This is an optimization exercise on Yosys and OpenROAD, whose aim is small area, not a production implementation. At most, simulation tests tie the RTL to the original design; equivalence was not proved. Not every run is shown, and edits may drop behaviour that the tests do not exercise. Only the layout flow was run in runs 2 to 4 and 6 to 11; the RTL was not checked for function there.

===== design/flow/config.mk =====
export PLATFORM = sky130hd
export DESIGN_NAME = cordic
export DESIGN_NICKNAME = cordic
export VERILOG_FILES = /design/flow/design.v
export SDC_FILE = /design/flow/constraint.sdc
export NUM_CORES = 4
export LEC_CHECK = 0
export CAP_MARGIN = 20
export CORE_MARGIN = 2
export CORE_UTILIZATION = 40
export PLACE_DENSITY = 0.6
export SLEW_MARGIN = 20

===== design/flow/constraint.sdc =====
create_clock -name core_clock -period 5.0 [get_ports {clock}]
set_input_delay 1.0000 -clock core_clock [delete_from_list [all_inputs] [get_ports {clock}]]
set_output_delay 1.0000 -clock core_clock [all_outputs]
set_load 0.01 [all_outputs]

===== design/flow/design.v =====
`timescale 1ns / 1ps
module rotator # (
    DATA_WIDTH = 12,
    ANGLE_WIDTH = 16,
    ITERATION = 0,
    TAN_ANGLE = 0
)
(
    input clock, 
    input reset,
    input [1:0] quarter_in,
    input signed [DATA_WIDTH:0] x_in,
    input signed [DATA_WIDTH:0] y_in,
    input signed [ANGLE_WIDTH:0] z_in,
    output [1:0] quarter_out,
    output signed [DATA_WIDTH:0] x_out,
    output signed [DATA_WIDTH:0] y_out,
    output signed [ANGLE_WIDTH:0] z_out
);
    function signed [DATA_WIDTH:0] shift_register(
        input signed [DATA_WIDTH:0] register, 
        input integer n
    );
        integer i;
        begin
            shift_register = register;
            for (i = 0; i < n; i++) begin
                shift_register = {register[DATA_WIDTH], shift_register[DATA_WIDTH:1]};
            end
        end
    endfunction
    logic signed [DATA_WIDTH:0] Xd, Yd;
    assign Xd = shift_register(x_in, ITERATION);
    assign Yd = shift_register(y_in, ITERATION);   
    logic signed [DATA_WIDTH:0] X, Y; 
    logic signed [ANGLE_WIDTH:0] Z; 
    logic [1:0] Q;
    always_ff @(posedge clock) begin
        Q <= quarter_in;
        if (z_in < 0) begin
            X <= x_in + Yd;
            Y <= y_in - Xd;
            Z <= z_in + TAN_ANGLE;
        end
        else begin
            X <= x_in - Yd;
            Y <= y_in + Xd;
            Z <= z_in - TAN_ANGLE;
        end   
    end    
    assign x_out = X;
    assign y_out = Y;
    assign z_out = Z;    
    assign quarter_out = Q;
endmodule
`timescale 1ns / 1ps
module cordic_chain #(
    DATA_WIDTH = 12,
    ANGLE_WIDTH = 16,
    ITERATIONS = 16
)
(
    input clock,
    input reset,
    input [1:0] quarter_in,
    input signed [DATA_WIDTH:0] x_in,
    input signed [DATA_WIDTH:0] y_in,
    input signed [DATA_WIDTH:0] angle_in,
    output signed [DATA_WIDTH:0] x_out,
    output signed [DATA_WIDTH:0] y_out, 
    output [1:0] quarter_out 
 );
    logic [1:0] quarters [ITERATIONS:0];
    logic signed [DATA_WIDTH:0] xs [ITERATIONS:0];
    logic signed [DATA_WIDTH:0] ys [ITERATIONS:0];
    logic signed [ANGLE_WIDTH:0] zs [ITERATIONS:0];   
    assign quarters[0] = quarter_in;
    assign xs[0] = x_in;
    assign ys[0] = y_in;
    assign zs[0] = {1'b0, angle_in[DATA_WIDTH-1:0], 4'b0000};
    function [ANGLE_WIDTH:0] tan_angle; 
        input [3:0] iteration;
        begin
            case (iteration)
            4'b0000: tan_angle = 17'd25736;  
            4'b0001: tan_angle = 17'd15192;  
            4'b0010: tan_angle = 17'd8028;  
            4'b0011: tan_angle = 17'd4074;  
            4'b0100: tan_angle = 17'd2045;  
            4'b0101: tan_angle = 17'd1024;  
            4'b0110: tan_angle = 17'd512;  
            4'b0111: tan_angle = 17'd256;  
            4'b1000: tan_angle = 17'd128;  
            4'b1001: tan_angle = 17'd64;  
            4'b1010: tan_angle = 17'd32;  
            4'b1011: tan_angle = 17'd16;  
            4'b1100: tan_angle = 17'd8;  
            4'b1101: tan_angle = 17'd4;  
            4'b1110: tan_angle = 17'd2;  
            4'b1111: tan_angle = 17'd1;  
            endcase
        end
    endfunction
    genvar i;
    generate 
    for (i = 0; i < ITERATIONS; i++) begin
        rotator # (
            .DATA_WIDTH(DATA_WIDTH),
            .ANGLE_WIDTH(ANGLE_WIDTH),
            .ITERATION(i),
            .TAN_ANGLE(tan_angle(i))
        ) rotator_dut (
            .clock(clock),
            .reset(reset),
            .quarter_in(quarters[i]),
            .x_in(xs[i]),
            .y_in(ys[i]),
            .z_in(zs[i]),
            .quarter_out(quarters[i+1]),
            .x_out(xs[i+1]),
            .y_out(ys[i+1]),
            .z_out(zs[i+1])        
        );   
    end
    endgenerate
    assign x_out = xs[ITERATIONS];
    assign y_out = ys[ITERATIONS];
    assign quarter_out = quarters[ITERATIONS];
endmodule
`timescale 1ns / 1ps
module quarter_selector # (
    DATA_WIDTH = 12
)
(
    input clock, 
    input reset,
    input [1:0] quarter,
    input signed [DATA_WIDTH:0] x_in,
    input signed [DATA_WIDTH:0] y_in,
    output signed [DATA_WIDTH:0] x_out,
    output signed [DATA_WIDTH:0] y_out
);
logic [DATA_WIDTH:0] x_up, x_down;
logic [DATA_WIDTH:0] y_up, y_down;
assign x_up = x_in + 13'h800;
assign x_down = 13'h800 - x_in;
assign y_up = y_in + 13'h800;
assign y_down = 13'h800 - y_in;
logic [DATA_WIDTH:0] X, Y;
always_ff @(posedge clock) begin
    if (reset) begin
        X <= '0;
        Y <= '0;    
    end
    else begin
        case (quarter)
            2'b00: begin
                X <= x_up;
                Y <= y_up; 
            end
            2'b01: begin
                X <= x_down;
                Y <= y_up;                        
            end
            2'b10: begin
                X <= x_down;
                Y <= y_down;                                    
            end
            2'b11: begin
                X <= x_up;
                Y <= y_down;                                               
            end
        endcase    
    end
end
assign x_out = X;
assign y_out = Y;
endmodule
`timescale 1ns / 1ps
module phase_controller # (
    PHASE_WIDTH = 13
) 
(
    input clock, 
    input reset,
    output [PHASE_WIDTH-1:0] phase,
    output [1:0] quadrant   
);
localparam frequence_fraction = 8'd56;
localparam frequence_reverse_fraction = 8'd100 - frequence_fraction;
localparam phase_90 = 13'd3216;
localparam base_step = 2'd1;
localparam extended_step = 2'd2;
typedef enum logic [1:0] {
    QUADRANT_I, 
    QUADRANT_II,
    QUADRANT_III,
    QUADRANT_IV
} quadrant_state;
logic [PHASE_WIDTH-1:0] phase_out;
logic inc_en; 
logic counter_reset;
logic [15:0] counter;
always_ff @(posedge clock) begin
    if (reset) begin
        counter <= '0;
        inc_en <= '0;
    end
    else if (counter_reset) begin
        counter <= '0;
    end
    else begin
        if (counter >= 8'd100) begin
            inc_en <= '1;
            counter <= counter - frequence_reverse_fraction;
        end
        else begin
            inc_en <= '0;
            counter <= counter + frequence_fraction;
        end
    end
end
quadrant_state quadrant_out;
logic [15:0] angle_counter;
assign quadrant = quadrant_out;
assign phase = phase_out;
always_ff @(posedge clock) begin
    if (reset) begin
        quadrant_out <= QUADRANT_I;
        phase_out <= '0;
        angle_counter <= '0;
    end
    else case (quadrant_out)
        QUADRANT_I: begin
            if (angle_counter >= phase_90) begin
                quadrant_out <= QUADRANT_II;
                angle_counter <= '0;                
            end
            else begin
                if (inc_en) begin
                    phase_out <= phase_out + extended_step;
                    angle_counter <= angle_counter + extended_step;
                end
                else begin
                    phase_out <= phase_out + base_step;
                    angle_counter <= angle_counter + base_step;
                end
            end
        end
        QUADRANT_II: begin
            if (angle_counter >= phase_90) begin
                quadrant_out <= QUADRANT_III;
                angle_counter <= '0;                
            end
            else begin
                if (inc_en) begin
                    phase_out <= phase_out - extended_step;
                    angle_counter <= angle_counter + extended_step;
                end
                else begin
                    phase_out <= phase_out - base_step;
                    angle_counter <= angle_counter + base_step;
                end
            end           
        end
        QUADRANT_III: begin
            if (angle_counter >= phase_90) begin
                quadrant_out <= QUADRANT_IV;
                angle_counter <= '0;                
            end
            else begin
                if (inc_en) begin
                    phase_out <= phase_out + extended_step;
                    angle_counter <= angle_counter + extended_step;
                end
                else begin
                    phase_out <= phase_out + base_step;
                    angle_counter <= angle_counter + base_step;
                end
            end        
        end
        QUADRANT_IV: begin
            if (angle_counter >= phase_90) begin
                quadrant_out <= QUADRANT_I;
                angle_counter <= '0;                
            end
            else begin
                if (inc_en) begin
                    phase_out <= phase_out - extended_step;
                    angle_counter <= angle_counter + extended_step;
                end
                else begin
                    phase_out <= phase_out - base_step;
                    angle_counter <= angle_counter + base_step;
                end
            end                                 
        end
    endcase
end
always_ff @(posedge clock) begin
    if (reset) begin
        counter_reset <= '0;
    end
    else if (angle_counter >= phase_90) begin
        counter_reset <= '1;
    end
    else begin
        counter_reset <= '0;
    end
end
endmodule
`timescale 1ns / 1ps
module cordic # (
    DATA_WIDTH = 12
)
(
    input clock,
    input reset,    
    output signed [DATA_WIDTH:0] sine,
    output signed [DATA_WIDTH:0] cosine
);
    localparam A = 16'h04DB;  
    logic [DATA_WIDTH:0] phase;
    logic [1:0] quarter;
    logic signed [DATA_WIDTH:0] x0;
    logic signed [DATA_WIDTH:0] y0;
    assign x0 = A;
    assign y0 = '0;
    phase_controller # (
        .PHASE_WIDTH(13)
    ) phase_controller_dut (
        .clock(clock),
        .reset(reset),
        .phase(phase),
        .quadrant(quarter)
    );
    logic signed [DATA_WIDTH:0] x_out;
    logic signed [DATA_WIDTH:0] y_out;
    logic [1:0] quarter_out;
    cordic_chain # (
        .DATA_WIDTH(12),
        .ANGLE_WIDTH(16),
        .ITERATIONS(16)
    ) cordic_chain_dut (
        .clock(clock),
        .reset(reset),
        .quarter_in(quarter),
        .x_in(x0),
        .y_in(y0),
        .angle_in(phase),        
        .x_out(x_out),
        .y_out(y_out),
        .quarter_out(quarter_out)        
    );
    quarter_selector # (
        .DATA_WIDTH(12)
    ) quarter_selector_dut (
        .clock(clock),
        .reset(reset),
        .quarter(quarter_out),
        .x_in(x_out),
        .y_in(y_out),
        .x_out(cosine),
        .y_out(sine)
    );
endmodule

===== design/flow/run.sh =====
#!/bin/bash
# synth_recipe.tcl (not shown) runs the flow's synth.tcl, then flattens the netlist and writes it again
# the make line also repeats each setting of config.mk as NAME=value (left out here)
make -C /OpenROAD-flow-scripts/flow DESIGN_CONFIG=/design/flow/config.mk WORK_HOME=/design/flow/orfs CLKGATE_MAP_FILE= SYNTH_SCRIPT=/design/flow/synth_recipe.tcl finish

==> out/metrics.json, run 1 <==
{
  "outcome": {
    "outcome": "finished clean"
  },
  "route": {
    "detail_route.drc_violations": 0,
    "ant_nets": 0,
    "dr_wl_met2_um": 34650
  },
  "sta": {
    "report.final.hold_viol_count": 0,
    "setup_viol_count_final": 0,
    "final_cycle_utilization_of_the_critical_path_pct": 66.67,
    "relSlewSlack_pct": 34.81,
    "rsz0062_at_grt": "no"
  },
  "layout": {
    "layout_top_registers": "cordic_chain_dut.genblk1.rotator_dut.Z: 216 flops, cordic_chain_dut.genblk1.rotator_dut.X: 185 flops, cordic_chain_dut.genblk1.rotator_dut.Y: 185 flops",
    "signal_buffer_area_fraction_pct": 0.7172,
    "diodes_inserted": 1,
    "final_layout_size_suffix_gt1_share_pct": 4.041,
    "final_clock_cell_share_pct": 6.038,
    "biggestCellCategory": "multi-input gates",
    "seqAreaFraction_pct": 31.93,
    "non_clock_buffer_count": 33
  },
  "synthesis": {
    "synth-edff-count": 0,
    "syn-instance-count": 4190,
    "fraction_of_the_mapped_netlist_area_in_adder_cells_pct": 19.37,
    "xor_xnor_cell_area_share_of_the_yosys_netlist_pct": 11.49,
    "ys_seq_elements": 690,
    "share_of_the_yosys_chip_area_belonging_to_registers_pct": 35.46,
    "simple_gate_portion_of_the_synthesized_area_pct": 11.67,
    "dominantRegCellSynth": "sky130_fd_sc_hd__dfxtp_1"
  },
  "worst_setup_path": {
    "worst-r2r-setup-slack_ps": 1670,
    "critical_path.max_fanout": 5,
    "cp_data_required_time_ps": 5500,
    "number_of_buffer_and_inverter_instances_along_the_worst_setup_path": 3,
    "path_cells": "inv_1 -> ha_1 -> inv_1 -> ha_1 -> inv_1 -> o21ai_0 -> ha_1 -> o21a_1 -> a2111oi_1 -> o41ai_1 -> a21oi_1 -> xnor3_1",
    "critPathLaunch": "cordic_chain_dut.genblk1[9].rotator_dut.Y[10]"
  },
  "place": {
    "dp_slack_ps": 1671,
    "post-place-cells": 5444,
    "gpl.final_weighted_congestion": 0.8387,
    "dpl.hpwl_um": 60280,
    "placed_cell_area_um2": 40650
  },
  "worst_hold_path": {
    "holdCritStartpoint": "cordic_chain_dut.genblk1[8].rotator_dut.Z[5]"
  },
  "grt": {
    "grt.met1_usage_pct": 21.02,
    "first_global_vias": 27328,
    "maximum_number_of_pins_on_one_net_before_global_route_repair": 45,
    "antenna_violations_before_repair": 1,
    "first_pass_grt_wire_length_um": 130800
  },
  "cts": {
    "tritoncts_num_sinks": 690,
    "cts.repair.resized": 0
  },
  "floorplan": {
    "fp.coreArea_um2": 96570
  }
}
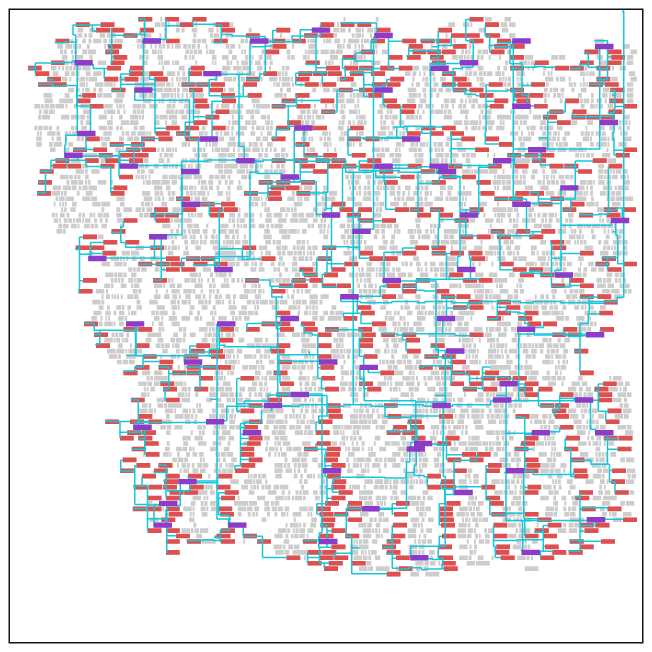
**Above:** run 1 (routed clock nets over the placement).
Drawn at 2 px/um.
[clock wires] cyan | length: 8980 um
[flip-flops] red | count: 690
[clock-net drivers] purple | count: 77
flops lie: spread over the die

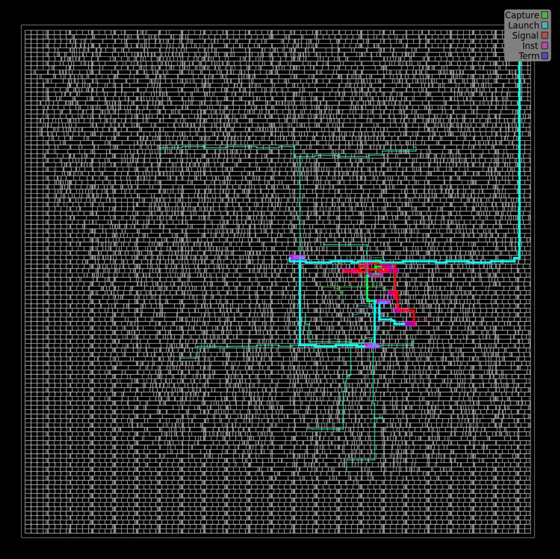
**Above:** run 1 (critical path on the layout).
post-layout utilization of the core: 44.81%
final worst path period need: 3334 ps
worst setup margin: 1666 ps

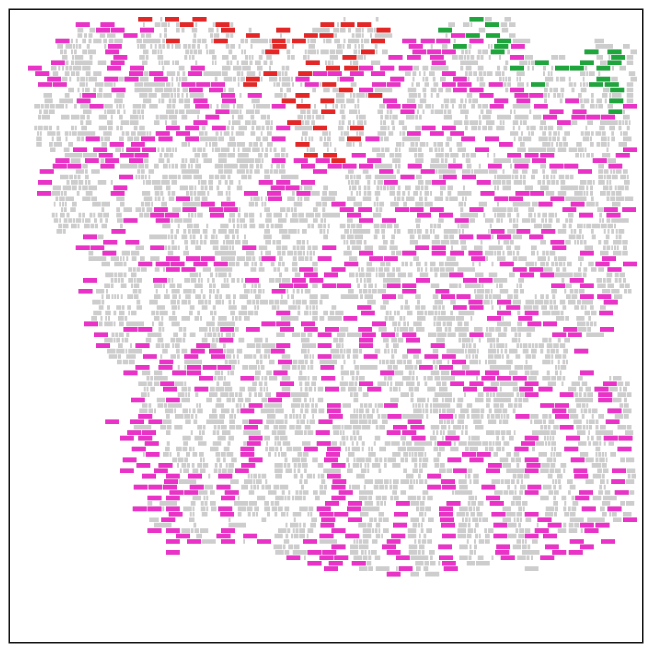
**Above:** run 1 (hierarchy map of the flops).
Drawn at 2 px/um. Other cells in gray.
[cordic_chain_dut] magenta | placed flops: 618 | where: spread over the die
[phase_controller_dut] red | placed flops: 46 | where: north
[quarter_selector_dut] green | placed flops: 26 | where: north-east

--- run 2 (changed files replaced; the others as in run 1) ---
==> design/flow/design.v <==
`timescale 1ns / 1ps
module addsub #(
    parameter W = 8
) (
    input  [W-1:0] a,
    input  [W-1:0] b,
    input          sub,
    output [W-1:0] s
);
    logic [W:0] c;
    logic [W-1:0] bb;
    assign c[0] = sub;
    assign bb = b ^ {W{sub}};
    genvar i;
    generate
        for (i = 0; i < W; i++) begin : g
            assign s[i] = a[i] ^ bb[i] ^ c[i];
            assign c[i+1] = (a[i] & bb[i]) | (c[i] & (a[i] ^ bb[i]));
        end
    endgenerate
endmodule
module addsmall #(
    parameter W = 12,
    parameter K = 6
) (
    input  [W-1:0] a,
    input  [K-1:0] b,
    input          sub,
    output [W-1:0] s
);
    logic [K:0] c;
    logic [K-1:0] bb;
    logic t;
    assign c[0] = sub;
    assign bb = b ^ {K{sub}};
    assign t = b[K-1] ^ sub;       
    genvar i;
    generate
        for (i = 0; i < K; i++) begin : lo
            assign s[i] = a[i] ^ bb[i] ^ c[i];
            assign c[i+1] = (a[i] & bb[i]) | (c[i] & (a[i] ^ bb[i]));
        end
    endgenerate
    logic [W-K:0] all1, any1;
    assign all1[0] = 1'b1;
    assign any1[0] = 1'b0;
    generate
        for (i = K; i < W; i++) begin : hi
            assign all1[i-K+1] = all1[i-K] & a[i];
            assign any1[i-K+1] = any1[i-K] | a[i];
            assign s[i] = a[i] ^ t ^ (t ? (c[K] | any1[i-K]) : (c[K] & all1[i-K]));
        end
    endgenerate
endmodule
module addfast #(
    parameter W = 12,
    parameter K = 6
) (
    input  [W-1:0] a,
    input  [K-1:0] b,
    input          sub,
    output [W-1:0] s
);
    localparam LG = $clog2(K + 1);
    logic [K-1:0] bb, pp, gg;
    logic t;
    assign bb = b ^ {K{sub}};
    assign t = b[K-1] ^ sub;       
    logic [K:0] G [0:LG];
    logic [K:0] P [0:LG];
    assign G[0] = {(a[K-1:0] & bb), sub};
    assign P[0] = {(a[K-1:0] ^ bb), 1'b0};
    genvar l, i;
    generate
        for (l = 0; l < LG; l++) begin : lev
            for (i = 0; i <= K; i++) begin : node
                if (((i >> l) & 1) == 1) begin : comb
                    localparam integer J = ((i >> l) << l) - 1;
                    assign G[l+1][i] = G[l][i] | (P[l][i] & G[l][J]);
                    assign P[l+1][i] = P[l][i] & P[l][J];
                end else begin : pass
                    assign G[l+1][i] = G[l][i];
                    assign P[l+1][i] = P[l][i];
                end
            end
        end
    endgenerate
    logic [K:0] c;
    assign c = G[LG];
    assign s[K-1:0] = (a[K-1:0] ^ bb) ^ c[K-1:0];
    logic [W-K:0] all1, any1;
    assign all1[0] = 1'b1;
    assign any1[0] = 1'b0;
    generate
        for (i = K; i < W; i++) begin : hi
            assign all1[i-K+1] = all1[i-K] & a[i];
            assign any1[i-K+1] = any1[i-K] | a[i];
            assign s[i] = a[i] ^ t ^ (t ? (c[K] | any1[i-K]) : (c[K] & all1[i-K]));
        end
    endgenerate
endmodule
`timescale 1ns / 1ps
module phase_controller #(
    parameter PRE_ROLL = 1
) (
    input clock,
    input reset,
    output [11:0] phase,
    output [1:0] quadrant
);
    logic [5:0] c;
    logic e, r;
    logic [1:0] q;
    logic [11:0] p;
    wire pre  = &p[11:4];
    wire ge25 = (c >= 6'd25);
    logic [5:0] c_next;
    logic [11:0] p_next;
    addsub #(.W(6)) uc (.a(c), .b(ge25 ? 6'd11 : 6'd14), .sub(ge25), .s(c_next));
    addsub #(.W(12)) up_ (.a(p), .b({10'd0, e, ~e}), .sub(q[0]), .s(p_next));
    wire up   = ~q[0];
    wire endq = up ? (p >= 12'd3216 && !pre) : (p <= 12'd1);
    always_ff @(posedge clock) begin
        if (reset || pre) begin
            c <= '0;
            e <= 1'b0;
            r <= 1'b0;
        end
        else begin
            r <= endq;
            if (r)
                c <= '0;
            else begin
                c <= c_next;
                e <= ge25;
            end
        end
    end
    always_ff @(posedge clock) begin
        if (reset) begin
            q <= 2'd0;
            p <= 12'(4096 - PRE_ROLL);
        end
        else if (endq)
            q <= q + 2'd1;
        else
            p <= p_next;
    end
    assign phase = p;
    assign quadrant = q;
endmodule
`timescale 1ns / 1ps
module cordic (
    input clock,
    input reset,
    output signed [12:0] sine,
    output signed [12:0] cosine
);
    logic [11:0] p;
    logic [1:0] q;
    phase_controller #(.PRE_ROLL(14)) pc (.clock(clock), .reset(reset), .phase(p), .quadrant(q));
    wire d1 = p >= 12'd1609;
    wire d2 = d1 ? p >= 12'd2558 : p >= 12'd659;
    logic d3, d4;
    always_comb begin
        case ({d1, d2})
            2'd0: d3 = p >= 12'd158;
            2'd1: d3 = p >= 12'd1161;
            2'd2: d3 = p >= 12'd2057;
            2'd3: d3 = p >= 12'd3060;
        endcase
        case ({d1, d2, d3})
            3'd0: d4 = 1'b1;
            3'd1: d4 = p >= 12'd412;
            3'd2: d4 = p >= 12'd907;
            3'd3: d4 = p >= 12'd1416;
            3'd4: d4 = p >= 12'd1802;
            3'd5: d4 = p >= 12'd2311;
            3'd6: d4 = p >= 12'd2806;
            3'd7: d4 = 1'b0;
        endcase
    end
    wire [3:0] code = {d1, d2, d3, d4};
    logic [7:0] h;
    always_comb begin
        case (code)
            4'd1: h = 8'd31;
            4'd2: h = 8'd29;
            4'd3: h = 8'd28;
            4'd4: h = 8'd11;
            4'd5: h = 8'd10;
            4'd6: h = 8'd8;
            4'd7: h = 8'd8;
            4'd8: h = 8'd138;
            4'd9: h = 8'd138;
            4'd10: h = 8'd136;
            4'd11: h = 8'd135;
            4'd12: h = 8'd118;
            4'd13: h = 8'd117;
            4'd14: h = 8'd115;
            default: h = 8'd0;
        endcase
    end
    logic [7:0] w;
    assign w = p[7:0] - h;
    wire [9:0] dirs_a = {code, ~w[7], w[6:2]};    
    logic [9:0] dirs_r1;
    logic [1:0] q_r1;
    always_ff @(posedge clock) begin
        dirs_r1 <= dirs_a;
        q_r1 <= q;
    end
    logic signed [11:0] x6, y6;
    wire [4:0] ts = dirs_r1[9:5];
    assign x6 = ({12{ts == 5'd2}} & 12'h7fc)
              | ({12{ts == 5'd3}} & 12'h7fc)
              | ({12{ts == 5'd4}} & 12'h7f1)
              | ({12{ts == 5'd5}} & 12'h7e1)
              | ({12{ts == 5'd6}} & 12'h7c7)
              | ({12{ts == 5'd7}} & 12'h7a7)
              | ({12{ts == 5'd8}} & 12'h782)
              | ({12{ts == 5'd9}} & 12'h754)
              | ({12{ts == 5'd10}} & 12'h71d)
              | ({12{ts == 5'd11}} & 12'h6e1)
              | ({12{ts == 5'd12}} & 12'h69b)
              | ({12{ts == 5'd13}} & 12'h651)
              | ({12{ts == 5'd14}} & 12'h5ff)
              | ({12{ts == 5'd15}} & 12'h5a9)
              | ({12{ts == 5'd16}} & 12'h5a5)
              | ({12{ts == 5'd17}} & 12'h549)
              | ({12{ts == 5'd18}} & 12'h4e6)
              | ({12{ts == 5'd19}} & 12'h480)
              | ({12{ts == 5'd20}} & 12'h415)
              | ({12{ts == 5'd21}} & 12'h3a7)
              | ({12{ts == 5'd22}} & 12'h333)
              | ({12{ts == 5'd23}} & 12'h2bd)
              | ({12{ts == 5'd24}} & 12'h252)
              | ({12{ts == 5'd25}} & 12'h1d8)
              | ({12{ts == 5'd26}} & 12'h15a)
              | ({12{ts == 5'd27}} & 12'h0dc)
              | ({12{ts == 5'd28}} & 12'h05e)
              | ({12{ts == 5'd29}} & 12'hfe0);
    assign y6 = ({12{ts == 5'd2}} & 12'hfe0)
              | ({12{ts == 5'd3}} & 12'h05e)
              | ({12{ts == 5'd4}} & 12'h0dc)
              | ({12{ts == 5'd5}} & 12'h15a)
              | ({12{ts == 5'd6}} & 12'h1d8)
              | ({12{ts == 5'd7}} & 12'h252)
              | ({12{ts == 5'd8}} & 12'h2bd)
              | ({12{ts == 5'd9}} & 12'h333)
              | ({12{ts == 5'd10}} & 12'h3a7)
              | ({12{ts == 5'd11}} & 12'h415)
              | ({12{ts == 5'd12}} & 12'h480)
              | ({12{ts == 5'd13}} & 12'h4e6)
              | ({12{ts == 5'd14}} & 12'h549)
              | ({12{ts == 5'd15}} & 12'h5a5)
              | ({12{ts == 5'd16}} & 12'h5a9)
              | ({12{ts == 5'd17}} & 12'h5ff)
              | ({12{ts == 5'd18}} & 12'h651)
              | ({12{ts == 5'd19}} & 12'h69b)
              | ({12{ts == 5'd20}} & 12'h6e1)
              | ({12{ts == 5'd21}} & 12'h71d)
              | ({12{ts == 5'd22}} & 12'h754)
              | ({12{ts == 5'd23}} & 12'h782)
              | ({12{ts == 5'd24}} & 12'h7a7)
              | ({12{ts == 5'd25}} & 12'h7c7)
              | ({12{ts == 5'd26}} & 12'h7e1)
              | ({12{ts == 5'd27}} & 12'h7f1)
              | ({12{ts == 5'd28}} & 12'h7fc)
              | ({12{ts == 5'd29}} & 12'h7fc);
    logic signed [11:0] x7, y7;
    addfast #(.W(12), .K(6)) ux7 (.a(12'(x6)), .b(6'(y6 >>> 6)), .sub(dirs_r1[4]), .s(x7));
    addfast #(.W(12), .K(6)) uy7 (.a(12'(y6)), .b(6'(x6 >>> 6)), .sub(~dirs_r1[4]), .s(y7));
    logic signed [11:0] x8, y8;
    addfast #(.W(12), .K(5)) ux8 (.a(12'(x7)), .b(5'(y7 >>> 7)), .sub(dirs_r1[3]), .s(x8));
    addfast #(.W(12), .K(5)) uy8 (.a(12'(y7)), .b(5'(x7 >>> 7)), .sub(~dirs_r1[3]), .s(y8));
    logic [9:0] dirs_r2;
    logic [1:0] q_r2;
    logic signed [11:0] x_r2;
    logic signed [11:0] y_r2;
    always_ff @(posedge clock) begin
        dirs_r2 <= dirs_r1;
        q_r2 <= q_r1;
        x_r2 <= x8;
        y_r2 <= y8;
    end
    logic [10:0] x9, y9;
    addfast #(.W(11), .K(4)) ux9 (.a(11'(x_r2)), .b(4'(y_r2 >>> 8)), .sub(dirs_r2[2]), .s(x9));
    addfast #(.W(11), .K(4)) uy9 (.a(11'(y_r2)), .b(4'(x_r2 >>> 8)), .sub(~dirs_r2[2]), .s(y9));
    logic [10:0] x10, y10;
    addfast #(.W(11), .K(3)) ux10 (.a(11'(x9)), .b(3'(y9 >> 9)), .sub(dirs_r2[1]), .s(x10));
    addfast #(.W(11), .K(3)) uy10 (.a(11'(y9)), .b(3'(x9 >> 9)), .sub(~dirs_r2[1]), .s(y10));
    logic [10:0] x11, y11;
    addfast #(.W(11), .K(2)) ux11 (.a(11'(x10)), .b(2'(y10 >> 10)), .sub(dirs_r2[0]), .s(x11));
    addfast #(.W(11), .K(2)) uy11 (.a(11'(y10)), .b(2'(x10 >> 10)), .sub(~dirs_r2[0]), .s(y11));
    logic [1:0] q_r3;
    logic [10:0] x_r3;
    logic [10:0] y_r3;
    always_ff @(posedge clock) begin
        q_r3 <= q_r2;
        x_r3 <= x11;
        y_r3 <= y11;
    end
    logic [10:0] xs, ys;
    assign xs = x_r3[10:0];
    assign ys = y_r3[10:0];
    assign cosine = (q_r3[0] ^ q_r3[1]) ? {2'b00, 11'(-xs)} : {2'b01, xs};
    assign sine = q_r3[1] ? {2'b00, 11'(-ys)} : {2'b01, ys};
endmodule
==> run 2 against run 1 <==
Compared with the run above: fmax is 39% lower; register-to-register slack worse by 2100 ps; the layout now fails its checks (negative setup slack); critical path type unchanged; synthesized cell count is 72% lower; die area is 76% lower; worst setup slack worse by 2100 ps; wire length is 66% lower; via count is 68% lower; count of clock-buffer cells in the layout is 99 lower.
==> out/metrics.json, run 2 <==
{
  "worst_setup_path": {
    "number_of_buffer_and_inverter_instances_along_the_worst_setup_path": 2,
    "critPathLaunch": "dirs_r2[2]"
  },
  "route": {
    "detail_route.drc_violations": 0,
    "ant_nets": 0
  },
  "cts": {
    "cts.repair.resized": 59,
    "tritoncts_num_sinks": 87
  },
  "place": {
    "placed_cell_area_um2": 11410,
    "gpl.final_weighted_congestion": 0.9246,
    "dpl.hpwl_um": 19780,
    "post-place-cells": 1645
  },
  "outcome": {
    "outcome": "failed layout checks",
    "violations": "negative setup slack"
  },
  "layout": {
    "final_layout_size_suffix_gt1_share_pct": 35.17,
    "final_clock_cell_share_pct": 2.403,
    "biggestCellCategory": "multi-input gates",
    "layout_top_registers": "pc.p: 12 flops, x_r2: 12 flops, y_r2: 12 flops"
  },
  "synthesis": {
    "simple_gate_portion_of_the_synthesized_area_pct": 22.14,
    "fraction_of_the_mapped_netlist_area_in_adder_cells_pct": 12.14,
    "ys_seq_elements": 87,
    "syn-instance-count": 1170,
    "xor_xnor_cell_area_share_of_the_yosys_netlist_pct": 15.28
  },
  "sta": {
    "layout_setup_ws_ps": -425.4,
    "final_cycle_utilization_of_the_critical_path_pct": 108.5,
    "report.final.hold_viol_count": 0,
    "setup_viol_count_final": 20,
    "rsz0062_at_grt": "yes",
    "period_minus_slack_ps": 5425
  },
  "grt": {
    "grt.met1_usage_pct": 26.45
  },
  "floorplan": {
    "fp.coreArea_um2": 22500
  }
}
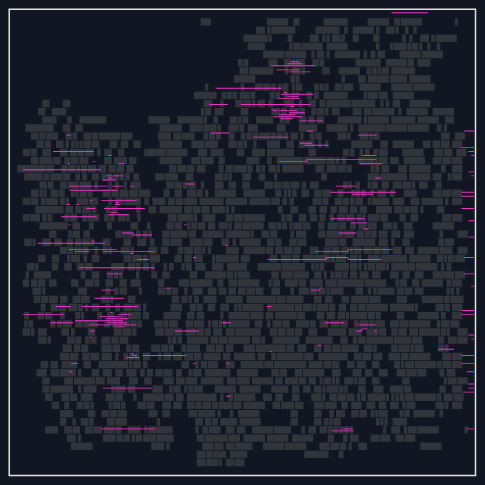
**Above:** run 2 (signal wires on met3).
Drawn at 3 px/um. Cells faint in the background.
main direction: horizontal
nets with wire on the layer: 112

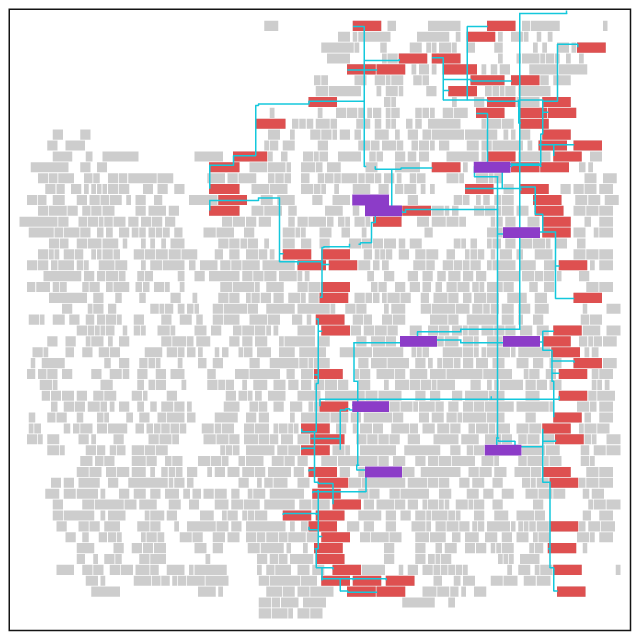
**Above:** run 2 (routed clock nets over the placement).
Drawn at 4 px/um.
clock skew: 8.010 ps

==> run 3, diff against run 2 <==
--- a/design/flow/design.v
+++ b/design/flow/design.v
@@ -41,53 +41,6 @@
             assign c[i+1] = (a[i] & bb[i]) | (c[i] & (a[i] ^ bb[i]));
         end
     endgenerate
-    logic [W-K:0] all1, any1;
-    assign all1[0] = 1'b1;
-    assign any1[0] = 1'b0;
-    generate
-        for (i = K; i < W; i++) begin : hi
-            assign all1[i-K+1] = all1[i-K] & a[i];
-            assign any1[i-K+1] = any1[i-K] | a[i];
-            assign s[i] = a[i] ^ t ^ (t ? (c[K] | any1[i-K]) : (c[K] & all1[i-K]));
-        end
-    endgenerate
-endmodule
-module addfast #(
-    parameter W = 12,
-    parameter K = 6
-) (
-    input  [W-1:0] a,
-    input  [K-1:0] b,
-    input          sub,
-    output [W-1:0] s
-);
-    localparam LG = $clog2(K + 1);
-    logic [K-1:0] bb, pp, gg;
-    logic t;
-    assign bb = b ^ {K{sub}};
-    assign t = b[K-1] ^ sub;       
-    logic [K:0] G [0:LG];
-    logic [K:0] P [0:LG];
-    assign G[0] = {(a[K-1:0] & bb), sub};
-    assign P[0] = {(a[K-1:0] ^ bb), 1'b0};
-    genvar l, i;
-    generate
-        for (l = 0; l < LG; l++) begin : lev
-            for (i = 0; i <= K; i++) begin : node
-                if (((i >> l) & 1) == 1) begin : comb
-                    localparam integer J = ((i >> l) << l) - 1;
-                    assign G[l+1][i] = G[l][i] | (P[l][i] & G[l][J]);
-                    assign P[l+1][i] = P[l][i] & P[l][J];
-                end else begin : pass
-                    assign G[l+1][i] = G[l][i];
-                    assign P[l+1][i] = P[l][i];
-                end
-            end
-        end
-    endgenerate
-    logic [K:0] c;
-    assign c = G[LG];
-    assign s[K-1:0] = (a[K-1:0] ^ bb) ^ c[K-1:0];
     logic [W-K:0] all1, any1;
     assign all1[0] = 1'b1;
     assign any1[0] = 1'b0;
@@ -269,11 +222,11 @@
               | ({12{ts == 5'd28}} & 12'h7fc)
               | ({12{ts == 5'd29}} & 12'h7fc);
     logic signed [11:0] x7, y7;
-    addfast #(.W(12), .K(6)) ux7 (.a(12'(x6)), .b(6'(y6 >>> 6)), .sub(dirs_r1[4]), .s(x7));
-    addfast #(.W(12), .K(6)) uy7 (.a(12'(y6)), .b(6'(x6 >>> 6)), .sub(~dirs_r1[4]), .s(y7));
+    addsmall #(.W(12), .K(6)) ux7 (.a(12'(x6)), .b(6'(y6 >>> 6)), .sub(dirs_r1[4]), .s(x7));
+    addsmall #(.W(12), .K(6)) uy7 (.a(12'(y6)), .b(6'(x6 >>> 6)), .sub(~dirs_r1[4]), .s(y7));
     logic signed [11:0] x8, y8;
-    addfast #(.W(12), .K(5)) ux8 (.a(12'(x7)), .b(5'(y7 >>> 7)), .sub(dirs_r1[3]), .s(x8));
-    addfast #(.W(12), .K(5)) uy8 (.a(12'(y7)), .b(5'(x7 >>> 7)), .sub(~dirs_r1[3]), .s(y8));
+    addsmall #(.W(12), .K(5)) ux8 (.a(12'(x7)), .b(5'(y7 >>> 7)), .sub(dirs_r1[3]), .s(x8));
+    addsmall #(.W(12), .K(5)) uy8 (.a(12'(y7)), .b(5'(x7 >>> 7)), .sub(~dirs_r1[3]), .s(y8));
     logic [9:0] dirs_r2;
     logic [1:0] q_r2;
     logic signed [11:0] x_r2;
@@ -285,14 +238,14 @@
         y_r2 <= y8;
     end
     logic [10:0] x9, y9;
-    addfast #(.W(11), .K(4)) ux9 (.a(11'(x_r2)), .b(4'(y_r2 >>> 8)), .sub(dirs_r2[2]), .s(x9));
-    addfast #(.W(11), .K(4)) uy9 (.a(11'(y_r2)), .b(4'(x_r2 >>> 8)), .sub(~dirs_r2[2]), .s(y9));
+    addsmall #(.W(11), .K(4)) ux9 (.a(11'(x_r2)), .b(4'(y_r2 >>> 8)), .sub(dirs_r2[2]), .s(x9));
+    addsmall #(.W(11), .K(4)) uy9 (.a(11'(y_r2)), .b(4'(x_r2 >>> 8)), .sub(~dirs_r2[2]), .s(y9));
     logic [10:0] x10, y10;
-    addfast #(.W(11), .K(3)) ux10 (.a(11'(x9)), .b(3'(y9 >> 9)), .sub(dirs_r2[1]), .s(x10));
-    addfast #(.W(11), .K(3)) uy10 (.a(11'(y9)), .b(3'(x9 >> 9)), .sub(~dirs_r2[1]), .s(y10));
+    addsmall #(.W(11), .K(3)) ux10 (.a(11'(x9)), .b(3'(y9 >> 9)), .sub(dirs_r2[1]), .s(x10));
+    addsmall #(.W(11), .K(3)) uy10 (.a(11'(y9)), .b(3'(x9 >> 9)), .sub(~dirs_r2[1]), .s(y10));
     logic [10:0] x11, y11;
-    addfast #(.W(11), .K(2)) ux11 (.a(11'(x10)), .b(2'(y10 >> 10)), .sub(dirs_r2[0]), .s(x11));
-    addfast #(.W(11), .K(2)) uy11 (.a(11'(y10)), .b(2'(x10 >> 10)), .sub(~dirs_r2[0]), .s(y11));
+    addsmall #(.W(11), .K(2)) ux11 (.a(11'(x10)), .b(2'(y10 >> 10)), .sub(dirs_r2[0]), .s(x11));
+    addsmall #(.W(11), .K(2)) uy11 (.a(11'(y10)), .b(2'(x10 >> 10)), .sub(~dirs_r2[0]), .s(y11));
     logic [1:0] q_r3;
     logic [10:0] x_r3;
     logic [10:0] y_r3;
==> run 3 against run 2 <==
Compared with the run above: still fails the layout checks on negative setup slack; sequential share of layout area increased by 0.95 points; final cell count decreased by 8.3%; wire length decreased by 10%; fmax decreased by 17%; largest cell class unchanged.
==> out/metrics.json, run 3 <==
{
  "outcome": {
    "violations": "negative setup slack",
    "outcome": "failed layout checks"
  },
  "worst_setup_path": {
    "critPathLaunch": "dirs_r1[5]",
    "path_cells": "buf_6 -> or3b_4 -> nor2_4 -> a211oi_4 -> xnor2_1 -> fa_2 -> fa_2 -> fa_2 -> fa_2 -> fa_2 -> o41ai_4 -> a2bb2oi_2 -> xor2_2 -> mux2_4 -> fa_2 -> fa_2 -> fa_2 -> fa_2 -> buf_4 -> or2_2 -> a21oi_2 -> a211oi_2 -> xnor2_1"
  },
  "place": {
    "post-place-cells": 1520,
    "placed_cell_area_um2": 11060
  },
  "grt": {
    "grt.met1_usage_pct": 24.93,
    "maximum_number_of_pins_on_one_net_before_global_route_repair": 22
  },
  "sta": {
    "fin_worst_skew_ps": 14.45,
    "period_minus_slack_ps": 6543,
    "rsz0062_at_grt": "yes",
    "report.final.hold_viol_count": 0,
    "layout_setup_ws_ps": -1543,
    "final_cycle_utilization_of_the_critical_path_pct": 130.9,
    "setup_viol_count_final": 39
  },
  "synthesis": {
    "share_of_the_yosys_chip_area_belonging_to_registers_pct": 19.84,
    "simple_gate_portion_of_the_synthesized_area_pct": 22.26,
    "syn-instance-count": 1051,
    "fraction_of_the_mapped_netlist_area_in_adder_cells_pct": 11.94,
    "synth-edff-count": 0
  },
  "route": {
    "dr_wl_met2_um": 11890
  },
  "layout": {
    "layout_top_registers": "pc.p: 12 flops, x_r2: 12 flops, y_r2: 12 flops",
    "final_layout_size_suffix_gt1_share_pct": 37.74,
    "seqAreaFraction_pct": 14.55,
    "signal_buffer_area_fraction_pct": 19.77,
    "final_clock_cell_share_pct": 2.718
  },
  "worst_hold_path": {
    "holdCritStartpoint": "q_r2[1]"
  }
}
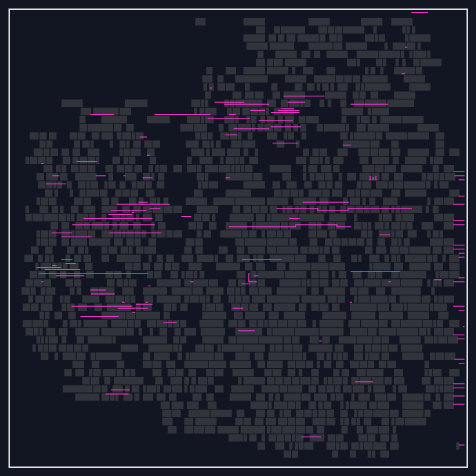
**Above:** run 3 (signal wires on met3).
Drawn at 3 px/um. Cells faint in the background.
nets with wire on the layer: 82
main direction: horizontal
share of all routed wire: 3.1%

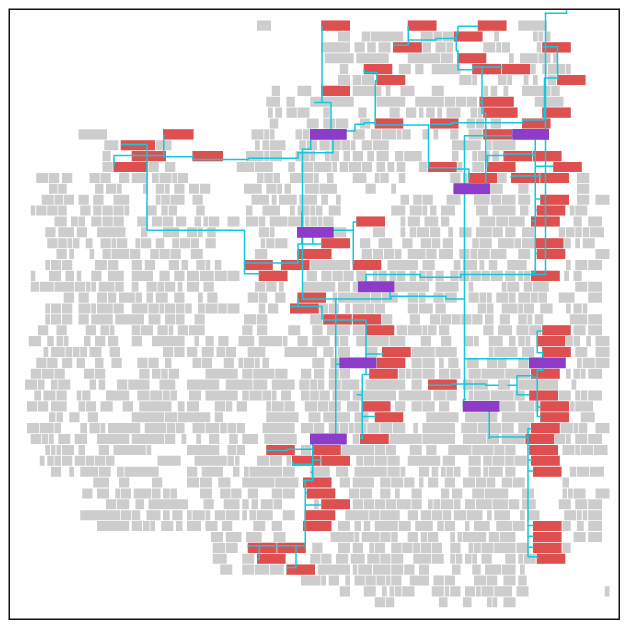
**Above:** run 3 (routed clock nets over the placement).
Drawn at 4 px/um.
[flip-flops] red | count: 87
[clock wires] cyan | length: 1130 um
[clock-net drivers] purple | count: 9
routed clock nets: 10

==> run 4: a larger rewrite; changed files in full <==
==> design/flow/design.v <==
`timescale 1ns / 1ps
module addsub #(
    parameter W = 8
) (
    input  [W-1:0] a,
    input  [W-1:0] b,
    input          sub,
    output [W-1:0] s
);
    logic [W:0] c;
    logic [W-1:0] bb;
    assign c[0] = sub;
    assign bb = b ^ {W{sub}};
    genvar i;
    generate
        for (i = 0; i < W; i++) begin : g
            assign s[i] = a[i] ^ bb[i] ^ c[i];
            assign c[i+1] = (a[i] & bb[i]) | (c[i] & (a[i] ^ bb[i]));
        end
    endgenerate
endmodule
module addsmall #(
    parameter W = 12,
    parameter K = 6
) (
    input  [W-1:0] a,
    input  [K-1:0] b,
    input          sub,
    output [W-1:0] s
);
    logic [K:0] c;
    logic [K-1:0] bb;
    logic t;
    assign c[0] = sub;
    assign bb = b ^ {K{sub}};
    assign t = b[K-1] ^ sub;       
    genvar i;
    generate
        for (i = 0; i < K; i++) begin : lo
            assign s[i] = a[i] ^ bb[i] ^ c[i];
            assign c[i+1] = (a[i] & bb[i]) | (c[i] & (a[i] ^ bb[i]));
        end
    endgenerate
    logic [W-K:0] all1, any1;
    assign all1[0] = 1'b1;
    assign any1[0] = 1'b0;
    generate
        for (i = K; i < W; i++) begin : hi
            assign all1[i-K+1] = all1[i-K] & a[i];
            assign any1[i-K+1] = any1[i-K] | a[i];
            assign s[i] = a[i] ^ t ^ (t ? (c[K] | any1[i-K]) : (c[K] & all1[i-K]));
        end
    endgenerate
endmodule
module addfast #(
    parameter W = 12,
    parameter K = 6
) (
    input  [W-1:0] a,
    input  [K-1:0] b,
    input          sub,
    output [W-1:0] s
);
    localparam LG = $clog2(K + 1);
    logic [K-1:0] bb, pp, gg;
    logic t;
    assign bb = b ^ {K{sub}};
    assign t = b[K-1] ^ sub;       
    logic [K:0] G [0:LG];
    logic [K:0] P [0:LG];
    assign G[0] = {(a[K-1:0] & bb), sub};
    assign P[0] = {(a[K-1:0] ^ bb), 1'b0};
    genvar l, i;
    generate
        for (l = 0; l < LG; l++) begin : lev
            for (i = 0; i <= K; i++) begin : node
                if (((i >> l) & 1) == 1) begin : comb
                    localparam integer J = ((i >> l) << l) - 1;
                    assign G[l+1][i] = G[l][i] | (P[l][i] & G[l][J]);
                    assign P[l+1][i] = P[l][i] & P[l][J];
                end else begin : pass
                    assign G[l+1][i] = G[l][i];
                    assign P[l+1][i] = P[l][i];
                end
            end
        end
    endgenerate
    logic [K:0] c;
    assign c = G[LG];
    assign s[K-1:0] = (a[K-1:0] ^ bb) ^ c[K-1:0];
    logic [W-K:0] all1, any1;
    assign all1[0] = 1'b1;
    assign any1[0] = 1'b0;
    generate
        for (i = K; i < W; i++) begin : hi
            assign all1[i-K+1] = all1[i-K] & a[i];
            assign any1[i-K+1] = any1[i-K] | a[i];
            assign s[i] = a[i] ^ t ^ (t ? (c[K] | any1[i-K]) : (c[K] & all1[i-K]));
        end
    endgenerate
endmodule
`timescale 1ns / 1ps
module phase_controller (
    input clock,
    input reset,
    output [3:0] code,
    output [7:0] w,
    output [1:0] quadrant
);
    logic [3:0] cd;
    logic [7:0] wr;
    logic [5:0] c;
    logic e, r;
    logic [1:0] q;
    wire pre = (cd == 4'd0);
    wire up  = ~q[0];
    wire endq = up ? (cd == 4'd14) && !wr[7] && (wr >= 8'h1d)
                   : (cd == 4'd1) && wr[7] && (wr <= 8'he2);
    logic [7:0] up1, up2, dn1, dn2;    
    logic [7:0] upw, dnw;              
    assign up1 = ({8{cd == 0}} & 8'he)
            | ({8{cd == 1}} & 8'h7e)
            | ({8{cd == 2}} & 8'h7e)
            | ({8{cd == 3}} & 8'h76)
            | ({8{cd == 4}} & 8'h7f)
            | ({8{cd == 5}} & 8'h7e)
            | ({8{cd == 6}} & 8'h7f)
            | ({8{cd == 7}} & 8'h40)
            | ({8{cd == 8}} & 8'h7f)
            | ({8{cd == 9}} & 8'h7e)
            | ({8{cd == 10}} & 8'h7e)
            | ({8{cd == 11}} & 8'h76)
            | ({8{cd == 12}} & 8'h7f)
            | ({8{cd == 13}} & 8'h7e);
    assign up2 = ({8{cd == 0}} & 8'hd)
            | ({8{cd == 1}} & 8'h7d)
            | ({8{cd == 2}} & 8'h7d)
            | ({8{cd == 3}} & 8'h75)
            | ({8{cd == 4}} & 8'h7e)
            | ({8{cd == 5}} & 8'h7d)
            | ({8{cd == 6}} & 8'h7e)
            | ({8{cd == 7}} & 8'h3f)
            | ({8{cd == 8}} & 8'h7e)
            | ({8{cd == 9}} & 8'h7d)
            | ({8{cd == 10}} & 8'h7d)
            | ({8{cd == 11}} & 8'h75)
            | ({8{cd == 12}} & 8'h7e)
            | ({8{cd == 13}} & 8'h7d);
    assign upw = ({8{cd == 0}} & 8'he1)
            | ({8{cd == 1}} & 8'h81)
            | ({8{cd == 2}} & 8'h80)
            | ({8{cd == 3}} & 8'h88)
            | ({8{cd == 4}} & 8'h81)
            | ({8{cd == 5}} & 8'h81)
            | ({8{cd == 6}} & 8'h80)
            | ({8{cd == 7}} & 8'hbf)
            | ({8{cd == 8}} & 8'h80)
            | ({8{cd == 9}} & 8'h81)
            | ({8{cd == 10}} & 8'h80)
            | ({8{cd == 11}} & 8'h88)
            | ({8{cd == 12}} & 8'h81)
            | ({8{cd == 13}} & 8'h81);
    assign dn1 = ({8{cd == 2}} & 8'h81)
            | ({8{cd == 3}} & 8'h80)
            | ({8{cd == 4}} & 8'h88)
            | ({8{cd == 5}} & 8'h81)
            | ({8{cd == 6}} & 8'h81)
            | ({8{cd == 7}} & 8'h80)
            | ({8{cd == 8}} & 8'hbf)
            | ({8{cd == 9}} & 8'h80)
            | ({8{cd == 10}} & 8'h81)
            | ({8{cd == 11}} & 8'h80)
            | ({8{cd == 12}} & 8'h88)
            | ({8{cd == 13}} & 8'h81)
            | ({8{cd == 14}} & 8'h81);
    assign dn2 = ({8{cd == 2}} & 8'h82)
            | ({8{cd == 3}} & 8'h81)
            | ({8{cd == 4}} & 8'h89)
            | ({8{cd == 5}} & 8'h82)
            | ({8{cd == 6}} & 8'h82)
            | ({8{cd == 7}} & 8'h81)
            | ({8{cd == 8}} & 8'hc0)
            | ({8{cd == 9}} & 8'h81)
            | ({8{cd == 10}} & 8'h82)
            | ({8{cd == 11}} & 8'h81)
            | ({8{cd == 12}} & 8'h89)
            | ({8{cd == 13}} & 8'h82)
            | ({8{cd == 14}} & 8'h82);
    assign dnw = ({8{cd == 2}} & 8'h7e)
            | ({8{cd == 3}} & 8'h7e)
            | ({8{cd == 4}} & 8'h76)
            | ({8{cd == 5}} & 8'h7f)
            | ({8{cd == 6}} & 8'h7e)
            | ({8{cd == 7}} & 8'h7f)
            | ({8{cd == 8}} & 8'h40)
            | ({8{cd == 9}} & 8'h7f)
            | ({8{cd == 10}} & 8'h7e)
            | ({8{cd == 11}} & 8'h7e)
            | ({8{cd == 12}} & 8'h76)
            | ({8{cd == 13}} & 8'h7f)
            | ({8{cd == 14}} & 8'h7e);
    wire can_up = (cd != 4'd14);
    wire can_dn = (cd > 4'd1);
    wire hit1 = up ? (wr == up1) : (wr == dn1);
    wire hit2 = up ? (wr == up2) : (wr == dn2);
    wire xing = (up ? can_up : can_dn) && (hit1 || (e && hit2));
    wire over = e && hit1;             
    logic [7:0] w_step, w_cross;
    addsub #(.W(8)) uw (.a(wr), .b({6'd0, e, ~e}), .sub(~up), .s(w_step));
    assign w_cross = up ? (over ? upw + 8'd1 : upw) : (over ? dnw - 8'd1 : dnw);
    always_ff @(posedge clock) begin
        if (reset || pre) begin
            c <= '0;
            e <= 1'b0;
            r <= 1'b0;
        end
        else begin
            r <= endq;
            if (r)
                c <= '0;
            else if (c >= 6'd25) begin
                c <= c - 6'd11;
                e <= 1'b1;
            end
            else begin
                c <= c + 6'd14;
                e <= 1'b0;
            end
        end
    end
    always_ff @(posedge clock) begin
        if (reset) begin
            q <= 2'd0;
            cd <= 4'd0;
            wr <= 8'd0;
        end
        else if (endq)
            q <= q + 2'd1;
        else if (xing) begin
            cd <= up ? cd + 4'd1 : cd - 4'd1;
            wr <= w_cross;
        end
        else
            wr <= w_step;
    end
    assign code = cd;
    assign w = wr;
    assign quadrant = q;
endmodule
`timescale 1ns / 1ps
module cordic (
    input clock,
    input reset,
    output signed [12:0] sine,
    output signed [12:0] cosine
);
    logic [3:0] code;
    logic [7:0] w;
    logic [1:0] q;
    phase_controller pc (.clock(clock), .reset(reset), .code(code), .w(w), .quadrant(q));
    wire [9:0] dirs_a = {code, ~w[7], w[6:2]};
    logic signed [11:0] x6, y6;
    wire [4:0] ts = dirs_a[9:5];
    assign x6 = ({12{ts == 5'd2}} & 12'h7fc)
            | ({12{ts == 5'd3}} & 12'h7fc)
            | ({12{ts == 5'd4}} & 12'h7f1)
            | ({12{ts == 5'd5}} & 12'h7e1)
            | ({12{ts == 5'd6}} & 12'h7c7)
            | ({12{ts == 5'd7}} & 12'h7a7)
            | ({12{ts == 5'd8}} & 12'h782)
            | ({12{ts == 5'd9}} & 12'h754)
            | ({12{ts == 5'd10}} & 12'h71d)
            | ({12{ts == 5'd11}} & 12'h6e1)
            | ({12{ts == 5'd12}} & 12'h69b)
            | ({12{ts == 5'd13}} & 12'h651)
            | ({12{ts == 5'd14}} & 12'h5ff)
            | ({12{ts == 5'd15}} & 12'h5a9)
            | ({12{ts == 5'd16}} & 12'h5a5)
            | ({12{ts == 5'd17}} & 12'h549)
            | ({12{ts == 5'd18}} & 12'h4e6)
            | ({12{ts == 5'd19}} & 12'h480)
            | ({12{ts == 5'd20}} & 12'h415)
            | ({12{ts == 5'd21}} & 12'h3a7)
            | ({12{ts == 5'd22}} & 12'h333)
            | ({12{ts == 5'd23}} & 12'h2bd)
            | ({12{ts == 5'd24}} & 12'h252)
            | ({12{ts == 5'd25}} & 12'h1d8)
            | ({12{ts == 5'd26}} & 12'h15a)
            | ({12{ts == 5'd27}} & 12'hdc)
            | ({12{ts == 5'd28}} & 12'h5e)
            | ({12{ts == 5'd29}} & 12'hfe0);
    assign y6 = ({12{ts == 5'd2}} & 12'hfe0)
            | ({12{ts == 5'd3}} & 12'h5e)
            | ({12{ts == 5'd4}} & 12'hdc)
            | ({12{ts == 5'd5}} & 12'h15a)
            | ({12{ts == 5'd6}} & 12'h1d8)
            | ({12{ts == 5'd7}} & 12'h252)
            | ({12{ts == 5'd8}} & 12'h2bd)
            | ({12{ts == 5'd9}} & 12'h333)
            | ({12{ts == 5'd10}} & 12'h3a7)
            | ({12{ts == 5'd11}} & 12'h415)
            | ({12{ts == 5'd12}} & 12'h480)
            | ({12{ts == 5'd13}} & 12'h4e6)
            | ({12{ts == 5'd14}} & 12'h549)
            | ({12{ts == 5'd15}} & 12'h5a5)
            | ({12{ts == 5'd16}} & 12'h5a9)
            | ({12{ts == 5'd17}} & 12'h5ff)
            | ({12{ts == 5'd18}} & 12'h651)
            | ({12{ts == 5'd19}} & 12'h69b)
            | ({12{ts == 5'd20}} & 12'h6e1)
            | ({12{ts == 5'd21}} & 12'h71d)
            | ({12{ts == 5'd22}} & 12'h754)
            | ({12{ts == 5'd23}} & 12'h782)
            | ({12{ts == 5'd24}} & 12'h7a7)
            | ({12{ts == 5'd25}} & 12'h7c7)
            | ({12{ts == 5'd26}} & 12'h7e1)
            | ({12{ts == 5'd27}} & 12'h7f1)
            | ({12{ts == 5'd28}} & 12'h7fc)
            | ({12{ts == 5'd29}} & 12'h7fc);
    logic signed [11:0] x7, y7;
    addfast #(.W(12), .K(6)) ux7 (.a(12'(x6)), .b(6'(y6 >>> 6)), .sub(dirs_a[4]), .s(x7));
    addfast #(.W(12), .K(6)) uy7 (.a(12'(y6)), .b(6'(x6 >>> 6)), .sub(~dirs_a[4]), .s(y7));
    logic signed [11:0] x8, y8;
    addfast #(.W(12), .K(5)) ux8 (.a(12'(x7)), .b(5'(y7 >>> 7)), .sub(dirs_a[3]), .s(x8));
    addfast #(.W(12), .K(5)) uy8 (.a(12'(y7)), .b(5'(x7 >>> 7)), .sub(~dirs_a[3]), .s(y8));
    logic [9:0] dirs_r1;
    logic [1:0] q_r1;
    logic signed [11:0] x_r1;
    logic signed [11:0] y_r1;
    always_ff @(posedge clock) begin
        dirs_r1 <= dirs_a;
        q_r1 <= q;
        x_r1 <= x8;
        y_r1 <= y8;
    end
    logic [10:0] x9, y9;
    addfast #(.W(11), .K(4)) ux9 (.a(11'(x_r1)), .b(4'(y_r1 >>> 8)), .sub(dirs_r1[2]), .s(x9));
    addfast #(.W(11), .K(4)) uy9 (.a(11'(y_r1)), .b(4'(x_r1 >>> 8)), .sub(~dirs_r1[2]), .s(y9));
    logic [10:0] x10, y10;
    addfast #(.W(11), .K(3)) ux10 (.a(11'(x9)), .b(3'(y9 >> 9)), .sub(dirs_r1[1]), .s(x10));
    addfast #(.W(11), .K(3)) uy10 (.a(11'(y9)), .b(3'(x9 >> 9)), .sub(~dirs_r1[1]), .s(y10));
    logic [9:0] dirs_r2;
    logic [1:0] q_r2;
    logic [10:0] x_r2;
    logic [10:0] y_r2;
    always_ff @(posedge clock) begin
        dirs_r2 <= dirs_r1;
        q_r2 <= q_r1;
        x_r2 <= x10;
        y_r2 <= y10;
    end
    logic [10:0] x11, y11;
    addfast #(.W(11), .K(2)) ux11 (.a(11'(x_r2)), .b(2'(y_r2 >> 10)), .sub(dirs_r2[0]), .s(x11));
    addfast #(.W(11), .K(2)) uy11 (.a(11'(y_r2)), .b(2'(x_r2 >> 10)), .sub(~dirs_r2[0]), .s(y11));
    logic [10:0] xs, ys;
    assign xs = x11[10:0];
    assign ys = y11[10:0];
    assign cosine = (q_r2[0] ^ q_r2[1]) ? {2'b00, 11'(-xs)} : {2'b01, xs};
    assign sine = q_r2[1] ? {2'b00, 11'(-ys)} : {2'b01, ys};
endmodule
==> design/flow/config.mk <==
export PLATFORM = sky130hd
export DESIGN_NAME = cordic
export DESIGN_NICKNAME = cordic
export VERILOG_FILES = /design/flow/design.v
export SDC_FILE = /design/flow/constraint.sdc
export NUM_CORES = 4
export LEC_CHECK = 0
export CAP_MARGIN = 20
export CORE_MARGIN = 2
export CORE_UTILIZATION = 40
export GPL_TIMING_DRIVEN = 0
export PLACE_DENSITY = 0.6
export SLEW_MARGIN = 20
==> run 4 against run 3 <==
Compared with the run above: the layout still fails its checks (negative setup slack); critical path depth is 3 higher; sequential cell count is 11 lower; utilization decreased by 4.0 points; worst hold slack gained 1.7 ps; sequential share of layout area shrank 0.97 points; worst setup slack better by 850 ps; fmax grew 15%; non-clock buffer count fell by 114; final cell count is 0.38% higher; critical path type unchanged.
==> out/metrics.json, run 4 <==
{
  "place": {
    "post-place-cells": 1473,
    "placed_cell_area_um2": 9587,
    "dpl.hpwl_um": 18490
  },
  "worst_setup_path": {
    "data_arrival_time_of_the_critical_path_ps": 5970,
    "worst-r2r-setup-slack_ps": -700,
    "cp_data_required_time_ps": 5270,
    "number_of_buffer_and_inverter_instances_along_the_worst_setup_path": 3,
    "critPathSlowestCell": "sky130_fd_sc_hd__or4b_4",
    "critical_path.max_fanout": 5
  },
  "layout": {
    "biggestCellCategory": "multi-input gates",
    "non_clock_buffer_count": 186,
    "layout.core_utilization_pct": 52.01,
    "diodes_inserted": 0,
    "layout_top_registers": "x_r1: 12 flops, y_r1: 12 flops",
    "leading_cell_type_in_the_layout_fill_and_taps_excluded": "sky130_fd_sc_hd__xnor2_1"
  },
  "synthesis": {
    "fraction_of_the_mapped_netlist_area_in_adder_cells_pct": 10.93,
    "simple_gate_portion_of_the_synthesized_area_pct": 21.10,
    "synth-edff-count": 0,
    "dominantRegCellSynth": "sky130_fd_sc_hd__dfxtp_1",
    "xor_xnor_cell_area_share_of_the_yosys_netlist_pct": 17.72,
    "share_of_the_yosys_chip_area_belonging_to_registers_pct": 17.22,
    "ys_seq_elements": 76
  },
  "sta": {
    "layout_setup_ws_ps": -696.4,
    "period_minus_slack_ps": 5696,
    "final_cycle_utilization_of_the_critical_path_pct": 113.9,
    "rsz0062_at_grt": "yes",
    "report.final.hold_viol_count": 0,
    "relSlewSlack_pct": 39.34,
    "setup_viol_count_final": 16
  },
  "cts": {
    "h_tree_lvl_count": 3,
    "cts.repair.resized": 83
  },
  "route": {
    "ant_nets": 0,
    "dr_wl_met2_um": 12410,
    "detail_route.drc_violations": 0
  },
  "floorplan": {
    "rows": 54,
    "die_height_um": 152.6,
    "fp.coreArea_um2": 21760
  },
  "outcome": {
    "outcome": "failed layout checks",
    "violations": "negative setup slack"
  },
  "grt": {
    "grt.met1_usage_pct": 26.79,
    "first_global_vias": 8213,
    "first_pass_grt_wire_length_um": 41120,
    "maximum_number_of_pins_on_one_net_before_global_route_repair": 20
  },
  "worst_hold_path": {
    "timing.hold.worst_endpoint": "dirs_r2[0]",
    "holdCritStartpoint": "dirs_r1[0]"
  }
}
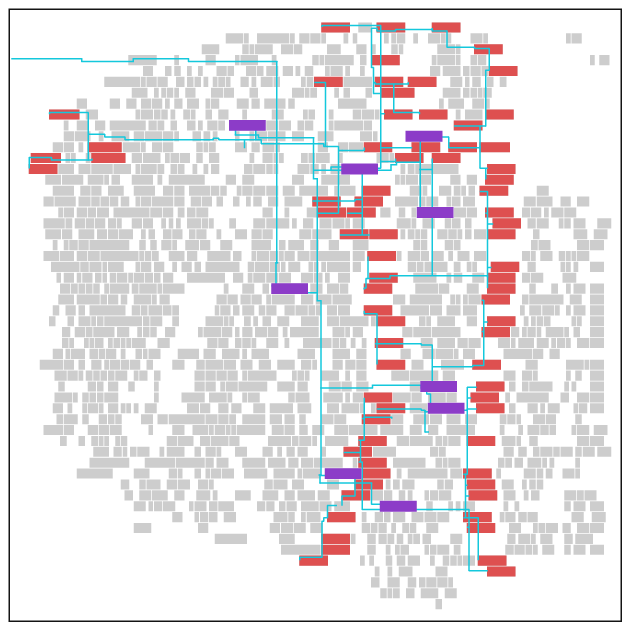
**Above:** run 4 (routed clock nets over the placement).
Drawn at 4 px/um.
clock skew: 18.69 ps
clock latency of the later-clocked register in the worst-skew pair: 350 ps

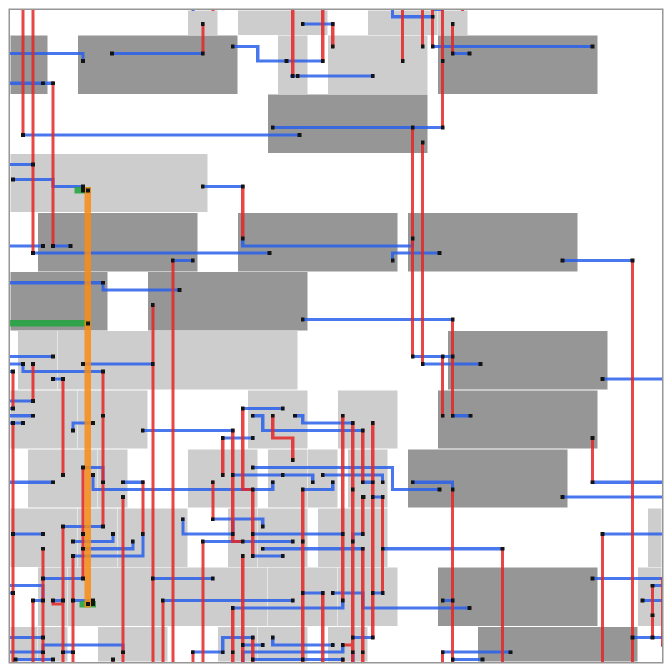
**Above:** run 4 (close-up of the layout).
Window x 99 to 129, y 99 to 129 um. Cells in gray, sequential cells in the stronger gray; small squares are vias.
[M1] blue
[M3] green
[M2] red
[M4] orange
most frequent: dfxtp_1 (12), xnor2_1 (6)
netlist names of flops here include: x_r2 (3), dirs_r1 (2), pc.c (2)
sequential cells in the window: 13
cells with their middle in the window: 43

==> run 5, diff against run 4 <==
--- a/design/flow/design.v
+++ b/design/flow/design.v
@@ -61,7 +61,7 @@
     input          sub,
     output [W-1:0] s
 );
-    localparam LG = $clog2(K + 1);
+    localparam LG = (K + 1 > 8) ? 4 : (K + 1 > 4) ? 3 : (K + 1 > 2) ? 2 : 1;
     logic [K-1:0] bb, pp, gg;
     logic t;
     assign bb = b ^ {K{sub}};
@@ -118,7 +118,7 @@
                    : (cd == 4'd1) && wr[7] && (wr <= 8'he2);
     logic [7:0] up1, up2, dn1, dn2;    
     logic [7:0] upw, dnw;              
-    assign up1 = ({8{cd == 0}} & 8'he)
+    assign up1 = ({8{cd == 0}} & 8'hd)
             | ({8{cd == 1}} & 8'h7e)
             | ({8{cd == 2}} & 8'h7e)
             | ({8{cd == 3}} & 8'h76)
@@ -132,7 +132,7 @@
             | ({8{cd == 11}} & 8'h76)
             | ({8{cd == 12}} & 8'h7f)
             | ({8{cd == 13}} & 8'h7e);
-    assign up2 = ({8{cd == 0}} & 8'hd)
+    assign up2 = ({8{cd == 0}} & 8'hc)
             | ({8{cd == 1}} & 8'h7d)
             | ({8{cd == 2}} & 8'h7d)
             | ({8{cd == 3}} & 8'h75)
@@ -320,9 +320,6 @@
     logic signed [11:0] x7, y7;
     addfast #(.W(12), .K(6)) ux7 (.a(12'(x6)), .b(6'(y6 >>> 6)), .sub(dirs_a[4]), .s(x7));
     addfast #(.W(12), .K(6)) uy7 (.a(12'(y6)), .b(6'(x6 >>> 6)), .sub(~dirs_a[4]), .s(y7));
-    logic signed [11:0] x8, y8;
-    addfast #(.W(12), .K(5)) ux8 (.a(12'(x7)), .b(5'(y7 >>> 7)), .sub(dirs_a[3]), .s(x8));
-    addfast #(.W(12), .K(5)) uy8 (.a(12'(y7)), .b(5'(x7 >>> 7)), .sub(~dirs_a[3]), .s(y8));
     logic [9:0] dirs_r1;
     logic [1:0] q_r1;
     logic signed [11:0] x_r1;
@@ -330,15 +327,15 @@
     always_ff @(posedge clock) begin
         dirs_r1 <= dirs_a;
         q_r1 <= q;
-        x_r1 <= x8;
-        y_r1 <= y8;
+        x_r1 <= x7;
+        y_r1 <= y7;
     end
+    logic signed [11:0] x8, y8;
+    addfast #(.W(12), .K(5)) ux8 (.a(12'(x_r1)), .b(5'(y_r1 >>> 7)), .sub(dirs_r1[3]), .s(x8));
+    addfast #(.W(12), .K(5)) uy8 (.a(12'(y_r1)), .b(5'(x_r1 >>> 7)), .sub(~dirs_r1[3]), .s(y8));
     logic [10:0] x9, y9;
-    addfast #(.W(11), .K(4)) ux9 (.a(11'(x_r1)), .b(4'(y_r1 >>> 8)), .sub(dirs_r1[2]), .s(x9));
-    addfast #(.W(11), .K(4)) uy9 (.a(11'(y_r1)), .b(4'(x_r1 >>> 8)), .sub(~dirs_r1[2]), .s(y9));
-    logic [10:0] x10, y10;
-    addfast #(.W(11), .K(3)) ux10 (.a(11'(x9)), .b(3'(y9 >> 9)), .sub(dirs_r1[1]), .s(x10));
-    addfast #(.W(11), .K(3)) uy10 (.a(11'(y9)), .b(3'(x9 >> 9)), .sub(~dirs_r1[1]), .s(y10));
+    addfast #(.W(11), .K(4)) ux9 (.a(11'(x8)), .b(4'(y8 >>> 8)), .sub(dirs_r1[2]), .s(x9));
+    addfast #(.W(11), .K(4)) uy9 (.a(11'(y8)), .b(4'(x8 >>> 8)), .sub(~dirs_r1[2]), .s(y9));
     logic [9:0] dirs_r2;
     logic [1:0] q_r2;
     logic [10:0] x_r2;
@@ -346,15 +343,26 @@
     always_ff @(posedge clock) begin
         dirs_r2 <= dirs_r1;
         q_r2 <= q_r1;
-        x_r2 <= x10;
-        y_r2 <= y10;
+        x_r2 <= x9;
+        y_r2 <= y9;
     end
+    logic [10:0] x10, y10;
+    addfast #(.W(11), .K(3)) ux10 (.a(11'(x_r2)), .b(3'(y_r2 >> 9)), .sub(dirs_r2[1]), .s(x10));
+    addfast #(.W(11), .K(3)) uy10 (.a(11'(y_r2)), .b(3'(x_r2 >> 9)), .sub(~dirs_r2[1]), .s(y10));
     logic [10:0] x11, y11;
-    addfast #(.W(11), .K(2)) ux11 (.a(11'(x_r2)), .b(2'(y_r2 >> 10)), .sub(dirs_r2[0]), .s(x11));
-    addfast #(.W(11), .K(2)) uy11 (.a(11'(y_r2)), .b(2'(x_r2 >> 10)), .sub(~dirs_r2[0]), .s(y11));
+    addfast #(.W(11), .K(2)) ux11 (.a(11'(x10)), .b(2'(y10 >> 10)), .sub(dirs_r2[0]), .s(x11));
+    addfast #(.W(11), .K(2)) uy11 (.a(11'(y10)), .b(2'(x10 >> 10)), .sub(~dirs_r2[0]), .s(y11));
+    logic [1:0] q_r3;
+    logic [10:0] x_r3;
+    logic [10:0] y_r3;
+    always_ff @(posedge clock) begin
+        q_r3 <= q_r2;
+        x_r3 <= x11;
+        y_r3 <= y11;
+    end
     logic [10:0] xs, ys;
-    assign xs = x11[10:0];
-    assign ys = y11[10:0];
-    assign cosine = (q_r2[0] ^ q_r2[1]) ? {2'b00, 11'(-xs)} : {2'b01, xs};
-    assign sine = q_r2[1] ? {2'b00, 11'(-ys)} : {2'b01, ys};
+    assign xs = x_r3[10:0];
+    assign ys = y_r3[10:0];
+    assign cosine = (q_r3[0] ^ q_r3[1]) ? {2'b00, 11'(-xs)} : {2'b01, xs};
+    assign sine = q_r3[1] ? {2'b00, 11'(-ys)} : {2'b01, ys};
 endmodule
--- a/design/flow/config.mk
+++ b/design/flow/config.mk
@@ -8,6 +8,5 @@
 export CAP_MARGIN = 20
 export CORE_MARGIN = 2
 export CORE_UTILIZATION = 40
-export GPL_TIMING_DRIVEN = 0
 export PLACE_DENSITY = 0.6
 export SLEW_MARGIN = 20
==> run 5 against run 4 <==
Compared with the run above: now clean on timing, DRC and antenna; worst setup slack improved by 1100 ps; fmax rose by 25%; final cell count fell by 2.2%; first-iteration DRC count fell by 28%; worst hold slack got worse by 3.2 ps; non-clock buffer count fell by 124; global-route usage fell by 2.3 points; synthesized cell count rose by 5.2%; area after synthesis rose by 6.8%; critical path type unchanged; critical endpoint is now x_r3[10].
==> out/metrics.json, run 5 <==
{
  "outcome": {
    "outcome": "finished clean"
  },
  "sta": {
    "setup_viol_count_final": 0,
    "report.final.hold_viol_count": 0,
    "final_cycle_utilization_of_the_critical_path_pct": 91.26
  },
  "synthesis": {
    "share_of_the_yosys_chip_area_belonging_to_registers_pct": 21.64,
    "synth-edff-count": 0,
    "fraction_of_the_mapped_netlist_area_in_adder_cells_pct": 10.45
  },
  "layout": {
    "final_clock_cell_share_pct": 2.958,
    "layout_top_registers": "x_r1: 12 flops, y_r1: 12 flops",
    "layout.core_utilization_pct": 44.41,
    "diodes_inserted": 0,
    "seqAreaFraction_pct": 19.71
  },
  "route": {
    "dr_wl_met2_um": 10550,
    "detail_route.drc_violations": 0
  },
  "worst_setup_path": {
    "worst-r2r-setup-slack_ps": 440,
    "number_of_buffer_and_inverter_instances_along_the_worst_setup_path": 1,
    "critPathLaunch": "dirs_r2[1]"
  },
  "place": {
    "post-place-cells": 1529,
    "gpl.final_weighted_congestion": 0.9657,
    "dpl.hpwl_um": 17590,
    "placed_cell_area_um2": 10010
  },
  "worst_hold_path": {
    "holdCritStartpoint": "dirs_r1[1]",
    "timing.hold.worst_endpoint": "dirs_r2[1]"
  },
  "cts": {
    "h_tree_lvl_count": 3,
    "cts.repair.resized": 0
  },
  "grt": {
    "antenna_violations_before_repair": 0,
    "maximum_number_of_pins_on_one_net_before_global_route_repair": 52,
    "grt.met1_usage_pct": 25.58,
    "first_pass_grt_wire_length_um": 38410
  }
}
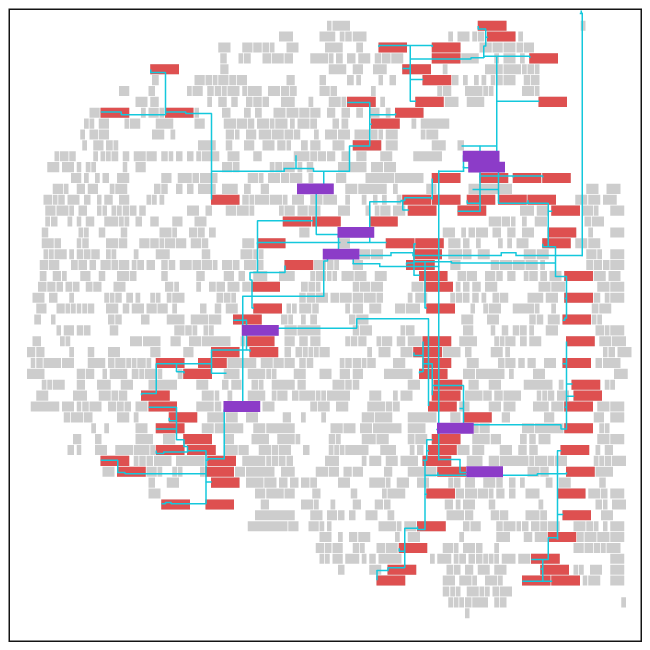
**Above:** run 5 (routed clock nets over the placement).
Drawn at 4 px/um.
[clock-net drivers] purple | count: 9
[flip-flops] red | count: 102
[clock wires] cyan | length: 1370 um
routed clock nets: 10
flops lie: spread over the die

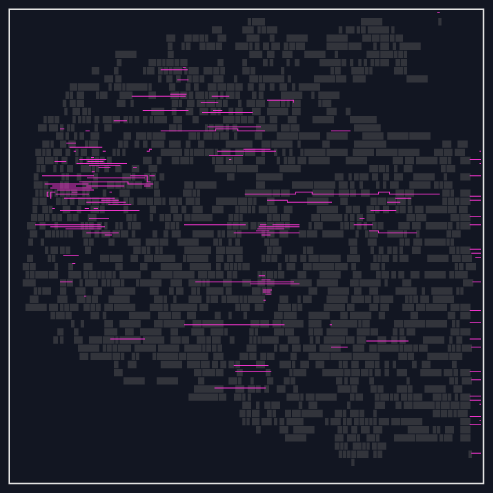
**Above:** run 5 (signal wires on met3).
Drawn at 3 px/um. Cells faint in the background.
main direction: horizontal
longest straight run: 33.1 um
wire length on this layer: 1010 um
nets with wire on the layer: 94

==> run 6, diff against run 5 <==
--- a/design/flow/design.v
+++ b/design/flow/design.v
@@ -99,6 +99,71 @@
         end
     endgenerate
 endmodule
+module addfast2 #(
+    parameter W = 12,
+    parameter K = 6
+) (
+    input  [W-1:0] a,
+    input  [K-1:0] b,
+    input          sub,
+    output [W-1:0] s
+);
+    localparam LG = (K + 1 > 8) ? 4 : (K + 1 > 4) ? 3 : (K + 1 > 2) ? 2 : 1;
+    localparam U = W - K;
+    localparam LU = (U > 8) ? 4 : (U > 4) ? 3 : (U > 2) ? 2 : (U > 1) ? 1 : 0;
+    logic [K-1:0] bb;
+    logic t;
+    assign bb = b ^ {K{sub}};
+    assign t = b[K-1] ^ sub;
+    logic [K:0] G [0:LG];
+    logic [K:0] P [0:LG];
+    assign G[0] = {(a[K-1:0] & bb), sub};
+    assign P[0] = {(a[K-1:0] ^ bb), 1'b0};
+    genvar l, i;
+    generate
+        for (l = 0; l < LG; l++) begin : lev
+            for (i = 0; i <= K; i++) begin : node
+                if (((i >> l) & 1) == 1) begin : comb
+                    localparam integer J = ((i >> l) << l) - 1;
+                    assign G[l+1][i] = G[l][i] | (P[l][i] & G[l][J]);
+                    assign P[l+1][i] = P[l][i] & P[l][J];
+                end else begin : pass
+                    assign G[l+1][i] = G[l][i];
+                    assign P[l+1][i] = P[l][i];
+                end
+            end
+        end
+    endgenerate
+    logic [K:0] c;
+    assign c = G[LG];
+    assign s[K-1:0] = (a[K-1:0] ^ bb) ^ c[K-1:0];
+    logic [U-1:0] O [0:LU];
+    logic [U-1:0] Z [0:LU];
+    assign O[0] = a[W-1:K];
+    assign Z[0] = ~a[W-1:K];
+    generate
+        for (l = 0; l < LU; l++) begin : ulev
+            for (i = 0; i < U; i++) begin : unode
+                if (((i >> l) & 1) == 1) begin : comb
+                    localparam integer J = ((i >> l) << l) - 1;
+                    assign O[l+1][i] = O[l][i] & O[l][J];
+                    assign Z[l+1][i] = Z[l][i] & Z[l][J];
+                end else begin : pass
+                    assign O[l+1][i] = O[l][i];
+                    assign Z[l+1][i] = Z[l][i];
+                end
+            end
+        end
+    endgenerate
+    wire inc = c[K] & ~t;
+    wire dec = ~c[K] & t;
+    assign s[K] = a[K] ^ inc ^ dec;
+    generate
+        for (i = 1; i < U; i++) begin : hi
+            assign s[K+i] = a[K+i] ^ ((inc & O[LU][i-1]) | (dec & Z[LU][i-1]));
+        end
+    endgenerate
+endmodule
 `timescale 1ns / 1ps
 module phase_controller (
     input clock,
@@ -118,7 +183,7 @@
                    : (cd == 4'd1) && wr[7] && (wr <= 8'he2);
     logic [7:0] up1, up2, dn1, dn2;    
     logic [7:0] upw, dnw;              
-    assign up1 = ({8{cd == 0}} & 8'hd)
+    assign up1 = ({8{cd == 0}} & 8'he)
             | ({8{cd == 1}} & 8'h7e)
             | ({8{cd == 2}} & 8'h7e)
             | ({8{cd == 3}} & 8'h76)
@@ -132,7 +197,7 @@
             | ({8{cd == 11}} & 8'h76)
             | ({8{cd == 12}} & 8'h7f)
             | ({8{cd == 13}} & 8'h7e);
-    assign up2 = ({8{cd == 0}} & 8'hc)
+    assign up2 = ({8{cd == 0}} & 8'hd)
             | ({8{cd == 1}} & 8'h7d)
             | ({8{cd == 2}} & 8'h7d)
             | ({8{cd == 3}} & 8'h75)
@@ -318,8 +383,8 @@
             | ({12{ts == 5'd28}} & 12'h7fc)
             | ({12{ts == 5'd29}} & 12'h7fc);
     logic signed [11:0] x7, y7;
-    addfast #(.W(12), .K(6)) ux7 (.a(12'(x6)), .b(6'(y6 >>> 6)), .sub(dirs_a[4]), .s(x7));
-    addfast #(.W(12), .K(6)) uy7 (.a(12'(y6)), .b(6'(x6 >>> 6)), .sub(~dirs_a[4]), .s(y7));
+    addfast2 #(.W(12), .K(6)) ux7 (.a(12'(x6)), .b(6'(y6 >>> 6)), .sub(dirs_a[4]), .s(x7));
+    addfast2 #(.W(12), .K(6)) uy7 (.a(12'(y6)), .b(6'(x6 >>> 6)), .sub(~dirs_a[4]), .s(y7));
     logic [9:0] dirs_r1;
     logic [1:0] q_r1;
     logic signed [11:0] x_r1;
@@ -331,11 +396,11 @@
         y_r1 <= y7;
     end
     logic signed [11:0] x8, y8;
-    addfast #(.W(12), .K(5)) ux8 (.a(12'(x_r1)), .b(5'(y_r1 >>> 7)), .sub(dirs_r1[3]), .s(x8));
-    addfast #(.W(12), .K(5)) uy8 (.a(12'(y_r1)), .b(5'(x_r1 >>> 7)), .sub(~dirs_r1[3]), .s(y8));
+    addfast2 #(.W(12), .K(5)) ux8 (.a(12'(x_r1)), .b(5'(y_r1 >>> 7)), .sub(dirs_r1[3]), .s(x8));
+    addfast2 #(.W(12), .K(5)) uy8 (.a(12'(y_r1)), .b(5'(x_r1 >>> 7)), .sub(~dirs_r1[3]), .s(y8));
     logic [10:0] x9, y9;
-    addfast #(.W(11), .K(4)) ux9 (.a(11'(x8)), .b(4'(y8 >>> 8)), .sub(dirs_r1[2]), .s(x9));
-    addfast #(.W(11), .K(4)) uy9 (.a(11'(y8)), .b(4'(x8 >>> 8)), .sub(~dirs_r1[2]), .s(y9));
+    addfast2 #(.W(11), .K(4)) ux9 (.a(11'(x8)), .b(4'(y8 >>> 8)), .sub(dirs_r1[2]), .s(x9));
+    addfast2 #(.W(11), .K(4)) uy9 (.a(11'(y8)), .b(4'(x8 >>> 8)), .sub(~dirs_r1[2]), .s(y9));
     logic [9:0] dirs_r2;
     logic [1:0] q_r2;
     logic [10:0] x_r2;
@@ -347,22 +412,18 @@
         y_r2 <= y9;
     end
     logic [10:0] x10, y10;
-    addfast #(.W(11), .K(3)) ux10 (.a(11'(x_r2)), .b(3'(y_r2 >> 9)), .sub(dirs_r2[1]), .s(x10));
-    addfast #(.W(11), .K(3)) uy10 (.a(11'(y_r2)), .b(3'(x_r2 >> 9)), .sub(~dirs_r2[1]), .s(y10));
-    logic [10:0] x11, y11;
-    addfast #(.W(11), .K(2)) ux11 (.a(11'(x10)), .b(2'(y10 >> 10)), .sub(dirs_r2[0]), .s(x11));
-    addfast #(.W(11), .K(2)) uy11 (.a(11'(y10)), .b(2'(x10 >> 10)), .sub(~dirs_r2[0]), .s(y11));
-    logic [1:0] q_r3;
-    logic [10:0] x_r3;
-    logic [10:0] y_r3;
-    always_ff @(posedge clock) begin
-        q_r3 <= q_r2;
-        x_r3 <= x11;
-        y_r3 <= y11;
-    end
-    logic [10:0] xs, ys;
-    assign xs = x_r3[10:0];
-    assign ys = y_r3[10:0];
-    assign cosine = (q_r3[0] ^ q_r3[1]) ? {2'b00, 11'(-xs)} : {2'b01, xs};
-    assign sine = q_r3[1] ? {2'b00, 11'(-ys)} : {2'b01, ys};
+    addfast2 #(.W(11), .K(3)) ux10 (.a(11'(x_r2)), .b(3'(y_r2 >> 9)), .sub(dirs_r2[1]), .s(x10));
+    addfast2 #(.W(11), .K(3)) uy10 (.a(11'(y_r2)), .b(3'(x_r2 >> 9)), .sub(~dirs_r2[1]), .s(y10));
+    wire mx = q_r2[0] ^ q_r2[1];
+    wire my = q_r2[1];
+    wire bx = y10[10];
+    wire by = x10[10];
+    logic signed [2:0] ax, ay;
+    assign ax = mx ? (dirs_r2[0] ? 3'd1 + {2'b00, bx} : 3'd1 - {2'b00, bx}) : (dirs_r2[0] ? 3'd0 - {2'b00, bx} : {2'b00, bx});
+    assign ay = my ? (dirs_r2[0] ? 3'd1 - {2'b00, by} : 3'd1 + {2'b00, by}) : (dirs_r2[0] ? {2'b00, by} : 3'd0 - {2'b00, by});
+    logic [10:0] rx, ry;
+    addfast2 #(.W(11), .K(3)) ux11 (.a(x10 ^ {11{mx}}), .b(ax), .sub(1'b0), .s(rx));
+    addfast2 #(.W(11), .K(3)) uy11 (.a(y10 ^ {11{my}}), .b(ay), .sub(1'b0), .s(ry));
+    assign cosine = {1'b0, ~mx, rx};
+    assign sine = {1'b0, ~my, ry};
 endmodule
==> run 6 against run 5 <==
Compared with the run above: non-clock buffer count grew 23; wire length is 5.2% lower; via count down 7.5%; worst setup slack lost 250 ps; area after synthesis shrank 6.9%; synthesized cell count decreased by 7.8%; clock skew is 2.5 ps higher; utilization increased by 1.7 points; critical path type is now register to output pin; highest routed layer unchanged.
==> out/metrics.json, run 6 <==
{
  "outcome": {
    "outcome": "finished clean"
  },
  "worst_setup_path": {
    "path_cells": "xor2_1 -> ha_1 -> nand2_1 -> o21ai_2 -> mux2i_1 -> buf_4 -> xnor2_2 -> nor2b_4 -> ha_1 -> a21o_1 -> a21oi_2 -> or2_4 -> nand2b_1 -> nand2_1 -> xnor2_1 -> clkdlybuf4s50_1",
    "data_arrival_time_of_the_critical_path_ps": 3810,
    "number_of_buffer_and_inverter_instances_along_the_worst_setup_path": 2,
    "cp_data_required_time_ps": 4000,
    "critPathLaunch": "dirs_r2[1]",
    "critical_path.max_fanout": 6,
    "worst-r2r-setup-slack_ps": 370
  },
  "synthesis": {
    "fraction_of_the_mapped_netlist_area_in_adder_cells_pct": 11.56,
    "simple_gate_portion_of_the_synthesized_area_pct": 21.12,
    "xor_xnor_cell_area_share_of_the_yosys_netlist_pct": 16.35,
    "dominantRegCellSynth": "sky130_fd_sc_hd__dfxtp_1",
    "synth-edff-count": 0
  },
  "sta": {
    "setup_viol_count_final": 0,
    "final_cycle_utilization_of_the_critical_path_pct": 96.29
  },
  "cts": {
    "cts.repair.resized": 13
  },
  "grt": {
    "first_global_vias": 7494,
    "maximum_number_of_pins_on_one_net_before_global_route_repair": 51,
    "antenna_violations_before_repair": 0,
    "first_pass_grt_wire_length_um": 36540
  },
  "layout": {
    "non_clock_buffer_count": 85,
    "diodes_inserted": 0,
    "leading_cell_type_in_the_layout_fill_and_taps_excluded": "sky130_fd_sc_hd__xnor2_1",
    "biggestCellCategory": "multi-input gates"
  },
  "route": {
    "dr_wl_met2_um": 10160,
    "ant_nets": 0
  },
  "floorplan": {
    "rows": 54
  },
  "place": {
    "placed_cell_area_um2": 9512,
    "dpl.hpwl_um": 16520
  }
}
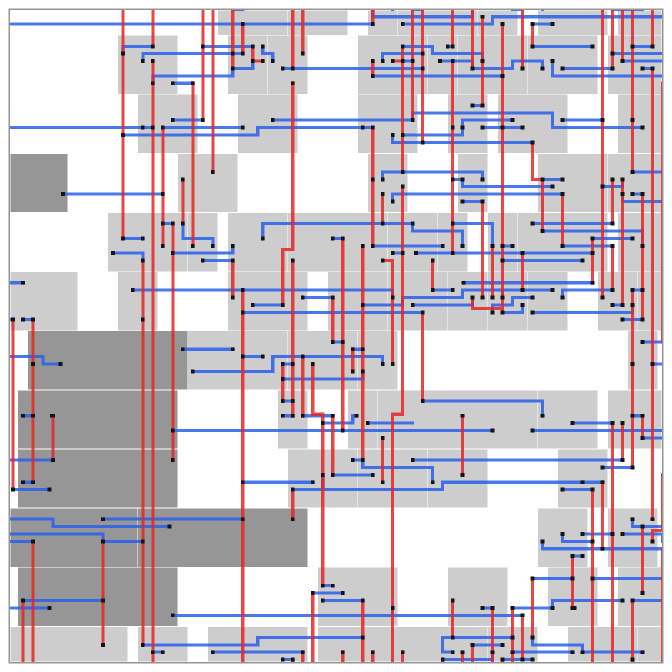
**Above:** run 6 (close-up of the layout).
Window x 99 to 129, y 99 to 129 um. Cells in gray, sequential cells in the stronger gray; small squares are vias.
[M2] red
[M1] blue
sequential cells in the window: 6
most frequent: buf_4 (11), xor2_1 (5)
netlist names of flops here include: x_r2 (3), y_r2 (2)
cells with their middle in the window: 67

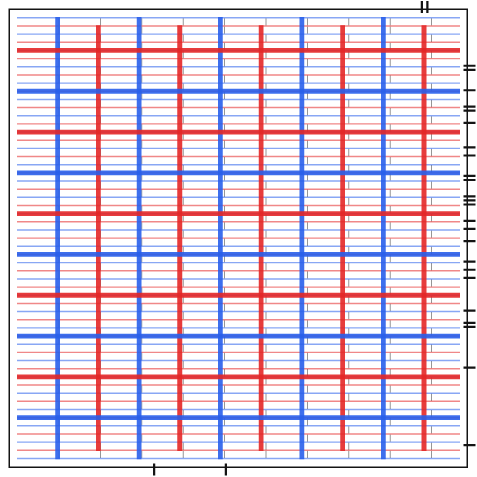
**Above:** run 6 (PDN straps and rails).
Drawn at 3 px/um. Pins as bars on the die edge. Tap cells in gray.
[VDD] red
[VSS] blue
tap cells: 280
met1 rails: 55
met5 straps: 10

==> run 7, diff against run 6 <==
--- a/design/flow/design.v
+++ b/design/flow/design.v
@@ -383,8 +383,8 @@
             | ({12{ts == 5'd28}} & 12'h7fc)
             | ({12{ts == 5'd29}} & 12'h7fc);
     logic signed [11:0] x7, y7;
-    addfast2 #(.W(12), .K(6)) ux7 (.a(12'(x6)), .b(6'(y6 >>> 6)), .sub(dirs_a[4]), .s(x7));
-    addfast2 #(.W(12), .K(6)) uy7 (.a(12'(y6)), .b(6'(x6 >>> 6)), .sub(~dirs_a[4]), .s(y7));
+    addsmall #(.W(12), .K(6)) ux7 (.a(12'(x6)), .b(6'(y6 >>> 6)), .sub(dirs_a[4]), .s(x7));
+    addsmall #(.W(12), .K(6)) uy7 (.a(12'(y6)), .b(6'(x6 >>> 6)), .sub(~dirs_a[4]), .s(y7));
     logic [9:0] dirs_r1;
     logic [1:0] q_r1;
     logic signed [11:0] x_r1;
@@ -396,8 +396,8 @@
         y_r1 <= y7;
     end
     logic signed [11:0] x8, y8;
-    addfast2 #(.W(12), .K(5)) ux8 (.a(12'(x_r1)), .b(5'(y_r1 >>> 7)), .sub(dirs_r1[3]), .s(x8));
-    addfast2 #(.W(12), .K(5)) uy8 (.a(12'(y_r1)), .b(5'(x_r1 >>> 7)), .sub(~dirs_r1[3]), .s(y8));
+    addsmall #(.W(12), .K(5)) ux8 (.a(12'(x_r1)), .b(5'(y_r1 >>> 7)), .sub(dirs_r1[3]), .s(x8));
+    addsmall #(.W(12), .K(5)) uy8 (.a(12'(y_r1)), .b(5'(x_r1 >>> 7)), .sub(~dirs_r1[3]), .s(y8));
     logic [10:0] x9, y9;
     addfast2 #(.W(11), .K(4)) ux9 (.a(11'(x8)), .b(4'(y8 >>> 8)), .sub(dirs_r1[2]), .s(x9));
     addfast2 #(.W(11), .K(4)) uy9 (.a(11'(y8)), .b(4'(x8 >>> 8)), .sub(~dirs_r1[2]), .s(y9));
==> run 7 against run 6 <==
Compared with the run above: worst hold slack got worse by 0.70 ps; largest cell class unchanged; area after synthesis shrank 5.2%; non-clock buffer count up 69.
==> out/metrics.json, run 7 <==
{
  "worst_setup_path": {
    "critical_path.max_fanout": 6,
    "critPathLaunch": "dirs_r2[1]",
    "data_arrival_time_of_the_critical_path_ps": 3910,
    "worst-r2r-setup-slack_ps": 260
  },
  "synthesis": {
    "xor_xnor_cell_area_share_of_the_yosys_netlist_pct": 17.54,
    "share_of_the_yosys_chip_area_belonging_to_registers_pct": 18.75,
    "ys_seq_elements": 78
  },
  "grt": {
    "grt.met1_usage_pct": 26.02,
    "first_global_vias": 7187,
    "first_pass_grt_wire_length_um": 34560,
    "antenna_violations_before_repair": 0
  },
  "place": {
    "placed_cell_area_um2": 9533,
    "dp_slack_ps": -171.4,
    "gpl.final_weighted_congestion": 0.8968
  },
  "layout": {
    "layout.core_utilization_pct": 51.03,
    "signal_buffer_area_fraction_pct": 11.46,
    "layout_top_registers": "x_r1: 12 flops, y_r1: 12 flops",
    "diodes_inserted": 0,
    "final_clock_cell_share_pct": 2.926,
    "biggestCellCategory": "multi-input gates"
  },
  "cts": {
    "tritoncts_num_sinks": 78,
    "cts.repair.resized": 42,
    "worst_skew_pair.late_latency_ps": 340
  },
  "worst_hold_path": {
    "timing.hold.worst_endpoint": "q_r2[0]"
  },
  "sta": {
    "setup_viol_count_final": 0,
    "layout_setup_ws_ps": 93.96
  },
  "outcome": {
    "outcome": "finished clean"
  },
  "route": {
    "dr_wl_met2_um": 10180,
    "detail_route.drc_violations": 0
  },
  "floorplan": {
    "fp.coreArea_um2": 20360,
    "rows": 52
  }
}
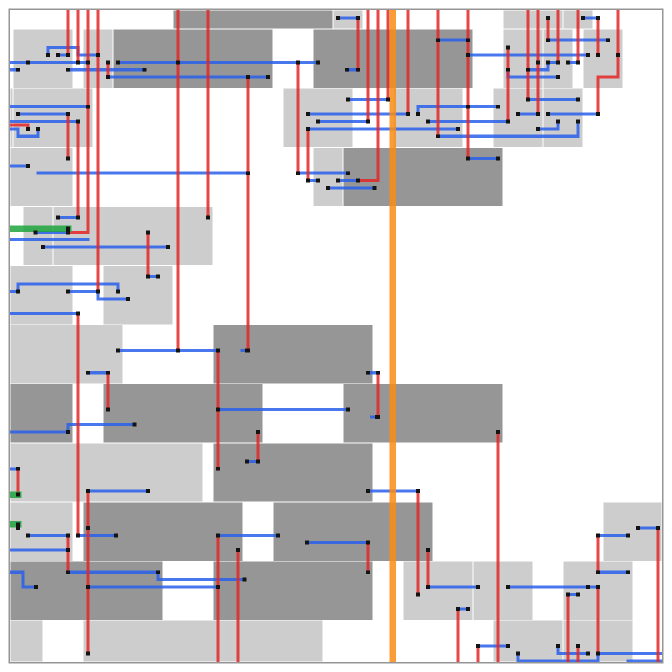
**Above:** run 7 (close-up of the layout).
Window x 96 to 126, y 96 to 126 um. Cells in gray, sequential cells in the stronger gray; small squares are vias.

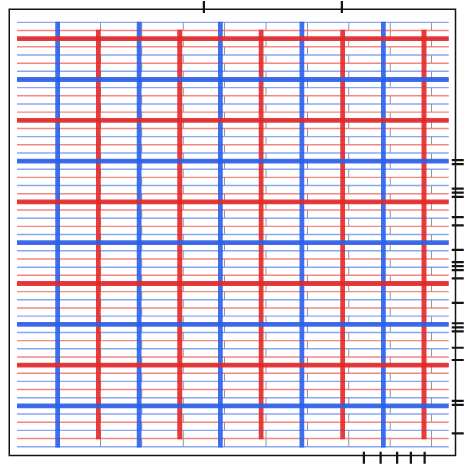
**Above:** run 7 (PDN straps and rails).
Drawn at 3 px/um. Pins as bars on the die edge. Tap cells in gray.
[VSS] blue
[VDD] red
met5 straps: 10
met4 straps: 10
signal pins: 28
rows: 52

==> run 8, diff against run 7 <==
--- a/design/flow/design.v
+++ b/design/flow/design.v
@@ -179,10 +179,10 @@
     logic [1:0] q;
     wire pre = (cd == 4'd0);
     wire up  = ~q[0];
-    wire endq = up ? (cd == 4'd14) && !wr[7] && (wr >= 8'h1d)
-                   : (cd == 4'd1) && wr[7] && (wr <= 8'he2);
-    logic [7:0] up1, up2, dn1, dn2;    
-    logic [7:0] upw, dnw;              
+    wire endq = up ? (cd == 4'd14) && (wr == 8'h1d || wr == 8'h1e)
+                   : (cd == 4'd1) && (wr == 8'he2 || wr == 8'he1);
+    logic [7:0] up1, dn1;                
+    logic [7:0] upw, upw1, dnw, dnw1;    
     assign up1 = ({8{cd == 0}} & 8'he)
             | ({8{cd == 1}} & 8'h7e)
             | ({8{cd == 2}} & 8'h7e)
@@ -197,20 +197,6 @@
             | ({8{cd == 11}} & 8'h76)
             | ({8{cd == 12}} & 8'h7f)
             | ({8{cd == 13}} & 8'h7e);
-    assign up2 = ({8{cd == 0}} & 8'hd)
-            | ({8{cd == 1}} & 8'h7d)
-            | ({8{cd == 2}} & 8'h7d)
-            | ({8{cd == 3}} & 8'h75)
-            | ({8{cd == 4}} & 8'h7e)
-            | ({8{cd == 5}} & 8'h7d)
-            | ({8{cd == 6}} & 8'h7e)
-            | ({8{cd == 7}} & 8'h3f)
-            | ({8{cd == 8}} & 8'h7e)
-            | ({8{cd == 9}} & 8'h7d)
-            | ({8{cd == 10}} & 8'h7d)
-            | ({8{cd == 11}} & 8'h75)
-            | ({8{cd == 12}} & 8'h7e)
-            | ({8{cd == 13}} & 8'h7d);
     assign upw = ({8{cd == 0}} & 8'he1)
             | ({8{cd == 1}} & 8'h81)
             | ({8{cd == 2}} & 8'h80)
@@ -225,6 +211,20 @@
             | ({8{cd == 11}} & 8'h88)
             | ({8{cd == 12}} & 8'h81)
             | ({8{cd == 13}} & 8'h81);
+    assign upw1 = ({8{cd == 0}} & 8'he2)
+            | ({8{cd == 1}} & 8'h82)
+            | ({8{cd == 2}} & 8'h81)
+            | ({8{cd == 3}} & 8'h89)
+            | ({8{cd == 4}} & 8'h82)
+            | ({8{cd == 5}} & 8'h82)
+            | ({8{cd == 6}} & 8'h81)
+            | ({8{cd == 7}} & 8'hc0)
+            | ({8{cd == 8}} & 8'h81)
+            | ({8{cd == 9}} & 8'h82)
+            | ({8{cd == 10}} & 8'h81)
+            | ({8{cd == 11}} & 8'h89)
+            | ({8{cd == 12}} & 8'h82)
+            | ({8{cd == 13}} & 8'h82);
     assign dn1 = ({8{cd == 2}} & 8'h81)
             | ({8{cd == 3}} & 8'h80)
             | ({8{cd == 4}} & 8'h88)
@@ -238,19 +238,6 @@
             | ({8{cd == 12}} & 8'h88)
             | ({8{cd == 13}} & 8'h81)
             | ({8{cd == 14}} & 8'h81);
-    assign dn2 = ({8{cd == 2}} & 8'h82)
-            | ({8{cd == 3}} & 8'h81)
-            | ({8{cd == 4}} & 8'h89)
-            | ({8{cd == 5}} & 8'h82)
-            | ({8{cd == 6}} & 8'h82)
-            | ({8{cd == 7}} & 8'h81)
-            | ({8{cd == 8}} & 8'hc0)
-            | ({8{cd == 9}} & 8'h81)
-            | ({8{cd == 10}} & 8'h82)
-            | ({8{cd == 11}} & 8'h81)
-            | ({8{cd == 12}} & 8'h89)
-            | ({8{cd == 13}} & 8'h82)
-            | ({8{cd == 14}} & 8'h82);
     assign dnw = ({8{cd == 2}} & 8'h7e)
             | ({8{cd == 3}} & 8'h7e)
             | ({8{cd == 4}} & 8'h76)
@@ -264,15 +251,71 @@
             | ({8{cd == 12}} & 8'h76)
             | ({8{cd == 13}} & 8'h7f)
             | ({8{cd == 14}} & 8'h7e);
+    assign dnw1 = ({8{cd == 2}} & 8'h7d)
+            | ({8{cd == 3}} & 8'h7d)
+            | ({8{cd == 4}} & 8'h75)
+            | ({8{cd == 5}} & 8'h7e)
+            | ({8{cd == 6}} & 8'h7d)
+            | ({8{cd == 7}} & 8'h7e)
+            | ({8{cd == 8}} & 8'h3f)
+            | ({8{cd == 9}} & 8'h7e)
+            | ({8{cd == 10}} & 8'h7d)
+            | ({8{cd == 11}} & 8'h7d)
+            | ({8{cd == 12}} & 8'h75)
+            | ({8{cd == 13}} & 8'h7e)
+            | ({8{cd == 14}} & 8'h7d);
     wire can_up = (cd != 4'd14);
-    wire can_dn = (cd > 4'd1);
+    wire can_dn = (cd != 4'd1) && (cd != 4'd0);
     wire hit1 = up ? (wr == up1) : (wr == dn1);
-    wire hit2 = up ? (wr == up2) : (wr == dn2);
+    logic [7:0] near2;
+    assign near2 = up ? wr + 8'd1 : wr - 8'd1;
+    wire hit2 = up ? (near2 == up1) : (near2 == dn1);
     wire xing = (up ? can_up : can_dn) && (hit1 || (e && hit2));
     wire over = e && hit1;             
     logic [7:0] w_step, w_cross;
     addsub #(.W(8)) uw (.a(wr), .b({6'd0, e, ~e}), .sub(~up), .s(w_step));
-    assign w_cross = up ? (over ? upw + 8'd1 : upw) : (over ? dnw - 8'd1 : dnw);
+    assign w_cross = up ? (over ? upw1 : upw) : (over ? dnw1 : dnw);
+    logic [5:0] c_next;
+    assign c_next = ({6{c == 6'd0}} & 6'he)
+            | ({6{c == 6'd1}} & 6'hf)
+            | ({6{c == 6'd2}} & 6'h10)
+            | ({6{c == 6'd3}} & 6'h11)
+            | ({6{c == 6'd4}} & 6'h12)
+            | ({6{c == 6'd5}} & 6'h13)
+            | ({6{c == 6'd6}} & 6'h14)
+            | ({6{c == 6'd7}} & 6'h15)
+            | ({6{c == 6'd8}} & 6'h16)
+            | ({6{c == 6'd9}} & 6'h17)
+            | ({6{c == 6'd10}} & 6'h18)
+            | ({6{c == 6'd11}} & 6'h19)
+            | ({6{c == 6'd12}} & 6'h1a)
+            | ({6{c == 6'd13}} & 6'h1b)
+            | ({6{c == 6'd14}} & 6'h1c)
+            | ({6{c == 6'd15}} & 6'h1d)
+            | ({6{c == 6'd16}} & 6'h1e)
+            | ({6{c == 6'd17}} & 6'h1f)
+            | ({6{c == 6'd18}} & 6'h20)
+            | ({6{c == 6'd19}} & 6'h21)
+            | ({6{c == 6'd20}} & 6'h22)
+            | ({6{c == 6'd21}} & 6'h23)
+            | ({6{c == 6'd22}} & 6'h24)
+            | ({6{c == 6'd23}} & 6'h25)
+            | ({6{c == 6'd24}} & 6'h26)
+            | ({6{c == 6'd25}} & 6'he)
+            | ({6{c == 6'd26}} & 6'hf)
+            | ({6{c == 6'd27}} & 6'h10)
+            | ({6{c == 6'd28}} & 6'h11)
+            | ({6{c == 6'd29}} & 6'h12)
+            | ({6{c == 6'd30}} & 6'h13)
+            | ({6{c == 6'd31}} & 6'h14)
+            | ({6{c == 6'd32}} & 6'h15)
+            | ({6{c == 6'd33}} & 6'h16)
+            | ({6{c == 6'd34}} & 6'h17)
+            | ({6{c == 6'd35}} & 6'h18)
+            | ({6{c == 6'd36}} & 6'h19)
+            | ({6{c == 6'd37}} & 6'h1a)
+            | ({6{c == 6'd38}} & 6'h1b);
+    wire c_big = (c >= 6'd25);
     always_ff @(posedge clock) begin
         if (reset || pre) begin
             c <= '0;
@@ -283,13 +326,9 @@
             r <= endq;
             if (r)
                 c <= '0;
-            else if (c >= 6'd25) begin
-                c <= c - 6'd11;
-                e <= 1'b1;
-            end
             else begin
-                c <= c + 6'd14;
-                e <= 1'b0;
+                c <= c_next;
+                e <= c_big;
             end
         end
     end
--- a/design/flow/config.mk
+++ b/design/flow/config.mk
@@ -5,6 +5,7 @@
 export SDC_FILE = /design/flow/constraint.sdc
 export NUM_CORES = 4
 export LEC_CHECK = 0
+export ABC_AREA = 1
 export CAP_MARGIN = 20
 export CORE_MARGIN = 2
 export CORE_UTILIZATION = 40
==> run 8 against run 7 <==
Compared with the run above: still clean on timing, DRC and antenna; design area shrank 2.0%; fmax grew 2.7%; area after synthesis grew 3.7%; non-clock buffer count shrank 49; critical path type unchanged; highest routed layer unchanged.
==> out/metrics.json, run 8 <==
{
  "route": {
    "dr_wl_met2_um": 10970,
    "ant_nets": 0,
    "detail_route.drc_violations": 0
  },
  "sta": {
    "layout_setup_ws_ps": 222.9,
    "relSlewSlack_pct": 54.35,
    "final_cycle_utilization_of_the_critical_path_pct": 95.54,
    "setup_viol_count_final": 0,
    "fin_worst_skew_ps": 9.970,
    "report.final.hold_viol_count": 0,
    "period_minus_slack_ps": 4777
  },
  "place": {
    "dpl.hpwl_um": 18300,
    "placed_cell_area_um2": 9614,
    "post-place-cells": 1678,
    "gpl.final_weighted_congestion": 0.9458,
    "dp_slack_ps": -108.4
  },
  "synthesis": {
    "ys_seq_elements": 78,
    "share_of_the_yosys_chip_area_belonging_to_registers_pct": 18.09,
    "synth-edff-count": 0,
    "synth_area_per_cell_um2": 6.490,
    "fraction_of_the_mapped_netlist_area_in_adder_cells_pct": 11.13,
    "syn-instance-count": 1330,
    "synth.top_cell.area_share_pct": 18.09,
    "dominantRegCellSynth": "sky130_fd_sc_hd__dfxtp_1"
  },
  "floorplan": {
    "die_area_um2": 22770,
    "rows": 53,
    "die_height_um": 150.9,
    "fp.coreArea_um2": 21090,
    "die_outline_width_um": 150.9
  },
  "layout": {
    "final_clock_cell_share_pct": 3.071,
    "seqAreaFraction_pct": 15.44,
    "biggestCellCategory": "multi-input gates",
    "layout_top_registers": "x_r1: 12 flops, y_r1: 12 flops",
    "signal_buffer_area_fraction_pct": 8.759,
    "leading_cell_type_in_the_layout_fill_and_taps_excluded": "sky130_fd_sc_hd__nand2_1",
    "layout.core_utilization_pct": 48.30,
    "sequential_cell_area_um2": 1573
  },
  "worst_setup_path": {
    "cp_data_required_time_ps": 4000,
    "critPathLaunch": "dirs_r2[1]",
    "data_arrival_time_of_the_critical_path_ps": 3780,
    "number_of_buffer_and_inverter_instances_along_the_worst_setup_path": 4,
    "path_cells": "xor2_4 -> ha_1 -> a21oi_2 -> nand2_2 -> nand2_2 -> clkinv_2 -> nand2_1 -> nand3b_1 -> nand2_2 -> nor2_4 -> nand2_2 -> inv_1 -> ha_1 -> a21oi_1 -> nand2_1 -> nor2_4 -> buf_4 -> a21oi_1 -> a21oi_1 -> clkdlybuf4s50_1",
    "worst-r2r-setup-slack_ps": 280,
    "critical_path.max_fanout": 6,
    "critPathSlowestCell": "sky130_fd_sc_hd__clkdlybuf4s50_1"
  },
  "grt": {
    "first_pass_grt_wire_length_um": 37000,
    "grt.met1_usage_pct": 24.89,
    "antenna_violations_before_repair": 0,
    "maximum_number_of_pins_on_one_net_before_global_route_repair": 38,
    "first_global_vias": 7933
  },
  "worst_hold_path": {
    "timing.hold.worst_endpoint": "dirs_r2[1]",
    "holdCritStartpoint": "dirs_r1[1]"
  },
  "cts": {
    "h_tree_lvl_count": 3,
    "cts.repair.resized": 10,
    "tritoncts_num_sinks": 78
  },
  "outcome": {
    "outcome": "finished clean"
  }
}
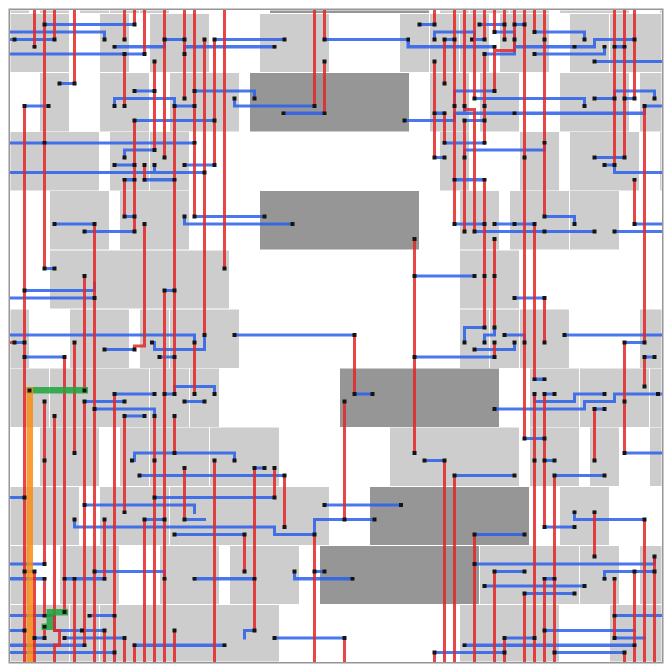
**Above:** run 8 (close-up of the layout).
Window x 98 to 128, y 98 to 128 um. Cells in gray, sequential cells in the stronger gray; small squares are vias.
[M1] blue
[M3] green
[M2] red
[M4] orange
netlist names of flops here include: y_r2 (3), x_r2 (2)
most frequent: xor2_1 (9), buf_4 (8), nand2_1 (7)
sequential cells in the window: 5
cells with their middle in the window: 65

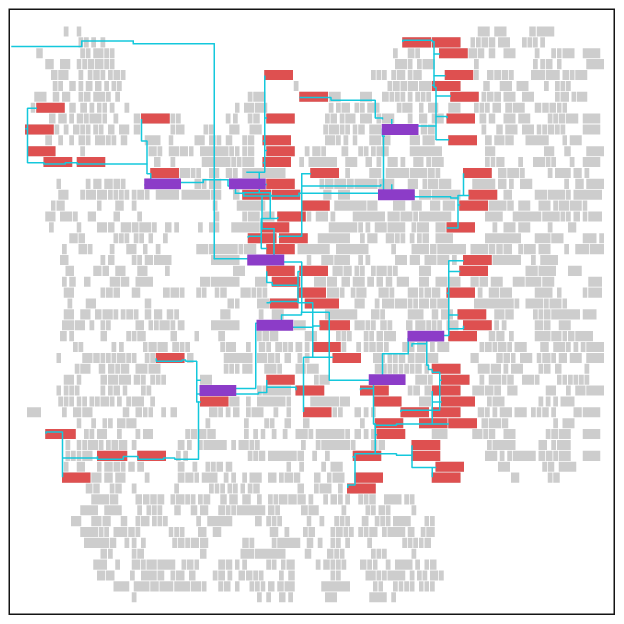
**Above:** run 8 (routed clock nets over the placement).
Drawn at 4 px/um.
clock latency of the later-clocked register in the worst-skew pair: 340 ps

==> run 9, diff against run 8 <==
--- a/design/flow/design.v
+++ b/design/flow/design.v
@@ -422,8 +422,11 @@
             | ({12{ts == 5'd28}} & 12'h7fc)
             | ({12{ts == 5'd29}} & 12'h7fc);
     logic signed [11:0] x7, y7;
-    addsmall #(.W(12), .K(6)) ux7 (.a(12'(x6)), .b(6'(y6 >>> 6)), .sub(dirs_a[4]), .s(x7));
-    addsmall #(.W(12), .K(6)) uy7 (.a(12'(y6)), .b(6'(x6 >>> 6)), .sub(~dirs_a[4]), .s(y7));
+    addfast2 #(.W(12), .K(6)) ux7 (.a(12'(x6)), .b(6'(y6 >>> 6)), .sub(dirs_a[4]), .s(x7));
+    addfast2 #(.W(12), .K(6)) uy7 (.a(12'(y6)), .b(6'(x6 >>> 6)), .sub(~dirs_a[4]), .s(y7));
+    logic signed [11:0] x8, y8;
+    addfast2 #(.W(12), .K(5)) ux8 (.a(12'(x7)), .b(5'(y7 >>> 7)), .sub(dirs_a[3]), .s(x8));
+    addfast2 #(.W(12), .K(5)) uy8 (.a(12'(y7)), .b(5'(x7 >>> 7)), .sub(~dirs_a[3]), .s(y8));
     logic [9:0] dirs_r1;
     logic [1:0] q_r1;
     logic signed [11:0] x_r1;
@@ -431,15 +434,15 @@
     always_ff @(posedge clock) begin
         dirs_r1 <= dirs_a;
         q_r1 <= q;
-        x_r1 <= x7;
-        y_r1 <= y7;
+        x_r1 <= x8;
+        y_r1 <= y8;
     end
-    logic signed [11:0] x8, y8;
-    addsmall #(.W(12), .K(5)) ux8 (.a(12'(x_r1)), .b(5'(y_r1 >>> 7)), .sub(dirs_r1[3]), .s(x8));
-    addsmall #(.W(12), .K(5)) uy8 (.a(12'(y_r1)), .b(5'(x_r1 >>> 7)), .sub(~dirs_r1[3]), .s(y8));
     logic [10:0] x9, y9;
-    addfast2 #(.W(11), .K(4)) ux9 (.a(11'(x8)), .b(4'(y8 >>> 8)), .sub(dirs_r1[2]), .s(x9));
-    addfast2 #(.W(11), .K(4)) uy9 (.a(11'(y8)), .b(4'(x8 >>> 8)), .sub(~dirs_r1[2]), .s(y9));
+    addfast2 #(.W(11), .K(4)) ux9 (.a(11'(x_r1)), .b(4'(y_r1 >>> 8)), .sub(dirs_r1[2]), .s(x9));
+    addfast2 #(.W(11), .K(4)) uy9 (.a(11'(y_r1)), .b(4'(x_r1 >>> 8)), .sub(~dirs_r1[2]), .s(y9));
+    logic [10:0] x10, y10;
+    addfast2 #(.W(11), .K(3)) ux10 (.a(11'(x9)), .b(3'(y9 >> 9)), .sub(dirs_r1[1]), .s(x10));
+    addfast2 #(.W(11), .K(3)) uy10 (.a(11'(y9)), .b(3'(x9 >> 9)), .sub(~dirs_r1[1]), .s(y10));
     logic [9:0] dirs_r2;
     logic [1:0] q_r2;
     logic [10:0] x_r2;
@@ -447,22 +450,19 @@
     always_ff @(posedge clock) begin
         dirs_r2 <= dirs_r1;
         q_r2 <= q_r1;
-        x_r2 <= x9;
-        y_r2 <= y9;
+        x_r2 <= x10;
+        y_r2 <= y10;
     end
-    logic [10:0] x10, y10;
-    addfast2 #(.W(11), .K(3)) ux10 (.a(11'(x_r2)), .b(3'(y_r2 >> 9)), .sub(dirs_r2[1]), .s(x10));
-    addfast2 #(.W(11), .K(3)) uy10 (.a(11'(y_r2)), .b(3'(x_r2 >> 9)), .sub(~dirs_r2[1]), .s(y10));
     wire mx = q_r2[0] ^ q_r2[1];
     wire my = q_r2[1];
-    wire bx = y10[10];
-    wire by = x10[10];
+    wire bx = y_r2[10];
+    wire by = x_r2[10];
     logic signed [2:0] ax, ay;
     assign ax = mx ? (dirs_r2[0] ? 3'd1 + {2'b00, bx} : 3'd1 - {2'b00, bx}) : (dirs_r2[0] ? 3'd0 - {2'b00, bx} : {2'b00, bx});
     assign ay = my ? (dirs_r2[0] ? 3'd1 - {2'b00, by} : 3'd1 + {2'b00, by}) : (dirs_r2[0] ? {2'b00, by} : 3'd0 - {2'b00, by});
     logic [10:0] rx, ry;
-    addfast2 #(.W(11), .K(3)) ux11 (.a(x10 ^ {11{mx}}), .b(ax), .sub(1'b0), .s(rx));
-    addfast2 #(.W(11), .K(3)) uy11 (.a(y10 ^ {11{my}}), .b(ay), .sub(1'b0), .s(ry));
+    addfast2 #(.W(11), .K(3)) ux11 (.a(x_r2 ^ {11{mx}}), .b(ax), .sub(1'b0), .s(rx));
+    addfast2 #(.W(11), .K(3)) uy11 (.a(y_r2 ^ {11{my}}), .b(ay), .sub(1'b0), .s(ry));
     assign cosine = {1'b0, ~mx, rx};
     assign sine = {1'b0, ~my, ry};
 endmodule
==> run 9 against run 8 <==
Compared with the run above: non-clock buffer count shrank 49; sequential cell count shrank 2; design area shrank 3.8%; global-route usage shrank 0.13 points; critical path depth grew 12; utilization shrank 2.0 points; count of clock-buffer cells in the layout grew 2; area after synthesis grew 0.80%; critical endpoint is now x_r1[10]; highest routed layer unchanged.
==> out/metrics.json, run 9 <==
{
  "layout": {
    "seqAreaFraction_pct": 15.59,
    "non_clock_buffer_count": 56,
    "final_clock_cell_share_pct": 2.747,
    "layout_top_registers": "x_r1: 12 flops, y_r1: 12 flops",
    "leading_cell_type_in_the_layout_fill_and_taps_excluded": "sky130_fd_sc_hd__nand2_1",
    "diodes_inserted": 0,
    "biggestCellCategory": "multi-input gates",
    "layout.core_utilization_pct": 46.30,
    "final_layout_size_suffix_gt1_share_pct": 11.44
  },
  "sta": {
    "report.final.hold_viol_count": 0,
    "relSlewSlack_pct": 47.01,
    "rsz0062_at_grt": "yes"
  },
  "floorplan": {
    "die_outline_width_um": 151.5,
    "die_height_um": 151.5,
    "die_area_um2": 22950
  },
  "grt": {
    "first_global_vias": 7648,
    "antenna_violations_before_repair": 0
  },
  "synthesis": {
    "simple_gate_portion_of_the_synthesized_area_pct": 36.02,
    "syn-instance-count": 1348,
    "ys_seq_elements": 76
  },
  "worst_setup_path": {
    "worst-r2r-setup-slack_ps": 330,
    "number_of_buffer_and_inverter_instances_along_the_worst_setup_path": 7,
    "critical_path.max_fanout": 8
  },
  "cts": {
    "tritoncts_num_sinks": 76,
    "cts.repair.resized": 2,
    "worst_skew_pair.late_latency_ps": 340,
    "h_tree_lvl_count": 3
  },
  "route": {
    "dr_wl_met2_um": 10760,
    "detail_route.drc_violations": 0,
    "ant_nets": 0
  },
  "outcome": {
    "outcome": "finished clean"
  },
  "place": {
    "post-place-cells": 1656,
    "gpl.final_weighted_congestion": 0.9703
  }
}
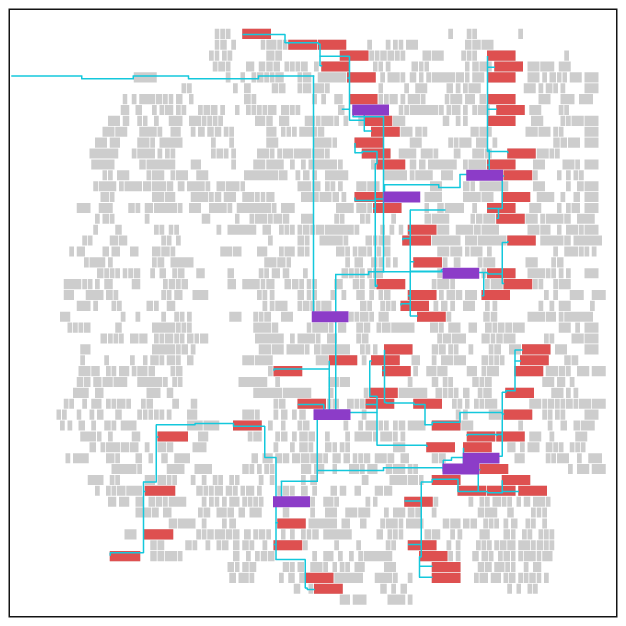
**Above:** run 9 (routed clock nets over the placement).
Drawn at 4 px/um.
[clock wires] cyan | length: 1020 um
[flip-flops] red | count: 76
[clock-net drivers] purple | count: 9
routed clock nets: 10

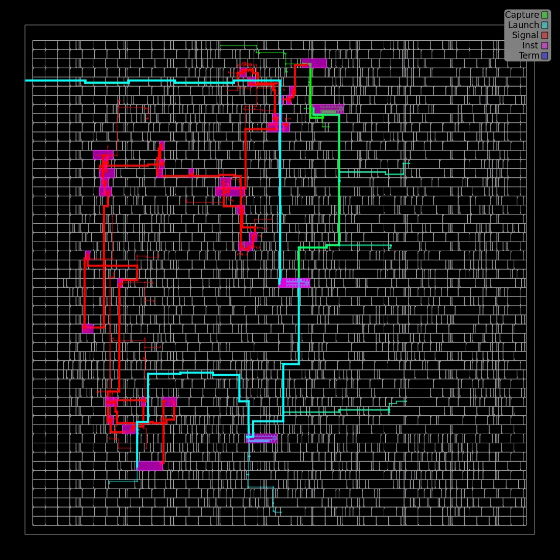
**Above:** run 9 (critical path on the layout).
Cell Count, Final, Fillers Out: 1673
final worst path period need: 4667 ps

==> run 10, diff against run 9 <==
--- a/design/flow/config.mk
+++ b/design/flow/config.mk
@@ -9,5 +9,7 @@
 export CAP_MARGIN = 20
 export CORE_MARGIN = 2
 export CORE_UTILIZATION = 40
+export CTS_BUF_LIST = sky130_fd_sc_hd__clkbuf_8
+export GPL_TIMING_DRIVEN = 0
 export PLACE_DENSITY = 0.6
 export SLEW_MARGIN = 20
==> run 10 against run 9 <==
Compared with the run above: still clean; worst setup slack worse by 31 ps; sequential cell count unchanged; design area down 0.40%; synthesized cell count unchanged; global-route usage down 0.28 points; register-to-register slack worse by 30 ps; first-iteration DRC count down 4.1%; area after synthesis unchanged; fmax down 0.66%; die area unchanged; critical path type unchanged; highest routed layer unchanged.
==> out/metrics.json, run 10 <==
{
  "place": {
    "dpl.hpwl_um": 17760,
    "dp_slack_ps": -364.6,
    "gpl.final_weighted_congestion": 0.9186,
    "post-place-cells": 1648
  },
  "sta": {
    "period_minus_slack_ps": 4698,
    "relSlewSlack_pct": 51.11,
    "final_cycle_utilization_of_the_critical_path_pct": 93.96,
    "report.final.hold_viol_count": 0,
    "fin_worst_skew_ps": 23.62,
    "layout_setup_ws_ps": 302.0
  },
  "grt": {
    "antenna_violations_before_repair": 0,
    "grt.met1_usage_pct": 24.88,
    "first_global_vias": 7910
  },
  "cts": {
    "worst_skew_pair.late_latency_ps": 380,
    "tritoncts_num_sinks": 76,
    "h_tree_lvl_count": 3,
    "cts.repair.resized": 9
  },
  "worst_setup_path": {
    "critical_path.max_fanout": 11,
    "cp_data_required_time_ps": 5270,
    "critPathLaunch": "pc.cd[0]",
    "critPathSlowestCell": "sky130_fd_sc_hd__fa_1",
    "worst-r2r-setup-slack_ps": 300,
    "number_of_buffer_and_inverter_instances_along_the_worst_setup_path": 8
  },
  "synthesis": {
    "share_of_the_yosys_chip_area_belonging_to_registers_pct": 17.49,
    "xor_xnor_cell_area_share_of_the_yosys_netlist_pct": 13.88,
    "fraction_of_the_mapped_netlist_area_in_adder_cells_pct": 11.19,
    "synth_area_per_cell_um2": 6.455,
    "ys_seq_elements": 76,
    "simple_gate_portion_of_the_synthesized_area_pct": 36.02,
    "synth.top_cell.area_share_pct": 17.49,
    "synth-edff-count": 0
  },
  "worst_hold_path": {
    "timing.hold.worst_endpoint": "q_r2[1]",
    "holdCritStartpoint": "q_r1[1]"
  },
  "layout": {
    "signal_buffer_area_fraction_pct": 4.386,
    "seqAreaFraction_pct": 15.66,
    "biggestCellCategory": "multi-input gates",
    "final_clock_cell_share_pct": 1.873,
    "sequential_cell_area_um2": 1528,
    "non_clock_buffer_count": 51,
    "leading_cell_type_in_the_layout_fill_and_taps_excluded": "sky130_fd_sc_hd__nand2_1",
    "layout_top_registers": "x_r1: 12 flops, y_r1: 12 flops",
    "final_layout_size_suffix_gt1_share_pct": 12.12,
    "diodes_inserted": 0
  },
  "floorplan": {
    "fp.coreArea_um2": 21150,
    "rows": 53,
    "die_outline_width_um": 151.5
  },
  "route": {
    "dr_wl_met2_um": 10270
  },
  "outcome": {
    "outcome": "finished clean"
  }
}
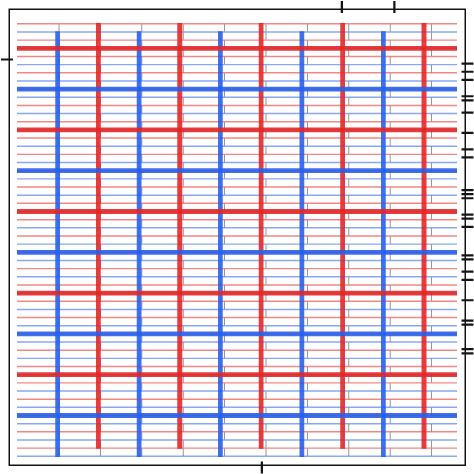
**Above:** run 10 (PDN straps and rails).
Drawn at 3 px/um. Pins as bars on the die edge. Tap cells in gray.
[VSS] blue
[VDD] red
tap cells: 275
met5 straps: 10
signal pins: 28
met1 rails: 54

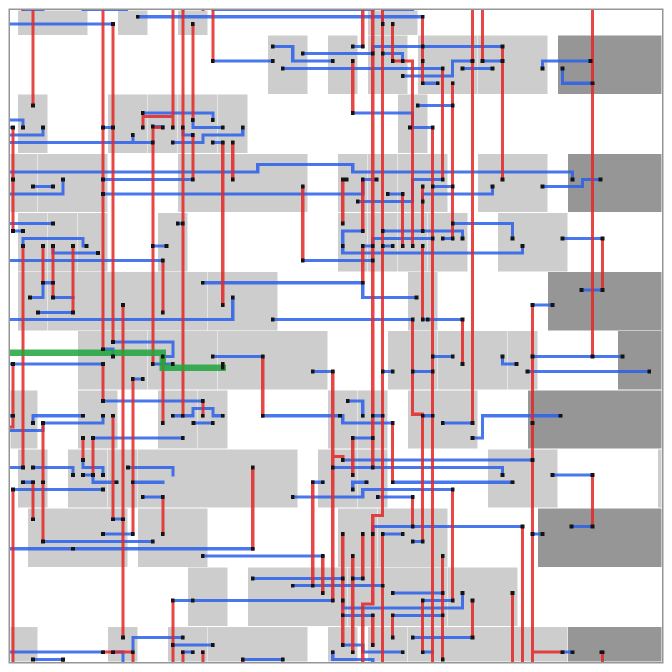
**Above:** run 10 (close-up of the layout).
Window x 99 to 129, y 99 to 129 um. Cells in gray, sequential cells in the stronger gray; small squares are vias.
[M1] blue
[M3] green
[M2] red
most frequent: xor2_1 (12), inv_1 (11), nand2_1 (10)
netlist names of flops here include: x_r2 (5), y_r2 (1)
sequential cells in the window: 6
cells with their middle in the window: 70

==> run 11, diff against run 10 <==
--- a/design/flow/config.mk
+++ b/design/flow/config.mk
@@ -11,5 +11,5 @@
 export CORE_UTILIZATION = 40
 export CTS_BUF_LIST = sky130_fd_sc_hd__clkbuf_8
 export GPL_TIMING_DRIVEN = 0
-export PLACE_DENSITY = 0.6
+export PLACE_DENSITY = 0.8
 export SLEW_MARGIN = 20
==> run 11 against run 10 <==
Compared with the run above: still clean on timing, DRC and antenna; sequential share of layout area about the same; die area unchanged; sequential cell count did not move; worst setup slack lost 2.3 ps; register-to-register slack hardly changed; clock skew fell by 1.7 ps; fmax is essentially flat; critical path type unchanged.
==> out/metrics.json, run 11 <==
{
  "grt": {
    "first_global_vias": 8081,
    "grt.met1_usage_pct": 23.13,
    "maximum_number_of_pins_on_one_net_before_global_route_repair": 19,
    "antenna_violations_before_repair": 0
  },
  "synthesis": {
    "fraction_of_the_mapped_netlist_area_in_adder_cells_pct": 11.19,
    "simple_gate_portion_of_the_synthesized_area_pct": 36.02,
    "synth.top_cell.area_share_pct": 17.49,
    "synth_area_per_cell_um2": 6.455,
    "dominantRegCellSynth": "sky130_fd_sc_hd__dfxtp_1",
    "synth-edff-count": 0,
    "share_of_the_yosys_chip_area_belonging_to_registers_pct": 17.49
  },
  "place": {
    "dpl.hpwl_um": 17500,
    "dp_slack_ps": -269.4,
    "gpl.final_weighted_congestion": 0.9355,
    "post-place-cells": 1648,
    "placed_cell_area_um2": 9289
  },
  "worst_setup_path": {
    "critical_path.max_fanout": 9,
    "critPathLaunch": "pc.cd[2]",
    "data_arrival_time_of_the_critical_path_ps": 4970,
    "number_of_buffer_and_inverter_instances_along_the_worst_setup_path": 8,
    "worst-r2r-setup-slack_ps": 300,
    "cp_data_required_time_ps": 5270,
    "critPathSlowestCell": "sky130_fd_sc_hd__fa_1"
  },
  "layout": {
    "leading_cell_type_in_the_layout_fill_and_taps_excluded": "sky130_fd_sc_hd__nand2_1",
    "biggestCellCategory": "multi-input gates",
    "final_layout_size_suffix_gt1_share_pct": 11.64,
    "sequential_cell_area_um2": 1530,
    "final_clock_cell_share_pct": 2.158,
    "signal_buffer_area_fraction_pct": 4.213,
    "layout.core_utilization_pct": 46.05,
    "non_clock_buffer_count": 49,
    "diodes_inserted": 0,
    "finish.cell_count_without_fillers": 1667,
    "layout_top_registers": "x_r1: 12 flops, y_r1: 12 flops"
  },
  "floorplan": {
    "rows": 53,
    "die_height_um": 151.5,
    "die_outline_width_um": 151.5
  },
  "sta": {
    "final_cycle_utilization_of_the_critical_path_pct": 94.01,
    "fin_worst_skew_ps": 21.96,
    "period_minus_slack_ps": 4700,
    "setup_viol_count_final": 0,
    "report.final.hold_viol_count": 0,
    "layout_setup_ws_ps": 299.7,
    "relSlewSlack_pct": 50.75
  },
  "cts": {
    "tritoncts_num_sinks": 76,
    "h_tree_lvl_count": 3,
    "worst_skew_pair.late_latency_ps": 370
  },
  "route": {
    "ant_nets": 0,
    "dr_wl_met2_um": 10420,
    "detail_route.drc_violations": 0
  },
  "worst_hold_path": {
    "holdCritStartpoint": "q_r1[1]",
    "timing.hold.worst_endpoint": "q_r2[1]"
  },
  "outcome": {
    "outcome": "finished clean"
  }
}
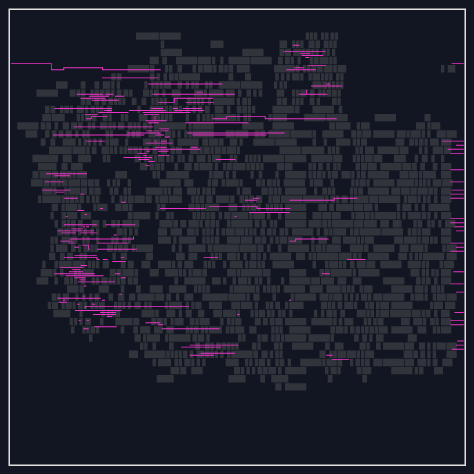
**Above:** run 11 (signal wires on met3).
Drawn at 3 px/um. Cells faint in the background.
share of all routed wire: 5.9%
wire length on this layer: 1250 um
main direction: horizontal
longest straight run: 34.5 um
nets with wire on the layer: 130

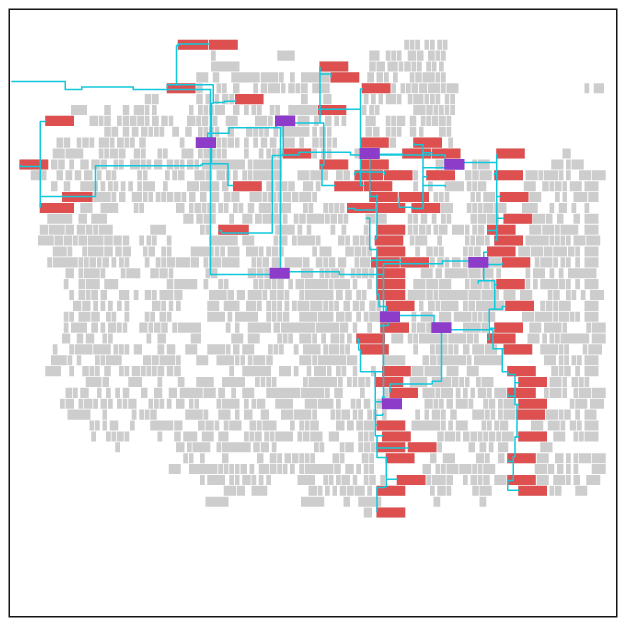
**Above:** run 11 (routed clock nets over the placement).
Drawn at 4 px/um.
[clock-net drivers] purple | count: 9
[flip-flops] red | count: 76
[clock wires] cyan | length: 999 um
routed clock nets: 10

## what the ideal ports hide
Ports are ideal in the flow. The routed layouts listed here were re-timed in OpenROAD. Step 1 (the two cells are an assumption about what drives the block):
set clk [get_ports {clock}]
set_driving_cell -lib_cell sky130_fd_sc_hd__clkbuf_16 $clk
set_driving_cell -lib_cell sky130_fd_sc_hd__buf_2 [delete_from_list [all_inputs] $clk]
Step 2 times the ports against the registers' clock, not the clock port: input delays grow and output delays shrink by t, the midpoint of the rising clock arrivals with the driver on. Three values: ideal, step 1, step 2; two values: the first two.
run | t (ns) | setup slack, ns | worst setup path at the end | worst register clock-pin slew, ns | pins driven straight from the clock port
run 1 | 0.677 | 1.666 / 1.666 / 1.666 | register to register | 0.06 / 0.06 | 1
run 2 | 0.387 | -0.425 / -0.425 / -0.425 | register to register | 0.07 / 0.07 | 1
run 3 | 0.389 | -1.543 / -1.543 / -1.543 | register to register | 0.07 / 0.07 | 1
run 4 | 0.388 | -0.696 / -0.696 / -0.696 | register to register | 0.08 / 0.08 | 1
run 5 | 0.385 | 0.437 / 0.437 / 0.437 | register to register | 0.07 / 0.07 | 1
run 6 | 0.374 | 0.185 / 0.149 / 0.375 | register to register | 0.06 / 0.06 | 1
run 7 | 0.368 | 0.094 / 0.055 / 0.258 | register to register | 0.07 / 0.07 | 1
run 8 | 0.376 | 0.223 / 0.182 / 0.276 | register to register | 0.07 / 0.07 | 1
run 9 | 0.381 | 0.333 / 0.292 / 0.333 | register to register | 0.06 / 0.06 | 1
run 10 | 0.407 | 0.302 / 0.302 / 0.302 | register to register | 0.10 / 0.10 | 1
run 11 | 0.397 | 0.300 / 0.290 / 0.300 | register to register | 0.09 / 0.09 | 1
